This design comes from an exercise in tuning for small area on the open sky130 flow, not from production work. RTL that was checked went through simulation tests only; none was proved equivalent to the original. The series may have gaps, and a smaller design here may also do less where the tests do not look. No functional check of the RTL was part of run 6. No activity file was given, so power comes from the tool's default toggle rates.

File: constraint.sdc
create_clock -name core_clock -period 6.0 [get_ports {clk}]
set_input_delay 1.2000 -clock core_clock [delete_from_list [all_inputs] [get_ports {clk}]]
set_output_delay 1.2000 -clock core_clock [all_outputs]
set_load 0.01 [all_outputs]
File: run.sh
#!/bin/bash
# synth_recipe.tcl (not shown) runs the flow's synth.tcl, then flattens the netlist and writes it again
# the make line also repeats each setting of config.mk as NAME=value (left out here)
make -C /OpenROAD-flow-scripts/flow DESIGN_CONFIG=/design/flow/config.mk WORK_HOME=/design/flow/orfs CLKGATE_MAP_FILE= SYNTH_SCRIPT=/design/flow/synth_recipe.tcl finish
File: design.v
module fpga2sdram_test(
  input  wire         clk,
  input  wire         rst,
  input  wire [9:0]   reg_address,
  input  wire         reg_write,
  input  wire         reg_read,
  input  wire [63:0]  reg_writedata,
  input  wire [7:0]   reg_byteenable,
  output wire [63:0]  reg_readdata,
  output wire         reg_waitrequest,
  output wire         reg_readdatavalid,
  output wire [27:0]  sdram0_address,
  output wire [7:0]   sdram0_burstcount,
  output wire         sdram0_write,
  output wire [127:0] sdram0_writedata,
  output wire [15:0]  sdram0_byteenable,
  input  wire         sdram0_waitrequest,
  output wire         irq
);
logic [2:0] takt;
wire        wr_last = reg_write & (takt == 3'd3);
wire        rd_last = reg_read  & takt[2];
always_ff @( posedge clk or posedge rst )
  if( rst )
    takt <= '0;
  else
    if( ( reg_write | reg_read ) & !wr_last & !rd_last )
      takt <= takt + 1'd1;
    else
      takt <= '0;
assign reg_waitrequest   = ( reg_write & !wr_last ) | ( reg_read & !rd_last );
assign reg_readdatavalid = rd_last;
wire [8:0] ridx = reg_address[9:1] + {7'd0, takt[1:0]};
wire       is_ctrl = ( ridx < 9'd5 );
wire [1:0] sidx = ridx[1:0] + 2'd3;    
wire [15:0] wdata = reg_writedata [ takt[1:0]*16 +: 16 ];
wire [1:0]  wbe   = reg_byteenable[ takt[1:0]*2  +: 2  ];
logic [15:0] cr [0:4];
genvar g;
generate
  for( g = 0; g < 5; g = g + 1 )
    begin : g_cr
      wire we = reg_write & ( ridx == g );
      always_ff @( posedge clk or posedge rst )
        if( rst )
          cr[g] <= '0;
        else
          begin
            if( we & wbe[0] )
              cr[g][7:0]  <= wdata[7:0];
            if( we & wbe[1] )
              cr[g][15:8] <= wdata[15:8];
          end
    end
endgenerate
wire [31:0] dma_addr = { cr[2], cr[1] };
wire [31:0] dma_size = { cr[4], cr[3] };
logic        running;
logic [31:0] cycle_cnt;
logic [31:0] data_cnt;
logic [27:0] addr_cnt;
logic ain_d1, ain_d2, ain_d3;
always_ff @( posedge clk or posedge rst )
  if( rst )
    { ain_d3, ain_d2, ain_d1 } <= '0;
  else
    { ain_d3, ain_d2, ain_d1 } <= { ain_d2, ain_d1, cr[0][0] };
wire run_stb = ain_d2 & !ain_d3;
wire [31:0] data_inc = data_cnt + 1'd1;
wire        at_end   = ( data_inc == dma_size );
wire        finished = at_end & !sdram0_waitrequest;
always_ff @( posedge clk or posedge rst )
  if( rst )
    running <= 1'b0;
  else
    if( run_stb )
      running <= 1'b1;
    else
      if( finished )
        running <= 1'b0;
always_ff @( posedge clk or posedge rst )
  if( rst )
    cycle_cnt <= '0;
  else
    if( run_stb )
      cycle_cnt <= '0;
    else
      if( running )
        cycle_cnt <= cycle_cnt + 1'd1;
always_ff @( posedge clk )
  if( !running )
    data_cnt <= '0;
  else
    if( !sdram0_waitrequest & !at_end )
      data_cnt <= data_inc;
always_ff @( posedge clk )
  if( run_stb )
    addr_cnt <= dma_addr[27:0];
  else
    if( !sdram0_waitrequest )
      addr_cnt <= addr_cnt + 1'd1;
logic [15:0] rdata;
always_comb
  if( is_ctrl )
    case( ridx[2:0] )
      3'd0:    rdata = cr[0];
      3'd1:    rdata = cr[1];
      3'd2:    rdata = cr[2];
      3'd3:    rdata = cr[3];
      default: rdata = cr[4];
    endcase
  else
    case( sidx )
      2'd0:    rdata = { 15'd0, running };
      2'd1:    rdata = cycle_cnt[15:0];
      2'd2:    rdata = cycle_cnt[31:16];
      default: rdata = '0;
    endcase
logic [63:0] rd_shift;
always_ff @( posedge clk )
  rd_shift <= { rdata, rd_shift[63:16] };
assign reg_readdata = rd_shift;
assign irq               = finished & running;
assign sdram0_writedata  = { 32'hffffffff, ~data_cnt, 32'h00000000, data_cnt };
assign sdram0_write      = running;
assign sdram0_byteenable = 16'hffff;
assign sdram0_burstcount = 8'd1;
assign sdram0_address    = addr_cnt;
endmodule
File: config.mk
export PLATFORM = sky130hd
export DESIGN_NAME = fpga2sdram_test
export DESIGN_NICKNAME = fpga2sdram_test
export VERILOG_FILES = /design/flow/design.v
export SDC_FILE = /design/flow/constraint.sdc
export NUM_CORES = 4
export LEC_CHECK = 0
export CAP_MARGIN = 20
export CORE_MARGIN = 2
export CORE_UTILIZATION = 40
export SLEW_MARGIN = 20
==> results.toml, run 1 <==
[status]
status = "no timing/DRC/antenna violations"

[global_routing]
antenna_found_initial = 0
grt_pass1_vias = 9586
grt_pass1_wl_um = 55770

[clock_tree]
cts_buffer_depth = 3
ctsHoldBuffers = 0
cts.repair.resized = 0
cts.clk_slew.worst_paths_ps = 60
cts_setup_buffers = 0
cts_tree = "built"

[pwr]
p_per_area_nw_per_um2 = 348.5
cellLeakagePower_nw = 6.607

[detailed_routing]
drc = 0
postRouteAntennaNets = 0

[synth]
synth_top_cell_area_share = 0.2367
async_flop_share = 0.4897
synth_edf_count = 28
netlist_instances = 1189
synthTopCellsByCount = "dfrtp_1, dfxtp_1, mux2_2"
synthesis.area_um2 = 12580
synth_area_leader_cell = "dfrtp_1"
synth_top_family_by_area = "multiplexers"
ys_seq_elements = 243
yosys.area_share.simple = 0.1414
yosys.cell_count.top_type = "dfrtp_1"
postSynthAreaPerCell_um2 = 10.58
synth-main-ff-cell = "dfrtp_1"
yosys_warnings = 2
synth.area.top_cells = "dfrtp_1, dfxtp_1, mux2_2"
yosysSeqAreaShare = 0.4564
synth_fa_ha_area_frac = 0.008555

[placement]
hpwl_um = 27270
gp_congestion = 0.8813
io_buffers = 245
dp_slack_ps = 1132

[hold_path]
min_from = "rd_shift[47]"
min-delay-path-class = "reg -> reg"

[final_layout]
nFillCells = 2835
layout_commonest_cell = "clkdlybuf4s50_1"
inv_count = 45
dominant_cells = "multi-input gates"
multiInputGateArea_um2 = 6120
fin_nets = 1525
drive_gt1_frac = 0.1510
seq_cells = 243
diodes = 0
buffers_excl_clock = 264
layout_common_cells = "clkdlybuf4s50_1, dfrtp_1, dfxtp_1, mux2_2, conb_1"
layoutNonFillerInstCount = 1846
nClkBuffers = 36
final-seq-area_um2 = 5741
multi_input_area_share = 0.3811

[critical_path]
cp_max_fo = 11
worstPathRequired_ps = 4800
critPathMaxStageDelay_ps = 560
startpoint = "data_cnt[0]"
worst-path-stages = 10
rrSetupSlack_ps = 2050
critPathBufInv = 1
cp-endpoint = "irq"
cpLargestDelayFamily = "simple AND/OR/NAND/NOR gates"
arrival_ps = 4230
rr_worst_depth = 10
endpoint_kind = "primary output"
worst_setup_path_start_kind = "flip-flop"

[timing]
clock.fmax_ghz = 0.1842
whs_ps = 347.8
period_share = 0.9049
period_minus_slack_ps = 5429
slew_viol_final = 0

[die]
nWellTaps = 396
ios = 335
start_util = 0.4091
-- run 1: flip-flops by register name, summed over array words and instances (netlist names) --
signal     flops
running        1
cr            80
ain_d2         1
cycle_cnt     32
takt           3
data_cnt      32
ain_d1         1
ain_d3         1
addr_cnt      28
rd_shift      64
-- run 1: where the power goes --
part           internal (mW)  switching (mW)  leakage [nW]  total (mW)
clock network           1.01           0.689         0.458        1.70
logic                  0.839           0.916          3.46        1.75
registers               1.90           0.242          2.69        2.14
total                   3.75            1.85          6.61        5.60
-- run 1: per-stage QoR --
| stage | power (mW) | area (µm²) |
|---|---|---|
| 3_3_place_gp | 3.906 | 15120 |
| 4_1_cts | 5.650 | 16060 |
| 5_1_grt | 5.875 | 16060 |
| 6_report | 5.597 | 16060 |
| 3_5_place_dp | 3.931 | 15120 |
| 2_1_floorplan | 3.163 | 12900 |
-- run 1: layer usage --
layer	global-route usage	vias up	wire length [µm]
met5	0	-	0
met1	0.2830	4729	15550
li1	-	4533	-
met4	0.06862	0	1077
met2	0.3684	373	17420
met3	0.03528	59	2020
==> run_1/floorplan.png <==
Scale bar: 50 µm. Pins as bars on the die edge.
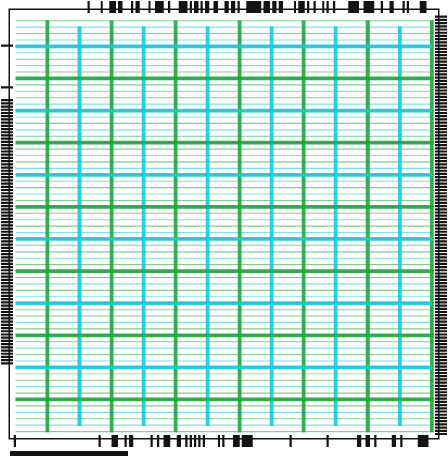
VDD -> cyan
VSS -> green
rows = 64
met4 straps = 13
met1 rails = 65
Max VDD drop: 0.3179 mV
Die Width: 181.3 µm
die height: 181.3 µm
core area: 30750 µm²

==> run_1/class_map.png <==
Scale bar: 50 µm.
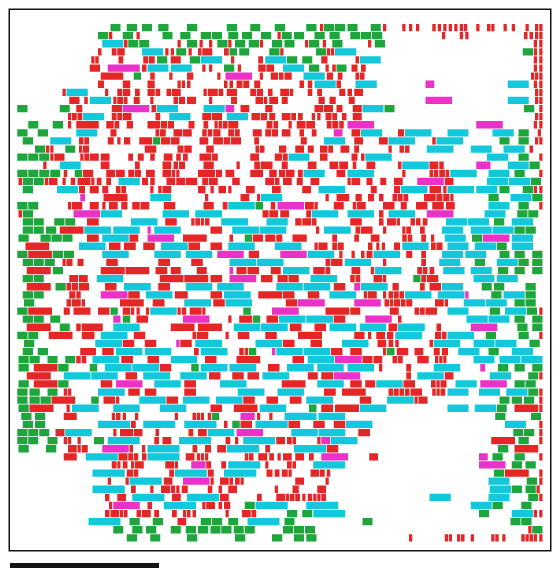
clock drivers and dummy loads -> magenta  # cells 49, share of their area 6.0%
remaining logic cells -> red  # cells 894, share of their area 40%
remaining buffers and delay cells -> green  # cells 264, share of their area 17%
registers -> cyan  # cells 243, share of their area 37%
sequential cell area share: 0.3575
post-layout util: 0.5222
FP Rows: 64
fin area: 16060 µm²

==> run_1/clock_wires.png <==
Scale bar: 50 µm.
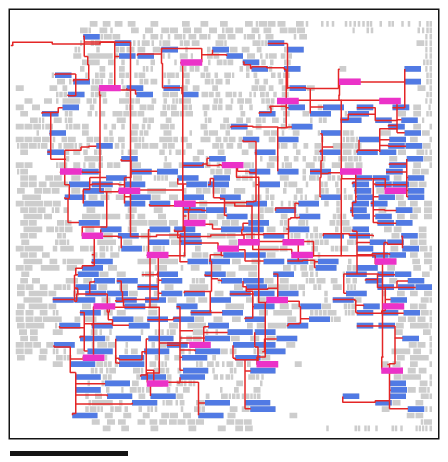
flip-flops -> blue  # count 243
clock-net drivers -> magenta  # count 27
clock wires -> red  # length 3250 µm
routed clock nets = 28
clock-net power: 1.70 mW
Setup Skew: 9.400 ps
clock latency (worst-skew pair): 530 ps

==> run_1/layers.png <==
Scale bar: 50 µm. Only two layers are drawn.
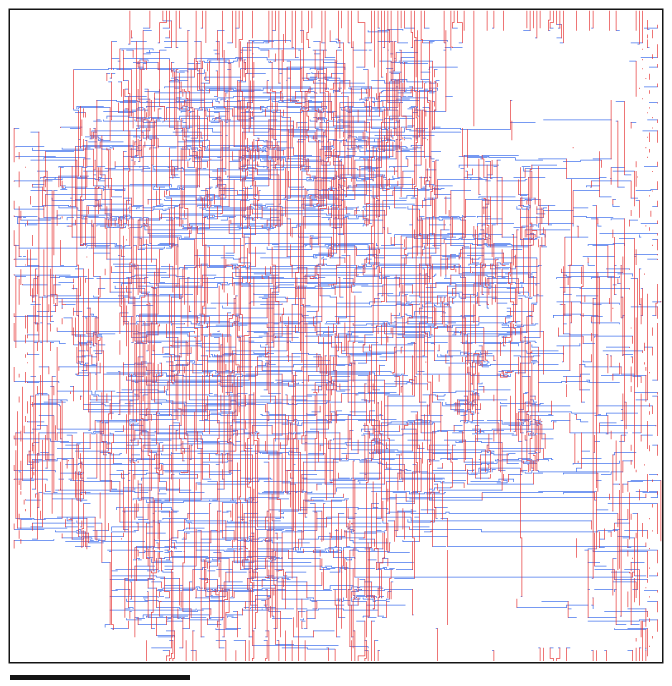
M1 -> blue  # wire length 15600 µm
M2 -> red  # wire length 17400 µm
Total Wirelength: 36070 µm
All-Layer GR Usage: 0.2168
WL per Instance: 19.54 µm
via count: 9694

## Run 2: what changed since run 1
--- a/config.mk
+++ b/config.mk
@@ -7,2 +7,3 @@
 export LEC_CHECK = 0
+export ABC_AREA = 1
 export CAP_MARGIN = 20
@@ -10,2 +11,3 @@
 export CORE_UTILIZATION = 40
+export CTS_BUF_LIST = sky130_fd_sc_hd__clkbuf_4
 export SLEW_MARGIN = 20
==> run 2 against run 1 <==
Clock power about the same. Synthesized cell count increased by 59%. Largest cell class unchanged. Still clean. Via count increased by 38%.
==> results.toml, run 2 <==
[final_layout]
fin_util = 0.5110
largest_register_ffs = 80
top_regs = "cr x80, rd_shift x64"
layout_commonest_cell = "nand2_1"
largest-register = "cr"
layoutNonFillerInstCount = 2676
layout_common_cells = "nand2_1, inv_1, clkdlybuf4s50_1, nor2_1, o21ai_0"
fin_nets = 2268

[timing]
slew_viol_final = 0
clock.fmax_ghz = 0.1959
whs_ps = 325.4
finalClockSkew_ps = 52.24

[clock_tree]
cts_tree = "built"
cts.clk_slew.worst_paths_ps = 60
cts.repair.resized = 0

[synth]
postSynthAreaPerCell_um2 = 7.104
synth_area_leader_cell = "dfrtp_1"
ys_seq_elements = 243
yosysSeqAreaShare = 0.4264
synthesis.area_um2 = 13460
synth_top_cell_area_share = 0.2212
yosys.cell_count.top_type = "nand2_1"
netlist_instances = 1895

[placement]
placed_cell_area_um2 = 16070
gp_congestion = 0.9531
dp_slack_ps = 1233

[hold_path]
min-delay-path-class = "reg -> reg"

[critical_path]
critPathBufInv = 1
cp-endpoint = "irq"
startpoint = "data_cnt[0]"
rrSetupSlack_ps = 1900
arrival_ps = 3900
worstPathRequired_ps = 4800

[global_routing]
grt_pass1_vias = 12290
grt_busiest_layer = "met2"
grt_pass1_wl_um = 67530

[pwr]
intPower_mw = 4.144
p_sw_mw = 3.013
seqPwrFrac = 0.314
p_total_mw = 7.157
cellLeakagePower_nw = 8.141

[detailed_routing]
postRouteAntennaNets = 0

[die]
start_util = 0.4035

[status]
status = "no timing/DRC/antenna violations"
-- run 2: power groups by stage --
stage | Sequential [mW] | Clock (mW) | Combinational [mW]
floorplan | 2.29 | 0 | 1.74
global placement | 2.28 | 0 | 3.13
detailed placement | 2.28 | 0 | 3.16
CTS | 2.25 | 1.76 | 3.17
global route | 2.29 | 1.86 | 3.52
finish | 2.25 | 1.70 | 3.21
-- run 2: kinds of logic (layout without fill, tap and decap cells) --
logic type | Yosys count | after routing | synth area share
compound gates | 301 | 301 | 0.1266
xor+xnor | 27 | 27 | 0.01757
fa+ha+maj | 8 | 8 | 0.007992
buf+inv | 409 | 655 | 0.1400
flops | 243 | 243 | 0.4264
other cells | 2 | 89 | 0.0005578
simple gates | 905 | 905 | 0.2809
-- run 2: final cells by class --
cell class / instances / share of cell area
tap: 448 / 0.03288
clock buffer: 105 / 0.04623
antenna: 1 / 0.0001468
sequential: 243 / 0.3367
timing repair buffer: 267 / 0.1535
inverter: 262 / 0.05783
multi-input combinational: 1329 / 0.3616
clock inverter: 21 / 0.01108
-- run 2: layer usage --
metal	up-vias	wire length, µm
met2	587	20830
met1	6188	18810
li1	6546	-
met4	0	1005
met3	66	3522
met5	-	0
==> run_2/floorplan.png <==
Scale bar: 50 µm. Pins as bars on the die edge.
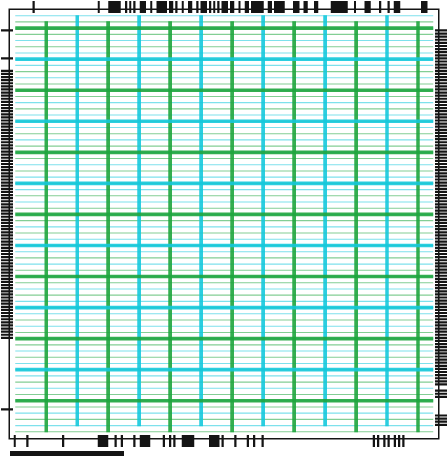
VDD -> cyan
VSS -> green
met4 straps = 13
signal pins = 335
met5 straps = 13
rows = 67
Die Width: 187.5 µm
die height: 187.5 µm

==> run_2/class_map.png <==
Scale bar: 50 µm.
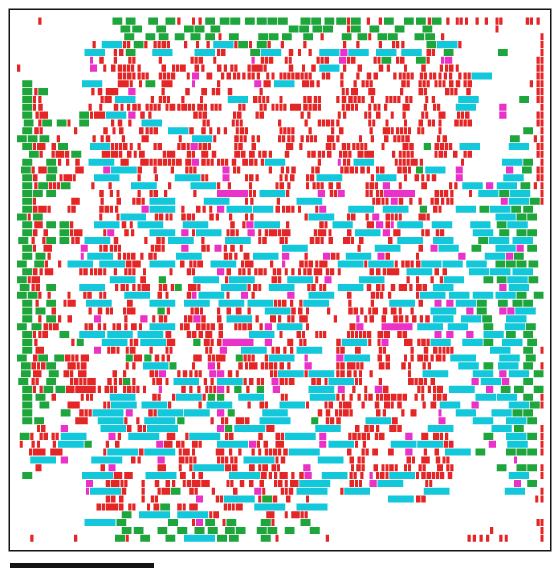
registers -> cyan  # cells 243, share of their area 35%
remaining logic cells -> red  # cells 1591, share of their area 43%
remaining buffers and delay cells -> green  # cells 267, share of their area 16%
clock drivers and dummy loads -> magenta  # cells 126, share of their area 5.9%
sequential cell area share: 0.3367
FP Rows: 67
fin area: 17050 µm²

==> run_2/clock_wires.png <==
Scale bar: 50 µm.
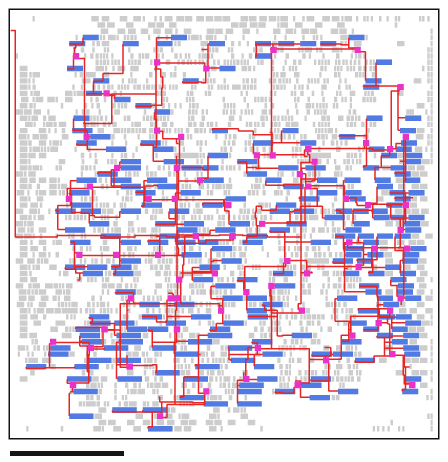
flip-flops -> blue  # count 243
clock-net drivers -> magenta  # count 70
clock wires -> red  # length 3820 µm
routed clock nets = 71
Clock Power Share: 0.238
clock latency (worst-skew pair): 680 ps

==> run_2/layers.png <==
Scale bar: 50 µm. Only two layers are drawn.
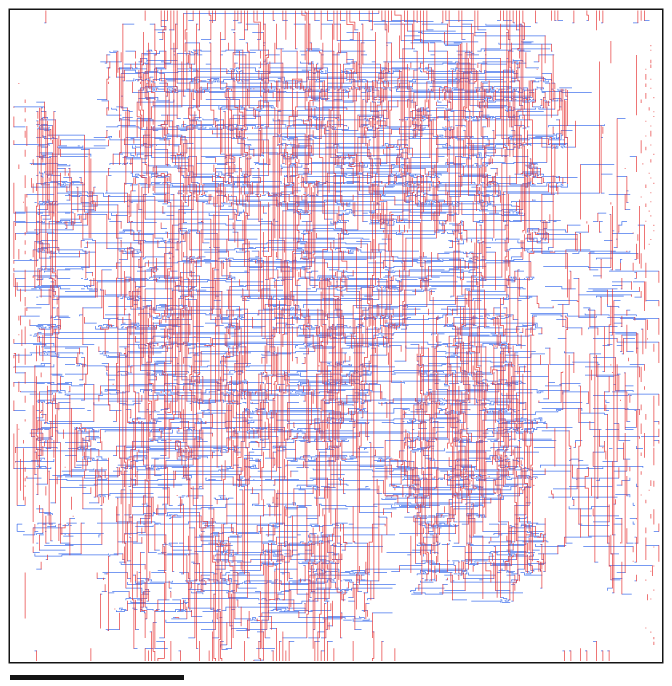
M2 -> red  # wire length 20.8 mm
M1 -> blue  # wire length 18800 µm
via count: 13390
WL per Instance: 16.50 µm
All-Layer GR Usage: 0.2450
Total Wirelength: 44160 µm

## Run 3: what changed since run 2
==> flow/run.sh (new file) <==
#!/bin/bash
# Standard layout, with the smallest buffer on every port and no dummy clock loads.
set -euo pipefail
export BUFFER_PORTS_ARGS="-buffer_cell sky130_fd_sc_hd__buf_1"
export CTS_ARGS="-sink_clustering_enable -repair_clock_nets -dont_use_dummy_load -buf_list sky130_fd_sc_hd__clkbuf_4"
bash standard.sh finish > standard_flow.log 2>&1
==> standard.sh (new file) <==
#!/bin/bash
# synth_recipe.tcl (not shown) runs the flow's synth.tcl, then flattens the netlist and writes it again
# the make line also repeats each setting of config.mk as NAME=value (left out here)
make -C /OpenROAD-flow-scripts/flow DESIGN_CONFIG=/design/flow/config.mk WORK_HOME=/design/flow/orfs CLKGATE_MAP_FILE= SYNTH_SCRIPT=/design/flow/synth_recipe.tcl "${@:-finish}"
removed: run.sh
==> run 3 against run 2 <==
Still clean. Via count is 2.1% lower. Register-to-register slack better by 270 ps. Synthesized cell count stayed put. Area after synthesis stayed put. Sequential share of layout area is 4.5 points higher. Maximum frequency is 10% higher. Clock power is 33% lower. Clock skew is 12 ps higher. Critical path depth stayed put. Highest routed layer unchanged.
==> results.toml, run 3 <==
[critical_path]
arrival_ps = 3430
critPathMaxStageDelay_ps = 490
critPathBufInv = 1
worstPathRequired_ps = 4800
endpoint_kind = "primary output"
cp_max_fo = 8
cpLargestDelayFamily = "simple AND/OR/NAND/NOR gates"
worst_setup_path_start_kind = "flip-flop"

[final_layout]
layout_common_cells = "nand2_1, inv_1, buf_1, nor2_1, o21ai_0"
largest-register = "cr"
top_regs = "cr x80, rd_shift x64"
final-seq-area_um2 = 5741
drive_gt1_frac = 0.04758
fin_nets = 2262
layoutNonFillerInstCount = 2614
layout_commonest_cell = "nand2_1"
nFillCells = 3545
largest_register_ffs = 80
multiInputGateArea_um2 = 6166

[synth]
synth-compound-area-share = 0.1266
synth_area_leader_cell = "dfrtp_1"
postSynthAreaPerCell_um2 = 7.104
yosysSeqAreaShare = 0.4264
synth_top_cell_area_share = 0.2212
synth_fa_ha_area_frac = 0.007993
yosys_warnings = 2
synthMuxAreaShare = 0
ys_seq_elements = 243
synth_top_family_by_area = "simple AND/OR/NAND/NOR gates"
synthesis.area_um2 = 13460
synth_edf_count = 28
synth-main-ff-cell = "dfrtp_1"
yosys.area_share.simple = 0.2809
async_flop_share = 0.4897
netlist_instances = 1895
yosys.area_share.xor_xnor = 0.01757
yosys.cell_count.top_type = "nand2_1"
synthTopCellsByCount = "nand2_1, inv_1, nor2_1"
synth.area.top_cells = "dfrtp_1, dfxtp_1, nand2_1"

[pwr]
pwr-share-comb = 0.447
cellLeakagePower_nw = 7.225
p_total_mw = 6.166
switching_share = 0.4702
p_sw_mw = 2.899
pg_clk_mw = 1.14
seqPwrFrac = 0.367
p_per_area_nw_per_um2 = 410.5
p_comb_mw = 2.76
intPower_mw = 3.267
ir_drop_mv = 0.1636
top_power_group = "combinational cells"
pg_seq_mw = 2.27

[clock_tree]
cts_setup_buffers = 0
cts_tree = "built"
cts_num_sinks = 243
cts.clk_slew.worst_paths_ps = 60
ctsHoldBuffers = 0
cts.repair.resized = 0
cts_buffer_depth = 3

[detailed_routing]
postRouteAntennaNets = 0
drc = 0
first_pass_iters = 6

[timing]
layout_setup_ws_ps = 1374
clock.fmax_ghz = 0.2162
rsz0062_at_grt = "false"
period_share = 0.7710
setup_viol = 0
slew_viol_final = 0
period_minus_slack_ps = 4626

[placement]
gp_congestion = 0.9376
hpwl_um = 33040
io_buffers = 245
dp_slack_ps = 1689
placed_cell_area_um2 = 14510

[global_routing]
overflow = 0
grtUsageMet2 = 0.4023
antenna_found_initial = 1
grt_pass1_vias = 11990
grt_pass1_wl_um = 65830
met1_usage = 0.3123
grt_busiest_layer = "met2"
grt_util_met3 = 0.04765

[die]
ios = 335
die_h_um = 187.5
rows = 67
start_util = 0.4035
die_x_um = 187.5

[hold_path]
min-delay-path-class = "reg -> reg"

[status]
status = "no timing/DRC/antenna violations"
==> run 3: cell counts after synthesis <==
Identical to the previous run, type by type.
==> run 3: area by class of cell <==
cell class / count / share of cell area
diodes: 1 / 0.0001666
clock buffers: 68 / 0.03399
inverters: 262 / 0.06564
multi-input cells: 1329 / 0.4105
flip-flops and latches: 243 / 0.3822
well taps: 448 / 0.03732
repair buffers: 263 / 0.07022
==> run 3: final timing paths <==
| path | from | end | slack, ps | cells after the start |
|---|---|---|---|---|
| setup / recovery | data_cnt[0] | irq | 1370 | 14 |
| hold / removal | rd_shift[62] | rd_shift[46] | 340 | 0 |
| setup reg to reg | takt[0] | rd_shift[54] | 2170 | 9 |
| hold reg to reg | rd_shift[62] | rd_shift[46] | 340 | 0 |
| max in group asynchronous | rst | running | 4000 | 3 |
| min in group asynchronous | rst | cr[0][5] | 690 | 2 |
==> run 3: routing by layer <==
metal	wire length (µm)	vias up	part of all wire
met1	18550	6023	0.43
li1	-	6489	-
met2	20090	527	0.47
met3	3189	69	0.074
met4	1070	0	0.025
met5	0	-	0
==> run_3/layers.png <==
Scale bar: 50 µm. Only two layers are drawn.
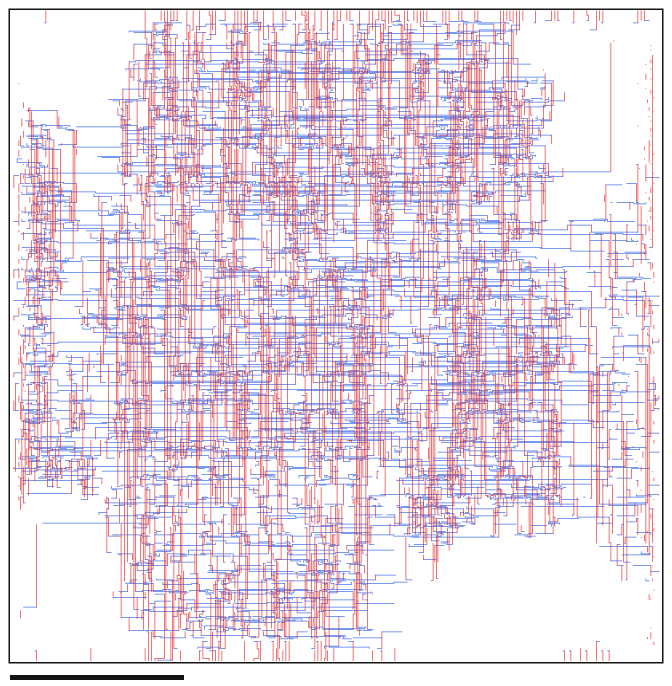
M1 -> blue  # wire length 18500 µm
M2 -> red  # wire length 20.1 mm
WL per Instance: 16.41 µm
All-Layer GR Usage: 0.2399
Total Wirelength: 42900 µm
via count: 13110

==> run_3/routed.png <==
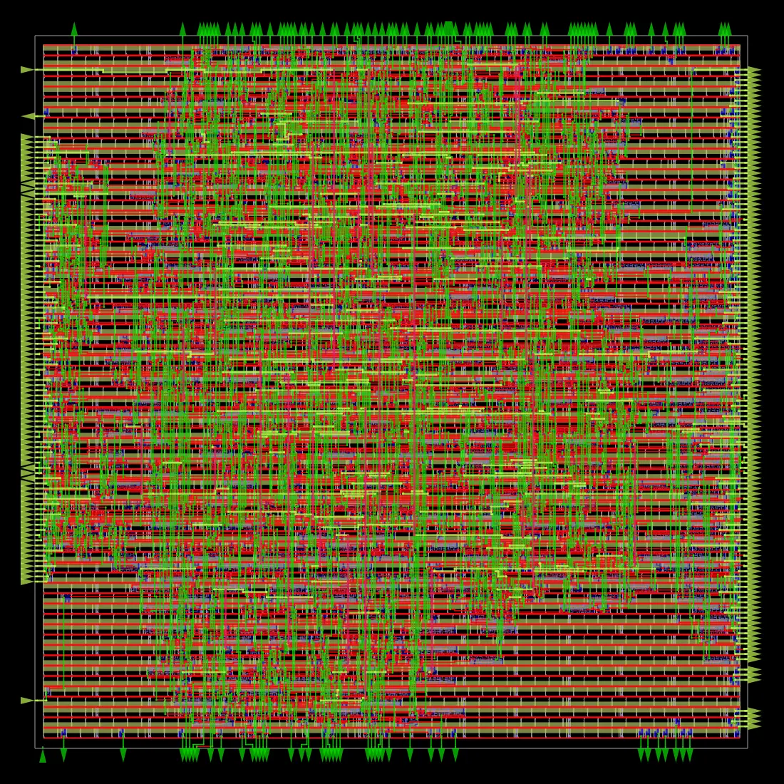
DRT met1 WL: 18550 µm
top sig layer: met4
met3 WL: 3189 µm

==> run_3/class_map.png <==
Scale bar: 50 µm.
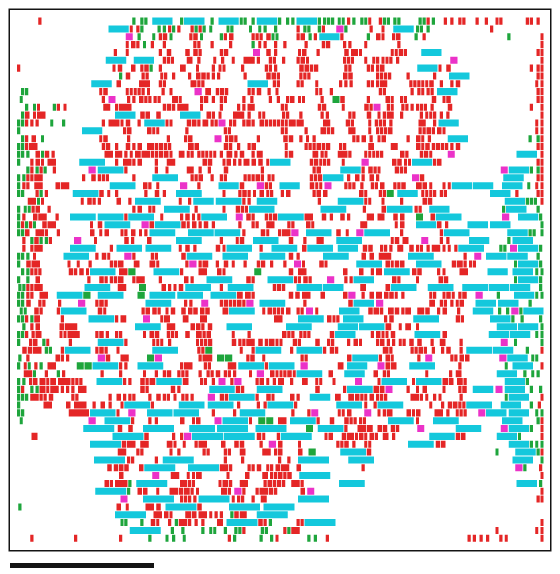
registers -> cyan  # cells 243, share of their area 40%
remaining buffers and delay cells -> green  # cells 263, share of their area 7.3%
remaining logic cells -> red  # cells 1591, share of their area 49%
clock-net drivers -> magenta  # cells 68, share of their area 3.5%
fin area: 15020 µm²
post-layout util: 0.4502
core area: 33360 µm²
sequential cell area share: 0.3822

==> run_3/clock_wires.png <==
Scale bar: 50 µm.
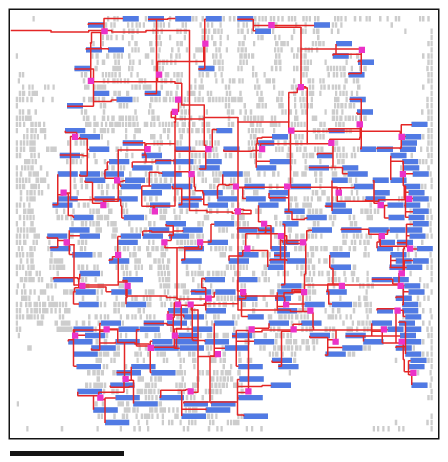
clock-net drivers -> magenta  # count 68
flip-flops -> blue  # count 243
clock wires -> red  # length 3680 µm
routed clock nets = 69
clock latency (worst-skew pair): 700 ps
Clock Power Share: 0.185
Setup Skew: 64.26 ps

## Run 4: what changed since run 3
==> flow/run.sh (replaced) <==
#!/bin/bash
set -euo pipefail
export BUFFER_PORTS_ARGS="-buffer_cell sky130_fd_sc_hd__buf_1"
export CTS_ARGS="-sink_clustering_enable -repair_clock_nets -dont_use_dummy_load -buf_list sky130_fd_sc_hd__clkbuf_4 -sink_clustering_size 10 -sink_clustering_max_diameter 50"
bash standard.sh finish > standard_flow.log 2>&1
--- a/config.mk
+++ b/config.mk
@@ -7,3 +7,2 @@
 export LEC_CHECK = 0
-export ABC_AREA = 1
 export CAP_MARGIN = 20
@@ -11,3 +10,2 @@
 export CORE_UTILIZATION = 40
-export CTS_BUF_LIST = sky130_fd_sc_hd__clkbuf_4
 export SLEW_MARGIN = 20
==> run 4 against run 3 <==
Flip-flop and latch count unchanged. Combinational power down 46%. Setup slack worse by 730 ps. Worst hold slack better by 2.3 ps. Non-clock buffer count down 5. Clock-buffer cell count down 33. Routed wire length down 19%. Critical endpoint unchanged. Synthesized cell count down 37%. Maximum frequency down 14%. Largest cell class unchanged. Sequential power down 6%. First-iteration DRC count down 32%. Critical path depth down 5.
==> results.toml, run 4 <==
[critical_path]
critPathBufInv = 1
rrSetupSlack_ps = 1890
cpLargestDelayFamily = "simple AND/OR/NAND/NOR gates"
endpoint_kind = "primary output"
critPathMaxStageDelay_ps = 790
rr_worst_depth = 9
worst_setup_path_start_kind = "flip-flop"

[synth]
synth.area.top_cells = "dfrtp_1, dfxtp_1, mux2_2"
yosysSeqAreaShare = 0.4564
synth_area_leader_cell = "dfrtp_1"
synthMuxAreaShare = 0.1665
async_flop_share = 0.4897
synth_edf_count = 28
yosys.area_share.xor_xnor = 0.06685
yosys.cell_count.top_type = "dfrtp_1"

[timing]
period_share = 0.8930
slew_viol_final = 0
rsz0062_at_grt = "false"

[pwr]
seqPwrFrac = 0.483
switching_share = 0.3788
cellLeakagePower_nw = 5.642
p_per_area_nw_per_um2 = 319.2
top_power_group = "sequential cells"
intPower_mw = 2.741

[clock_tree]
cts.clk_slew.worst_paths_ps = 100
ctsHoldBuffers = 0
cts.repair.resized = 0
cts_buffer_depth = 3
cts_setup_buffers = 0

[final_layout]
top_regs = "cr x80, rd_shift x64"
layout_commonest_cell = "buf_1"
nFillCells = 3003
fin_nets = 1527
layout_common_cells = "buf_1, dfrtp_1, dfxtp_1, mux2_2, conb_1"

[hold_path]
whs_endpoint = "rd_shift[40]"
min_from = "rd_shift[56]"

[detailed_routing]
first_pass_iters = 7
top_layer = "met5"

[placement]
hpwl_um = 26170
gp_congestion = 0.8909

[status]
status = "no timing/DRC/antenna violations"

[die]
die_x_um = 181.3
die_h_um = 181.3

[global_routing]
antenna_found_initial = 3
met1_usage = 0.2695
## run 4: layout make-up
class | instances | area [µm²] | area share
multi-input combinational | 849 | 6130 | 0.4435
sequential | 243 | 5741 | 0.4153
inverter | 45 | 171.4 | 0.01240
tap | 396 | 495.5 | 0.03585
timing repair buffer | 258 | 1017 | 0.07359
clock buffer | 35 | 262.8 | 0.01901
antenna | 2 | 5.005 | 0.0003621
## run 4: cell families after synthesis
group | Yosys count
buffers and inverters | 183
AND/OR/NAND/NOR | 341
multiplexers | 155
adder cells (fa/ha/maj) | 8
other | 2
flip-flops | 243
AO/OA/AOI/OAI | 161
XOR/XNOR | 96
## run 4: stage by stage
stage	area [µm²]	setup WS, ps	cells	util	hold WS [ps]
detailed placement	13540	1359	1791	0.4405	334.2
global placement	13540	1410	1791	0.4405	333.2
global route	13820	324.1	1828	0.4495	347.1
floorplan	12900	1643	1275	-	331.2
finish	13820	642.1	1828	0.4495	341.1
CTS	13810	620.4	1826	0.4490	338.0
## run 4: worst reg2reg max path, stage by stage (launching register included)
cell and delay [ps]:
dfxtp_1 480, nand3_1 420, nor4_1 790, xnor2_1 240, a21oi_1 100, or3_1 410
or4_4 540, o21ai_4 680, nor3_1 120, o21a_1 190
==> run_4/clock_wires.png <==
Scale bar: 50 µm.
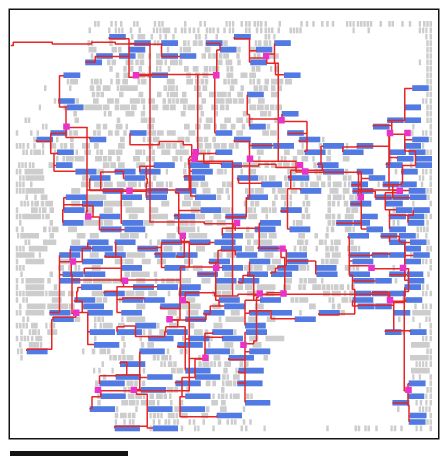
clock-net drivers -> magenta  # count 35
clock wires -> red  # length 3110 µm
flip-flops -> blue  # count 243
routed clock nets = 36
clock latency (worst-skew pair): 660 ps
Setup Skew: 85.75 ps
Clock Power Share: 0.181
clock-net power: 0.801 mW

==> run_4/class_map.png <==
Scale bar: 50 µm.
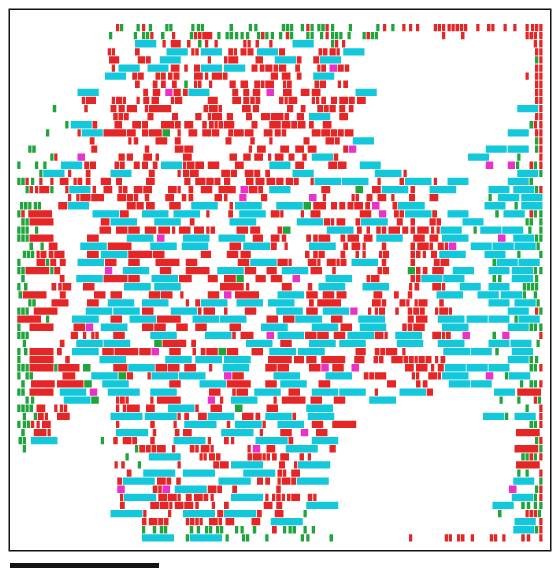
remaining logic cells -> red  # cells 894, share of their area 47%
clock-net drivers -> magenta  # cells 35, share of their area 2.0%
remaining buffers and delay cells -> green  # cells 258, share of their area 7.6%
registers -> cyan  # cells 243, share of their area 43%
post-layout util: 0.4495
sequential cell area share: 0.4153
FP Rows: 64
core area: 30750 µm²

==> run_4/routed.png <==
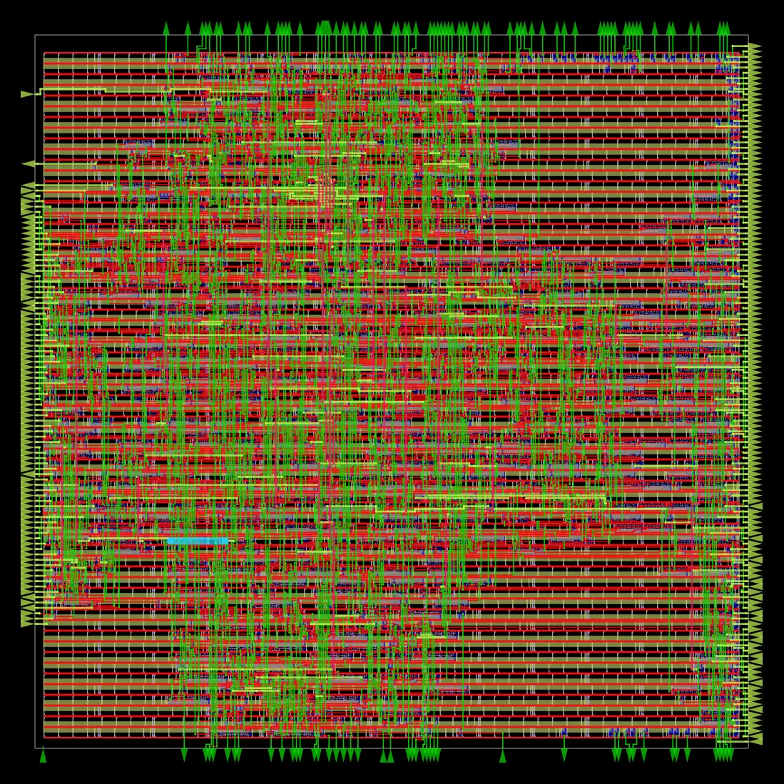
routed length on met2: 16730 µm
All-Layer GR Usage: 0.2058
DRT met1 WL: 15010 µm

==> run_4/layers.png <==
Scale bar: 50 µm. Only two layers are drawn.
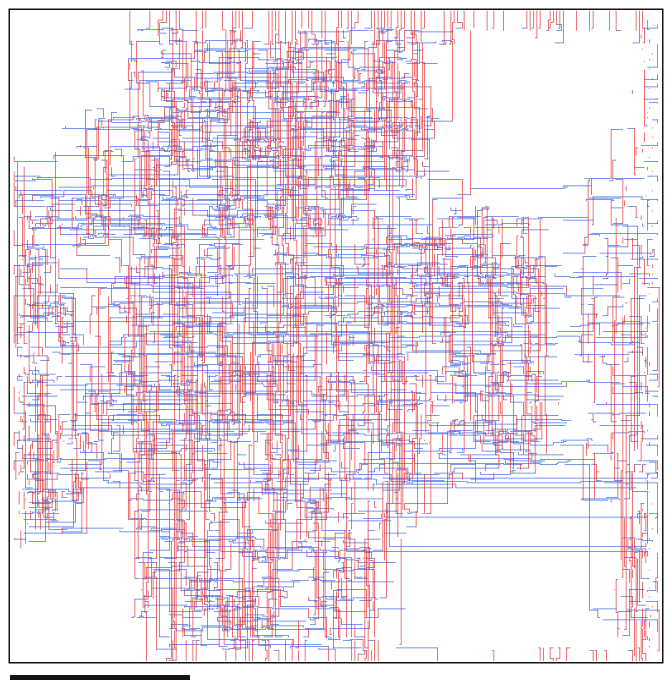
M2 -> red  # wire length 16700 µm
M1 -> blue  # wire length 15000 µm
Total Wirelength: 34860 µm
via count: 9703
WL per Instance: 19.07 µm

## Run 5: what changed since run 4
==> flow/run.sh (replaced) <==
#!/bin/bash
set -euo pipefail
export BUFFER_PORTS_ARGS="-buffer_cell sky130_fd_sc_hd__buf_1"
export CTS_ARGS="-sink_clustering_enable -repair_clock_nets -dont_use_dummy_load -buf_list sky130_fd_sc_hd__clkbuf_8 -sink_clustering_size 16 -sink_clustering_max_diameter 60"
bash standard.sh finish > standard_flow.log 2>&1
==> run 5 against run 4 <==
Total power grew 2.5%. Largest cell class unchanged. Flip-flop and latch count unchanged. Worst hold slack got worse by 47 ps. Design area is 0.55% higher. Highest routed layer unchanged.
==> results.toml, run 5 <==
[final_layout]
drive_gt1_frac = 0.1366
multi_input_area_share = 0.4410
nFillCells = 2980
inv_count = 45
fin_nets = 1517
multiInputGateArea_um2 = 6130
final-seq-area_um2 = 5741
largest_register_ffs = 80
layout_common_cells = "buf_1, dfrtp_1, dfxtp_1, mux2_2, conb_1"
layout_commonest_cell = "buf_1"
dominant_cells = "multi-input gates"
seq_share = 0.4130
buffers_excl_clock = 258
top_regs = "cr x80, rd_shift x64"
nClkBuffers = 25
final-clk-cell-share = 0.02476
seq_cells = 243
layout.nonclk_buf_frac = 0.07319
largest-register = "cr"
diodes = 0
syn_to_final_growth_pct = 10.49
multi_input_cells = 849

[timing]
slew_viol_final = 0
period_minus_slack_ps = 5305
clock.fmax_ghz = 0.1885
period_share = 0.8842
setup_viol = 0
rsz0062_at_grt = "false"

[detailed_routing]
postRouteAntennaNets = 0
first_pass_iters = 5
dr_wl_met2_um = 16730
drc = 0

[clock_tree]
cts.clk_slew.worst_paths_ps = 90
cts_num_sinks = 243
clkLatencyLatePin_ps = 570
cts_setup_buffers = 0
cts.repair.resized = 0
ctsHoldBuffers = 0
cts_tree = "built"
cts_buffers = 25
cts_buffer_depth = 3

[die]
rows = 64
die_h_um = 181.3
die_x_um = 181.3
nWellTaps = 396
ios = 335
start_util = 0.4091
core_area_um2 = 30750

[synth]
synth_area_leader_cell = "dfrtp_1"
synth_top_cell_area_share = 0.2367
synthTopCellsByCount = "dfrtp_1, dfxtp_1, mux2_2"
netlist_instances = 1189
async_flop_share = 0.4897
postSynthAreaPerCell_um2 = 10.58
synth_edf_count = 28
ys_seq_elements = 243
synth-main-ff-cell = "dfrtp_1"
synthMuxAreaShare = 0.1665
synth.area.top_cells = "dfrtp_1, dfxtp_1, mux2_2"
synth_fa_ha_area_frac = 0.008555
yosysSeqAreaShare = 0.4564
synthesis.area_um2 = 12580
yosys.area_share.xor_xnor = 0.06685
synth_top_family_by_area = "multiplexers"
yosys.area_share.simple = 0.1414
yosys.cell_count.top_type = "dfrtp_1"
yosys_warnings = 2

[global_routing]
grt_busiest_layer = "met2"
grtUsageMet2 = 0.3470
grt_pass1_vias = 9133
grt_pass1_wl_um = 52700
antenna_found_initial = 1
grt_max_degree = 86
overflow = 0
met1_usage = 0.2703
grt_util_met3 = 0.03165

[placement]
hpwl_um = 26170
io_buffers = 245
gp_congestion = 0.8909

[pwr]
pwr-share-comb = 0.327
intPower_mw = 2.842
cellLeakagePower_nw = 5.661
p_per_area_nw_per_um2 = 325.5
ir_drop_mv = 0.3665
switching_share = 0.3717
seqPwrFrac = 0.472
p_sw_mw = 1.681

[critical_path]
cpLargestDelayFamily = "simple AND/OR/NAND/NOR gates"
critPathBufInv = 1
cp_max_fo = 12
worstPathRequired_ps = 4800
critPathMaxStageDelay_ps = 790
arrival_ps = 4110
worst_setup_path_start_kind = "flip-flop"
endpoint_kind = "primary output"

[status]
status = "no timing/DRC/antenna violations"

[hold_path]
min-delay-path-class = "reg -> reg"
[run 5: through the flow]
stage	hold slack [ps]	std cells	instance area [µm²]	setup slack [ps]	power [mW]
after floorplan	331.2	1275	12900	1643	3.163
after global placement	333.2	1791	13540	1410	3.616
after detailed placement	334.2	1791	13540	1359	3.641
after CTS	285.4	1816	13890	695.3	4.555
after global routing	289.5	1816	13900	390.2	4.770
final	293.7	1816	13900	695.0	4.524
[run 5: path summary, 6_finish.rpt]
path                            slack, ps  depth (start not counted)          from           end
worst max-delay path                  690                          9   data_cnt[0]           irq
worst min-delay path                  290                          0  rd_shift[47]  rd_shift[31]
worst max register to register       1910                          9   data_cnt[0]  data_cnt[30]
worst min register to register        290                          0  rd_shift[47]  rd_shift[31]
max in group asynchronous            3950                          3           rst  cycle_cnt[5]
min in group asynchronous             840                          2           rst     cr[1][15]
[run 5: power groups by stage]
stage	logic [mW]	registers, mW	clock network [mW]
after floorplan	1.00	2.16	0
after global placement	1.45	2.16	0
after global routing	1.61	2.17	0.995
final	1.48	2.13	0.910
after detailed placement	1.47	2.17	0
after CTS	1.48	2.14	0.940
==> run_5/routed.png <==
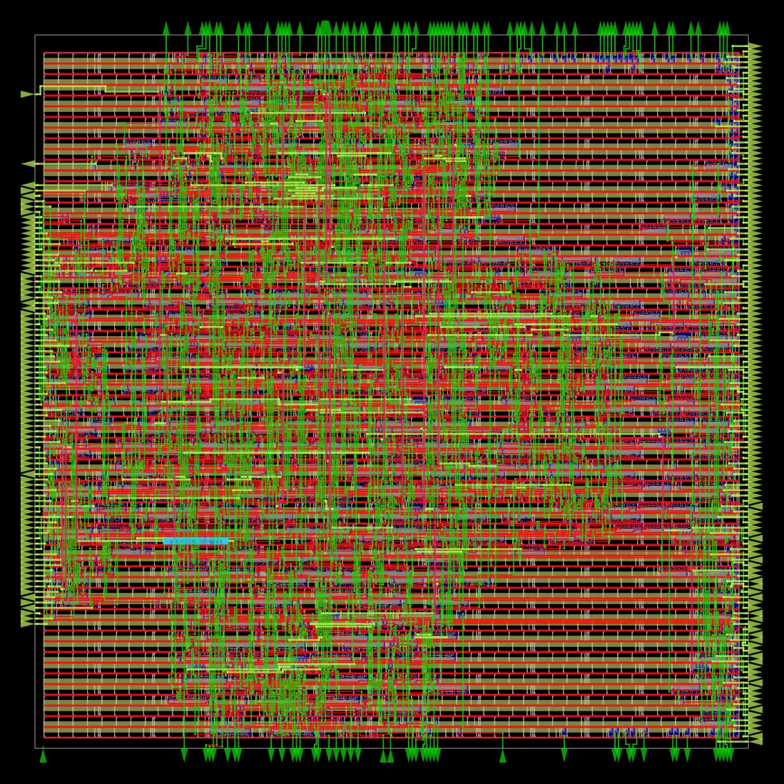
DRT met1 WL: 14980 µm
met3 WL: 2183 µm
top sig layer: met5
via count: 9691
Total Wirelength: 34870 µm

==> run_5/clock_wires.png <==
Scale bar: 50 µm.
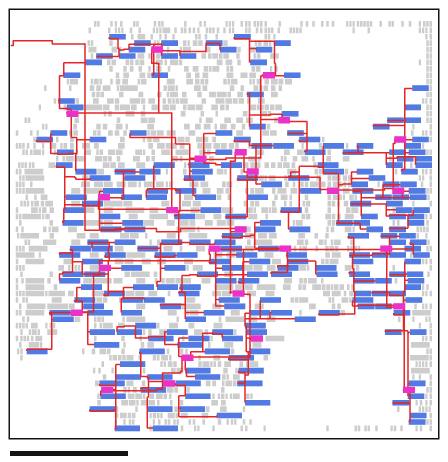
clock-net drivers -> magenta  # count 25
flip-flops -> blue  # count 243
clock wires -> red  # length 3050 µm
routed clock nets = 26
Setup Skew: 50.87 ps
clock-net power: 0.910 mW
Clock Power Share: 0.201

==> run_5/layers.png <==
Scale bar: 50 µm. Only two layers are drawn.
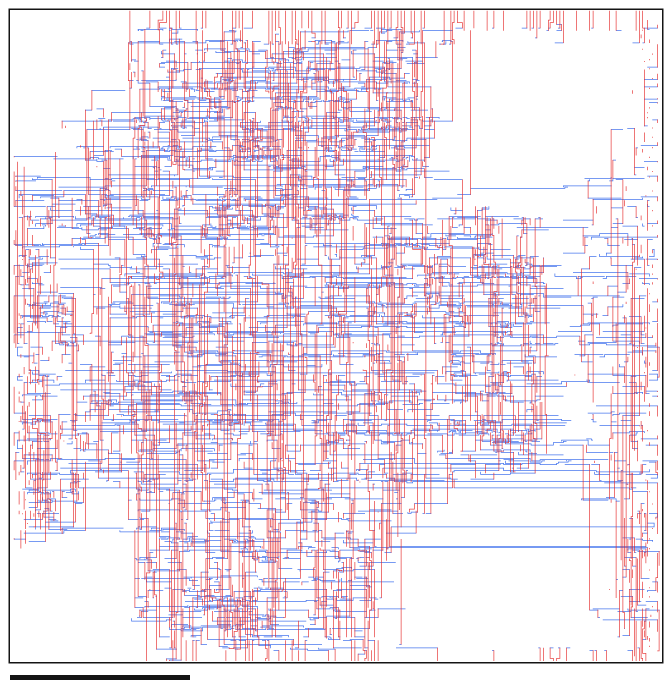
M1 -> blue  # wire length 15000 µm
M2 -> red  # wire length 16700 µm
All-Layer GR Usage: 0.2046
WL per Instance: 19.20 µm

==> run_5/class_map.png <==
Scale bar: 50 µm.
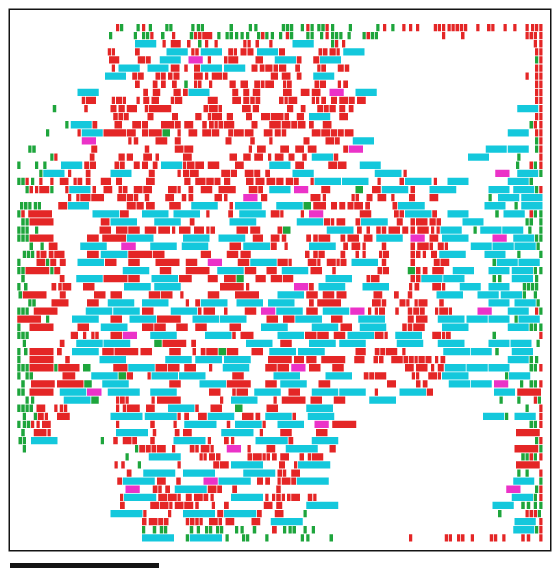
remaining logic cells -> red  # cells 894, share of their area 47%
registers -> cyan  # cells 243, share of their area 43%
remaining buffers and delay cells -> green  # cells 258, share of their area 7.6%
clock-net drivers -> magenta  # cells 25, share of their area 2.6%
fin area: 13900 µm²
post-layout util: 0.4520

--- run 6 (changed files replaced; the others as in run 5) ---
removed: flow/run.sh
removed: standard.sh
==> design.v <==
module sedge_sel_sv(
  input ain,
  input Clk,
  input rst_i,
  output edg
);
reg ain_d1,ain_d2,ain_d3;
always @(posedge Clk or posedge rst_i)
begin
  if (rst_i)
    begin
      ain_d1 <= 1'b0;
      ain_d2 <= 1'b0;
      ain_d3 <= 1'b0;
    end
  else
    begin
      ain_d1 <= ain;
      ain_d2 <= ain_d1;
      ain_d3 <= ain_d2;
    end
end
assign edg = ain_d2 & ~ain_d3;
endmodule
module regfile_with_be #( 
  parameter STAT_CNT = 32, 
  parameter CTRL_CNT = 32, 
  parameter ADDR_W = 7, 
  parameter DATA_W = 8,
  parameter SEL_SR_BY_MSB = 1 
) (
  input                                  clk_i,
  input                                  rst_i,
  input        [DATA_W-1:0]              data_i,          
  input                                  wren_i,          
  input        [1:0]                     be_i,            
  input        [ADDR_W-1:0]              addr_i,          
  input        [STAT_CNT*DATA_W-1:0]     sreg_i, 
  output logic [DATA_W-1:0]              data_o,          
  output logic [CTRL_CNT*DATA_W-1:0]     creg_o  
); 
localparam CR_CNT_WIDTH = ( CTRL_CNT == 1 ) ? ( 1 ) : $clog2( CTRL_CNT );
localparam SR_CNT_WIDTH = ( STAT_CNT == 1 ) ? ( 1 ) : $clog2( STAT_CNT );
logic [CR_CNT_WIDTH-1:0] cr_local_addr;
logic [SR_CNT_WIDTH-1:0] sr_local_addr;
logic [DATA_W-1:0] ctrl_regs [CTRL_CNT-1:0]; 
logic status_is_sel;
integer i;
always_ff @( posedge clk_i, posedge rst_i )
  if( rst_i )
    begin
      for( i = 0; i < CTRL_CNT; i = i + 1 )
        ctrl_regs[i] <= '0;
    end
  else
    if( wren_i & !status_is_sel & ( cr_local_addr < CTRL_CNT ) )
      case( be_i )
        2'b01:
          ctrl_regs[cr_local_addr][7:0] <= data_i[7:0]; 
        2'b10:
          ctrl_regs[cr_local_addr][15:8] <= data_i[15:8]; 
        2'b11:
          ctrl_regs[cr_local_addr] <= data_i; 
        default: ;
      endcase      
assign status_is_sel = ( SEL_SR_BY_MSB == 1 ) ? ( addr_i[ADDR_W-1]   ) : ( addr_i >= CTRL_CNT       );
assign cr_local_addr = ( SEL_SR_BY_MSB == 1 ) ? ( addr_i[ADDR_W-2:0] ) : ( addr_i[CR_CNT_WIDTH-1:0] );
assign sr_local_addr = ( SEL_SR_BY_MSB == 1 ) ? ( addr_i[ADDR_W-2:0] ) : ( addr_i - CTRL_CNT        );
always_comb
  if( status_is_sel ) 
    data_o = ( sr_local_addr < STAT_CNT ) ? sreg_i[sr_local_addr*DATA_W +: DATA_W] : '0;
  else       
    data_o = ( cr_local_addr < CTRL_CNT ) ? ctrl_regs[cr_local_addr] : '0;
genvar g;
generate
  for( g = 0; g < CTRL_CNT; g = g + 1 )
    begin : g_creg
      assign creg_o[g*DATA_W +: DATA_W] = ctrl_regs[g];
    end
endgenerate
endmodule
module avalon_width_adapter #(
  parameter WIDTH_RATIO        = 2,
  parameter NARROW_IF_BE_W     = 4,   
  parameter WIDE_IF_ADDR_W     = 12,
  parameter SLAVE_ADDR_IS_BYTE = 0,
  parameter WIDE_IF_BE_W      = WIDTH_RATIO * NARROW_IF_BE_W, 
  parameter NARROW_IF_DATA_W  = NARROW_IF_BE_W * 8, 
  parameter WIDE_IF_DATA_W    = WIDTH_RATIO * NARROW_IF_DATA_W, 
  parameter NARROW_IF_ADDR_W  = SLAVE_ADDR_IS_BYTE ? WIDE_IF_ADDR_W : ( WIDE_IF_ADDR_W - $clog2( NARROW_IF_BE_W ) )
) (
  input                                 clk_i,
  input                                 rst_i,
  input  [WIDE_IF_DATA_W-1:0]           wide_writedata_i,
  input  [WIDE_IF_BE_W-1:0]             wide_byteenable_i,
  input                                 wide_write_i,
  input                                 wide_read_i,
  input  [WIDE_IF_ADDR_W-1:0]           wide_address_i,
  output logic [WIDE_IF_DATA_W-1:0]     wide_readdata_o,
  output logic                          wide_waitrequest_o,
  output logic                          wide_datavalid_o,
  output logic [NARROW_IF_DATA_W-1:0]   narrow_writedata_o,
  output logic [NARROW_IF_BE_W-1:0]     narrow_byteenable_o,
  output logic                          narrow_write_o,
  output logic                          narrow_read_o,
  output logic [NARROW_IF_ADDR_W-1:0]   narrow_address_o,
  input [NARROW_IF_DATA_W-1:0]          narrow_readdata_i,
  input                                 narrow_datavalid_i,
  input                                 narrow_waitrequest_i
);
localparam TAKT_W    = $clog2(WIDTH_RATIO);
logic read_is_finished_0;
logic read_is_finished_1;
logic write_is_finished;
localparam [2:0] IDLE_S         = 3'd1,
                 READ_S         = 3'd2,
                 WRITE_S        = 3'd4;
logic [2:0] state, next_state;
always_ff @( posedge clk_i or posedge rst_i )
  if( rst_i )
    state <= IDLE_S;
  else
    state <= next_state;
always_comb
  begin
    next_state = state;
    case( state )
      IDLE_S:
        begin
          if( wide_read_i )
            next_state = READ_S;
          else  
            if( wide_write_i )
              next_state = WRITE_S;
        end
      READ_S:
        begin
          if( read_is_finished_1 )
            next_state = IDLE_S;
        end
      WRITE_S:
        begin
          if( write_is_finished )
            next_state = IDLE_S;
        end
      default: ;
    endcase
  end
logic [WIDE_IF_DATA_W-1:0]                     wide_writedata_d1;
logic [WIDE_IF_BE_W-1:0]                       wide_byteenable_d1;
logic [WIDE_IF_ADDR_W-1:0]                     wide_address_d1;
always_ff @( posedge clk_i )
  if( ( state == IDLE_S ) && ( next_state != IDLE_S ) )
    begin
      wide_writedata_d1  <= wide_writedata_i;
      wide_byteenable_d1 <= wide_byteenable_i;
      wide_address_d1    <= wide_address_i;
    end
logic [TAKT_W:0]   takt_cnt;
logic [TAKT_W-1:0] rd_takt_cnt;
always_ff @( posedge clk_i or posedge rst_i )
  if( rst_i )
    takt_cnt <= '0;
  else
    if( next_state == IDLE_S )
      takt_cnt <= '0;
    else
      if( !narrow_waitrequest_i )  
        if( takt_cnt != WIDTH_RATIO )
          takt_cnt <= takt_cnt + 1'd1;
always_ff @( posedge clk_i or posedge rst_i )
  if( rst_i )
    rd_takt_cnt <= '0;
  else
    if( next_state != READ_S )
      rd_takt_cnt <= '0;
    else
      if( narrow_datavalid_i )
        rd_takt_cnt <= rd_takt_cnt + 1'd1;
always_comb
  if( ( state == IDLE_S ) && ( next_state != IDLE_S ) )
    begin
      narrow_writedata_o  = wide_writedata_i[NARROW_IF_DATA_W-1:0];
      narrow_byteenable_o = wide_byteenable_i[NARROW_IF_BE_W-1:0];
    end
  else
    begin
      narrow_writedata_o  = wide_writedata_d1[ takt_cnt[TAKT_W-1:0]*NARROW_IF_DATA_W +: NARROW_IF_DATA_W ];
      narrow_byteenable_o = wide_byteenable_d1[ takt_cnt[TAKT_W-1:0]*NARROW_IF_BE_W +: NARROW_IF_BE_W ];
    end  
logic [WIDE_IF_ADDR_W-1:0] wide_address_w;
always_comb
  if( ( state == IDLE_S ) && ( next_state != IDLE_S ) )
    wide_address_w = wide_address_i;
  else  
    wide_address_w = wide_address_d1;
generate 
  if( SLAVE_ADDR_IS_BYTE )
    begin : g_byte_addr
      assign narrow_address_o = wide_address_w + ( takt_cnt << $clog2( NARROW_IF_BE_W )  );
    end
  else
    begin : g_item_addr
      assign narrow_address_o = ( wide_address_w >> $clog2( NARROW_IF_BE_W ) ) + takt_cnt;
    end
endgenerate
assign narrow_write_o = ( next_state == WRITE_S ) || ( state == WRITE_S );
assign narrow_read_o  = ( ( next_state == READ_S  ) || ( state == READ_S  ) ) && ( takt_cnt < WIDTH_RATIO );
assign read_is_finished_0   = narrow_datavalid_i && ( rd_takt_cnt == WIDTH_RATIO - 1 ) && ( state == READ_S  );
assign write_is_finished    = !narrow_waitrequest_i && ( takt_cnt == WIDTH_RATIO - 1 ) && ( state == WRITE_S );
always_ff @( posedge clk_i or posedge rst_i )
  if( rst_i )
    read_is_finished_1 <= 1'b0;
  else
    read_is_finished_1 <= read_is_finished_0;
logic [WIDE_IF_DATA_W-1:0] wide_readdata;
always_ff @( posedge clk_i )
  wide_readdata[ rd_takt_cnt*NARROW_IF_DATA_W +: NARROW_IF_DATA_W ] <= narrow_readdata_i;
assign wide_readdata_o    = wide_readdata;
assign wide_datavalid_o   = read_is_finished_1; 
assign wide_waitrequest_o = ( next_state != IDLE_S ); 
endmodule
module fpga2sdram_test(
  input  wire         clk,
  input  wire         rst,
  input  wire [9:0]   reg_address,
  input  wire         reg_write,
  input  wire         reg_read,
  input  wire [63:0]  reg_writedata,
  input  wire [7:0]   reg_byteenable,
  output wire [63:0]  reg_readdata,
  output wire         reg_waitrequest,
  output wire         reg_readdatavalid,
  output wire [27:0]  sdram0_address,
  output wire [7:0]   sdram0_burstcount,
  output wire         sdram0_write,
  output wire [127:0] sdram0_writedata,
  output wire [15:0]  sdram0_byteenable,
  input  wire         sdram0_waitrequest,
  output wire         irq
);
localparam CR_CNT = 5;
localparam SR_CNT = 3;
localparam DATA_W = 16;
localparam ADDR_W = 10;
localparam DMA_CTRL_CR        = 0;
localparam DMA_CTRL_CR_RUN_STB  = 0;
localparam DMA_ADDR_CR0       = 1;
localparam DMA_ADDR_CR1       = 2;
localparam DMA_SIZE_CR0       = 3;
localparam DMA_SIZE_CR1       = 4;
localparam DMA_STAT_SR        = 0;
localparam DMA_STAT_SR_BUSY     = 0;
localparam DMA_CYCLE_CNT_SR0  = 1;
localparam DMA_CYCLE_CNT_SR1  = 2;
logic               reg16_write;
logic               reg16_read;
logic [8:0]         reg16_address;
logic [15:0]        reg16_writedata;
logic [1:0]         reg16_byteenable;
logic [15:0]        reg16_readdata;
logic               reg16_readdatavalid;
logic               reg16_waitrequest;
avalon_width_adapter #(
  .SLAVE_ADDR_IS_BYTE                     ( 0                                ),
  .WIDTH_RATIO                            ( 4                                ),
  .NARROW_IF_BE_W                         ( 2                                ),
  .WIDE_IF_ADDR_W                         ( 10                               )
) avalon_width_adapter_regs (
  .clk_i                                  ( clk                              ),
  .rst_i                                  ( rst                              ),
  .wide_writedata_i                       ( reg_writedata                    ),
  .wide_byteenable_i                      ( reg_byteenable                   ),
  .wide_write_i                           ( reg_write                        ),
  .wide_read_i                            ( reg_read                         ),
  .wide_address_i                         ( reg_address                      ),
  .wide_readdata_o                        ( reg_readdata                     ),
  .wide_waitrequest_o                     ( reg_waitrequest                  ),
  .wide_datavalid_o                       ( reg_readdatavalid                ),
  .narrow_writedata_o                     ( reg16_writedata                  ),
  .narrow_byteenable_o                    ( reg16_byteenable                 ),
  .narrow_write_o                         ( reg16_write                      ),
  .narrow_read_o                          ( reg16_read                       ),
  .narrow_address_o                       ( reg16_address                    ),
  .narrow_readdata_i                      ( reg16_readdata                   ),
  .narrow_datavalid_i                     ( reg16_readdatavalid              ),
  .narrow_waitrequest_i                   ( reg16_waitrequest                )
);
logic [CR_CNT*DATA_W-1:0] cregs_w;
logic [SR_CNT*DATA_W-1:0] sregs_w;
regfile_with_be #( 
  .CTRL_CNT                               ( CR_CNT                           ), 
  .STAT_CNT                               ( SR_CNT                           ), 
  .ADDR_W                                 ( ADDR_W                           ), 
  .DATA_W                                 ( DATA_W                           ), 
  .SEL_SR_BY_MSB                          ( 0                                )
) fpga_id_regfile (
  .clk_i                                  ( clk                              ),
  .rst_i                                  ( rst                              ),
  .data_i                                 ( reg16_writedata                  ),
  .wren_i                                 ( reg16_write                      ),
  .addr_i                                 ( {1'b0, reg16_address}            ),
  .be_i                                   ( reg16_byteenable                 ),
  .sreg_i                                 ( sregs_w                          ),
  .data_o                                 ( reg16_readdata                   ),
  .creg_o                                 ( cregs_w                          )
); 
assign reg16_readdatavalid = reg16_read; 
assign reg16_waitrequest = 1'b0;
logic run_test;
logic run_test_stb;
logic [31:0] dma_data_size;
logic [31:0] dma_addr;
logic test_is_running;
logic [31:0] data_cnt;
logic [31:0] addr_cnt;
logic [31:0] cycle_cnt;
logic test_finished;
assign run_test       = cregs_w[DMA_CTRL_CR*DATA_W + DMA_CTRL_CR_RUN_STB];
assign dma_addr       = { cregs_w[DMA_ADDR_CR1*DATA_W +: DATA_W], cregs_w[DMA_ADDR_CR0*DATA_W +: DATA_W] };
assign dma_data_size  = { cregs_w[DMA_SIZE_CR1*DATA_W +: DATA_W], cregs_w[DMA_SIZE_CR0*DATA_W +: DATA_W] };
assign sregs_w[DMA_STAT_SR*DATA_W +: DATA_W] = { 15'd0, test_is_running };
assign sregs_w[DMA_CYCLE_CNT_SR0*DATA_W +: DATA_W] = cycle_cnt[15:0];
assign sregs_w[DMA_CYCLE_CNT_SR1*DATA_W +: DATA_W] = cycle_cnt[31:16];
sedge_sel_sv run_test_sel(
  .Clk                         ( clk           ),
  .rst_i                       ( rst           ),
  .ain                         ( run_test      ),
  .edg                         ( run_test_stb  )
);
always_ff @( posedge clk or posedge rst )
  if( rst )
    test_is_running <= 1'b0;
  else
    if( run_test_stb )
      test_is_running <= 1'b1;
    else
      if( test_finished )
        test_is_running <= 1'b0;
always_ff @( posedge clk or posedge rst )
  if( rst )
    cycle_cnt <= '0;
  else
    if( run_test_stb )
      cycle_cnt <= '0;
    else
      if( test_is_running )
        cycle_cnt <= cycle_cnt + 1;
always_ff @( posedge clk or posedge rst )
  if( rst )
    data_cnt <= '0;
  else
    if( !test_is_running )
      data_cnt <= '0;
    else
      if( !sdram0_waitrequest )
        if( data_cnt != ( dma_data_size - 1 ) )
          data_cnt <= data_cnt + 1;
always_ff @( posedge clk )
  if( run_test_stb )
    addr_cnt <= dma_addr;
  else
    if( !sdram0_waitrequest )
      addr_cnt <= addr_cnt + 1;
assign test_finished = ( data_cnt == ( dma_data_size - 1 ) ) && !sdram0_waitrequest;
assign irq = test_finished && test_is_running;
assign sdram0_writedata  = { 32'hffffffff, ~data_cnt, 32'h00000000, data_cnt };
assign sdram0_write      = test_is_running;
assign sdram0_byteenable = 16'hffff;
assign sdram0_burstcount = 8'd1;
assign sdram0_address    = addr_cnt[27:0];
endmodule
==> run.sh <==
#!/bin/bash
# synth_recipe.tcl (not shown) runs the flow's synth.tcl, then flattens the netlist and writes it again
# the make line also repeats each setting of config.mk as NAME=value (left out here)
make -C /OpenROAD-flow-scripts/flow DESIGN_CONFIG=/design/flow/config.mk WORK_HOME=/design/flow/orfs CLKGATE_MAP_FILE= SYNTH_SCRIPT=/design/flow/synth_recipe.tcl finish
==> run 6 against run 5 <==
Still clean on timing, DRC and antenna. Worst hold slack improved by 82 ps. Clock power rose to 2.6 times the previous value. Design area increased by 56%. Combinational power rose to 2.6 times the previous value. Non-clock buffer count is 36 higher. Area after synthesis grew 40%. Flip-flop and latch count rose by 87. Die area grew 39%. Via count grew 46%. Synthesized cell count increased by 50%. Critical endpoint unchanged.
==> results.toml, run 6 <==
[critical_path]
worstPathRequired_ps = 4800
cp_max_fo = 8
rrSetupSlack_ps = 1110
startpoint = "fpga_id_regfile.ctrl_regs[3][0]"
timing.rr.end = "avalon_width_adapter_regs.wide_readdata[37]"
r2r-start = "avalon_width_adapter_regs.takt_cnt[2]"
arrival_ps = 4350
cp-endpoint = "irq"
endpoint_kind = "primary output"

[final_layout]
layout_common_cells = "clkdlybuf4s50_1, nand2_1, dfrtp_1, o21ai_0, inv_1"
largest_register_ffs = 80
top_regs = "fpga_id_regfile.ctrl_regs x80, avalon_width_adapter_regs.wide_readdata x64, avalon_width_adapter_regs.wide_writedata_d1 x64"
largest-register = "fpga_id_regfile.ctrl_regs"
syn_to_final_growth_pct = 23.75
nFillCells = 3993
diodes = 0
layoutNonFillerInstCount = 2632
fin_nets = 2125
layout_commonest_cell = "clkdlybuf4s50_1"

[global_routing]
grt_pass1_vias = 13440
grtUsageMet2 = 0.3588
overflow = 0
met1_usage = 0.3023
grt_util_met3 = 0.04028
antenna_found_initial = 1
grt_pass1_wl_um = 77590

[placement]
gp_congestion = 0.8659
placed_cell_area_um2 = 20440
dp_slack_ps = 83.42
io_buffers = 245
hpwl_um = 37650

[pwr]
ir_drop_mv = 0.2617
p_comb_mw = 3.86
top_power_group = "combinational cells"
cellLeakagePower_nw = 8.698
p_per_area_nw_per_um2 = 425.1
pg_seq_mw = 3.02
intPower_mw = 5.560
seqPwrFrac = 0.327
p_total_mw = 9.232
switching_share = 0.3978
pwr-share-comb = 0.419

[timing]
period_minus_slack_ps = 5546
rsz0062_at_grt = "false"
slew_viol_final = 0
setup_viol = 0
slew_headroom = 0.2959
clock.fmax_ghz = 0.1803
period_share = 0.9244
whs_ps = 375.6

[synth]
synth.area.top_cells = "dfrtp_1, edfxtp_1, dfxtp_1"
synthesis.area_um2 = 17550
postSynthAreaPerCell_um2 = 9.870
yosysSeqAreaShare = 0.4784
synth_edf_count = 100
synth_area_leader_cell = "dfrtp_1"
ys_seq_elements = 330
synthTopCellsByCount = "nand2_1, dfrtp_1, inv_1"
yosys.cell_count.top_type = "nand2_1"
synth_top_cell_area_share = 0.2225
synth-main-ff-cell = "dfrtp_1"
yosys_warnings = 5
netlist_instances = 1778
async_flop_share = 0.4758

[hold_path]
hold_depth = 0
whs_endpoint = "run_test_sel.ain_d2"

[clock_tree]
cts_setup_buffers = 0
cts_tree = "built"
cts_buffer_depth = 3
cts.repair.resized = 0
cts_num_sinks = 330
cts.clk_slew.worst_paths_ps = 60
cts_buffers = 38

[detailed_routing]
first_pass_iters = 6
postRouteAntennaNets = 0
drc = 0
top_layer = "met5"

[die]
start_util = 0.4065
die_x_um = 213.5
ios = 335

[status]
status = "no timing/DRC/antenna violations"
-- run 6: changes by cell type in the layout (fill, tap and decap cells not counted), moves of 71 or more --
cell	change
inv_1	+73
clkdlybuf4s50_1	+245
edfxtp_1	+72
o21ai_0	+74
nor3_1	+71
buf_1	-245
nand2_1	+102
-- run 6: critical path: stages (launching register included) --
cell and delay (ps):
dfrtp_1 520, inv_1 140, ha_1 270, nor4b_2 420, nand4_1 280, or4_1 550
o41ai_2 360, nand4_1 210, nor4_4 290, and3_1 210, clkdlybuf4s50_1 540
-- run 6: area by class of cell --
type	instances	area [µm²]	share of cell area
inverter	119	452.9	0.02086
sequential	330	8394	0.3866
tap	585	732.0	0.03371
clock inverter	19	167.7	0.007721
multi-input combinational	1234	8023	0.3694
clock buffer	51	1101	0.05070
timing repair buffer	294	2845	0.1310
-- run 6: kinds of logic (layout without fill, tap and decap cells) --
kind of cell,count (synthesis),after routing,share of synthesized area
and+or+nand+nor,578,578,0.1697
AOI/OAI and AO/OA,343,343,0.1206
DFF,330,330,0.4784
buffers and inverters,300,483,0.08713
muxes,111,111,0.08193
xor gates and xnor gates,93,93,0.04642
adders and majority gates,21,21,0.01540
other,2,88,0.0004280
==> run_6/layers.png <==
Scale bar: 50 µm. Only two layers are drawn.
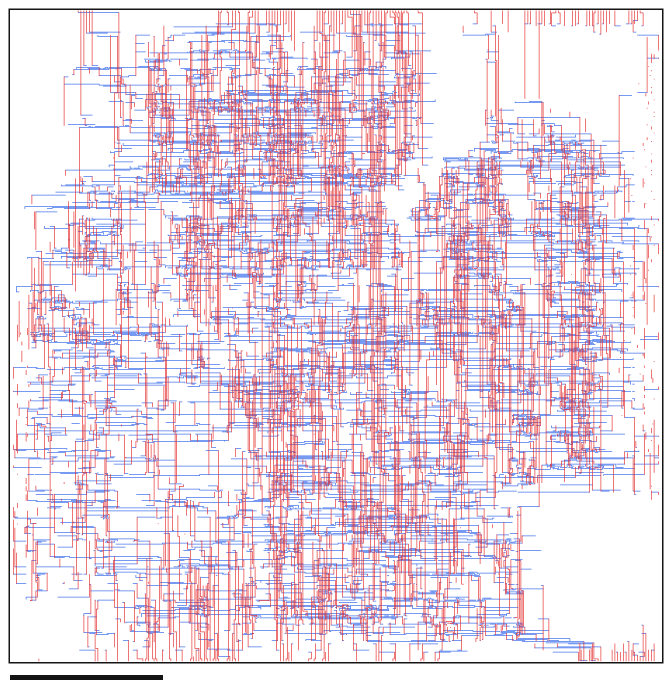
M2 -> red  # wire length 24.1 mm
M1 -> blue  # wire length 22.4 mm
via count: 14120
WL per Instance: 19.51 µm
Total Wirelength: 51350 µm
All-Layer GR Usage: 0.2221

==> run_6/class_map.png <==
Scale bar: 50 µm.
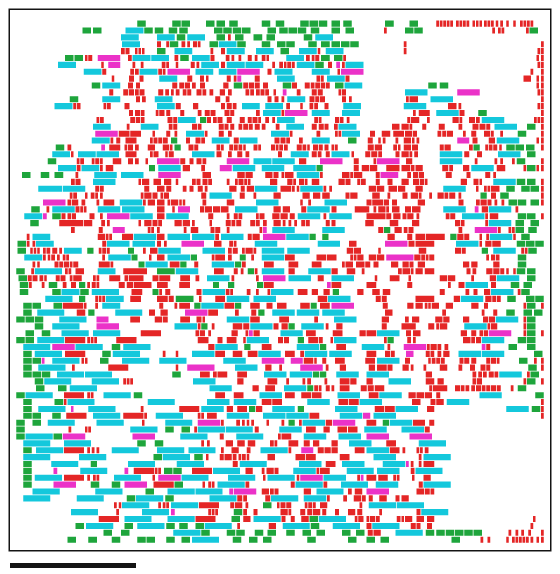
clock drivers and dummy loads -> magenta  # cells 70, share of their area 6.0%
registers -> cyan  # cells 330, share of their area 40%
remaining logic cells -> red  # cells 1353, share of their area 40%
remaining buffers and delay cells -> green  # cells 294, share of their area 14%
FP Rows: 76
core area: 43170 µm²
sequential cell area share: 0.3866
post-layout util: 0.5030
fin area: 21720 µm²

==> run_6/routed.png <==
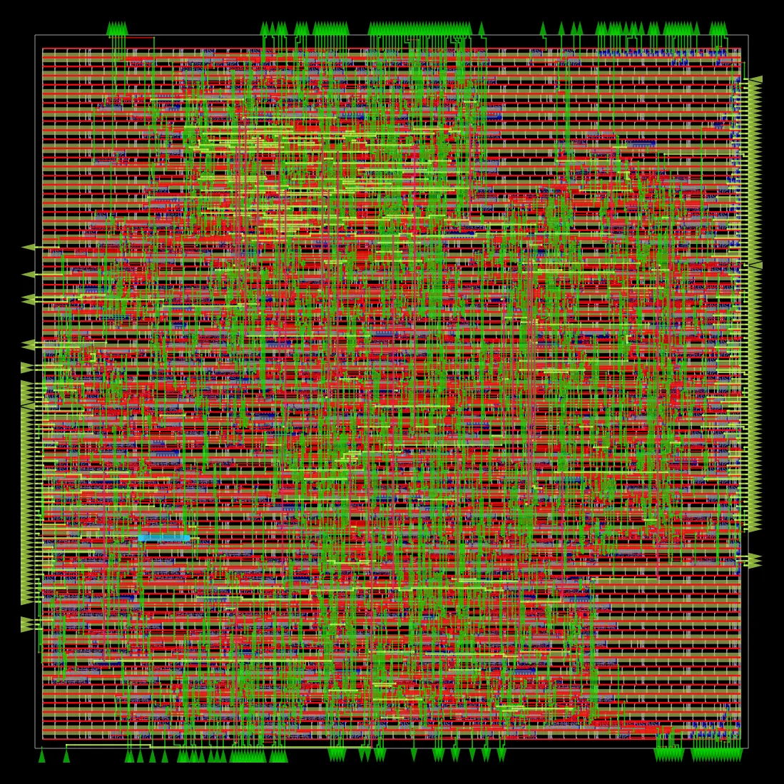
met3 WL: 3305 µm
routed length on met2: 24070 µm
DRT met1 WL: 22430 µm

==> run_6/clock_wires.png <==
Scale bar: 50 µm.
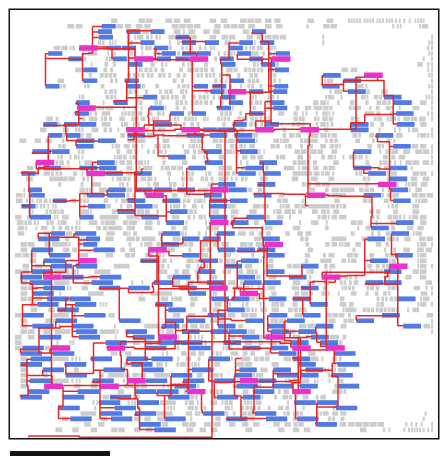
flip-flops -> blue  # count 330
clock wires -> red  # length 4610 µm
clock-net drivers -> magenta  # count 38
flops lie = widely spread
Clock Power Share: 0.254
clock latency (worst-skew pair): 560 ps
clock-net power: 2.35 mW
Setup Skew: 12.97 ps

## port drivers added, routing unchanged
Ports are ideal in the flow. The routed layouts listed here were re-timed in OpenROAD.
Step 1 (the two cells are an assumption about what drives the block):
set clk [get_ports {clk}]
set_driving_cell -lib_cell sky130_fd_sc_hd__clkbuf_16 $clk
set_driving_cell -lib_cell sky130_fd_sc_hd__buf_2 [delete_from_list [all_inputs] $clk]
Step 2, shift: input delay + t, output delay - t, t = (earliest + latest rising clock arrival at the registers) / 2. This alone moves slack from input paths to output paths.
Three values: ideal, step 1, step 2; two values: the first two.
| run | t (ns) | setup WS [ns] | hold WS [ns] | latest minus earliest clock arrival (ns) |
|---|---|---|---|---|
| run 1 | 0.583 | 0.571 / 0.515 / 1.098 | 0.348 / 0.348 / 0.348 | 0.010 / 0.010 |
| run 2 | 0.705 | 0.896 / 0.846 / 0.936 | 0.325 / 0.325 / 0.325 | 0.053 / 0.052 |
| run 3 | 0.722 | 1.374 / 1.325 / 1.530 | 0.339 / 0.339 / 0.339 | 0.068 / 0.068 |
| run 4 | 0.667 | 0.642 / 0.592 / 1.259 | 0.341 / 0.341 / 0.341 | 0.088 / 0.087 |
| run 5 | 0.595 | 0.695 / 0.646 / 1.240 | 0.294 / 0.294 / 0.294 | 0.057 / 0.057 |
| run 6 | 0.605 | 0.454 / 0.399 / 0.084 | 0.376 / 0.376 / 0.376 | 0.014 / 0.014 |
After both steps every run listed still meets setup and hold. For run 6, which loses most, drivers alone change the setup slack by -0.055 ns; drivers and shift together by -0.370 ns.
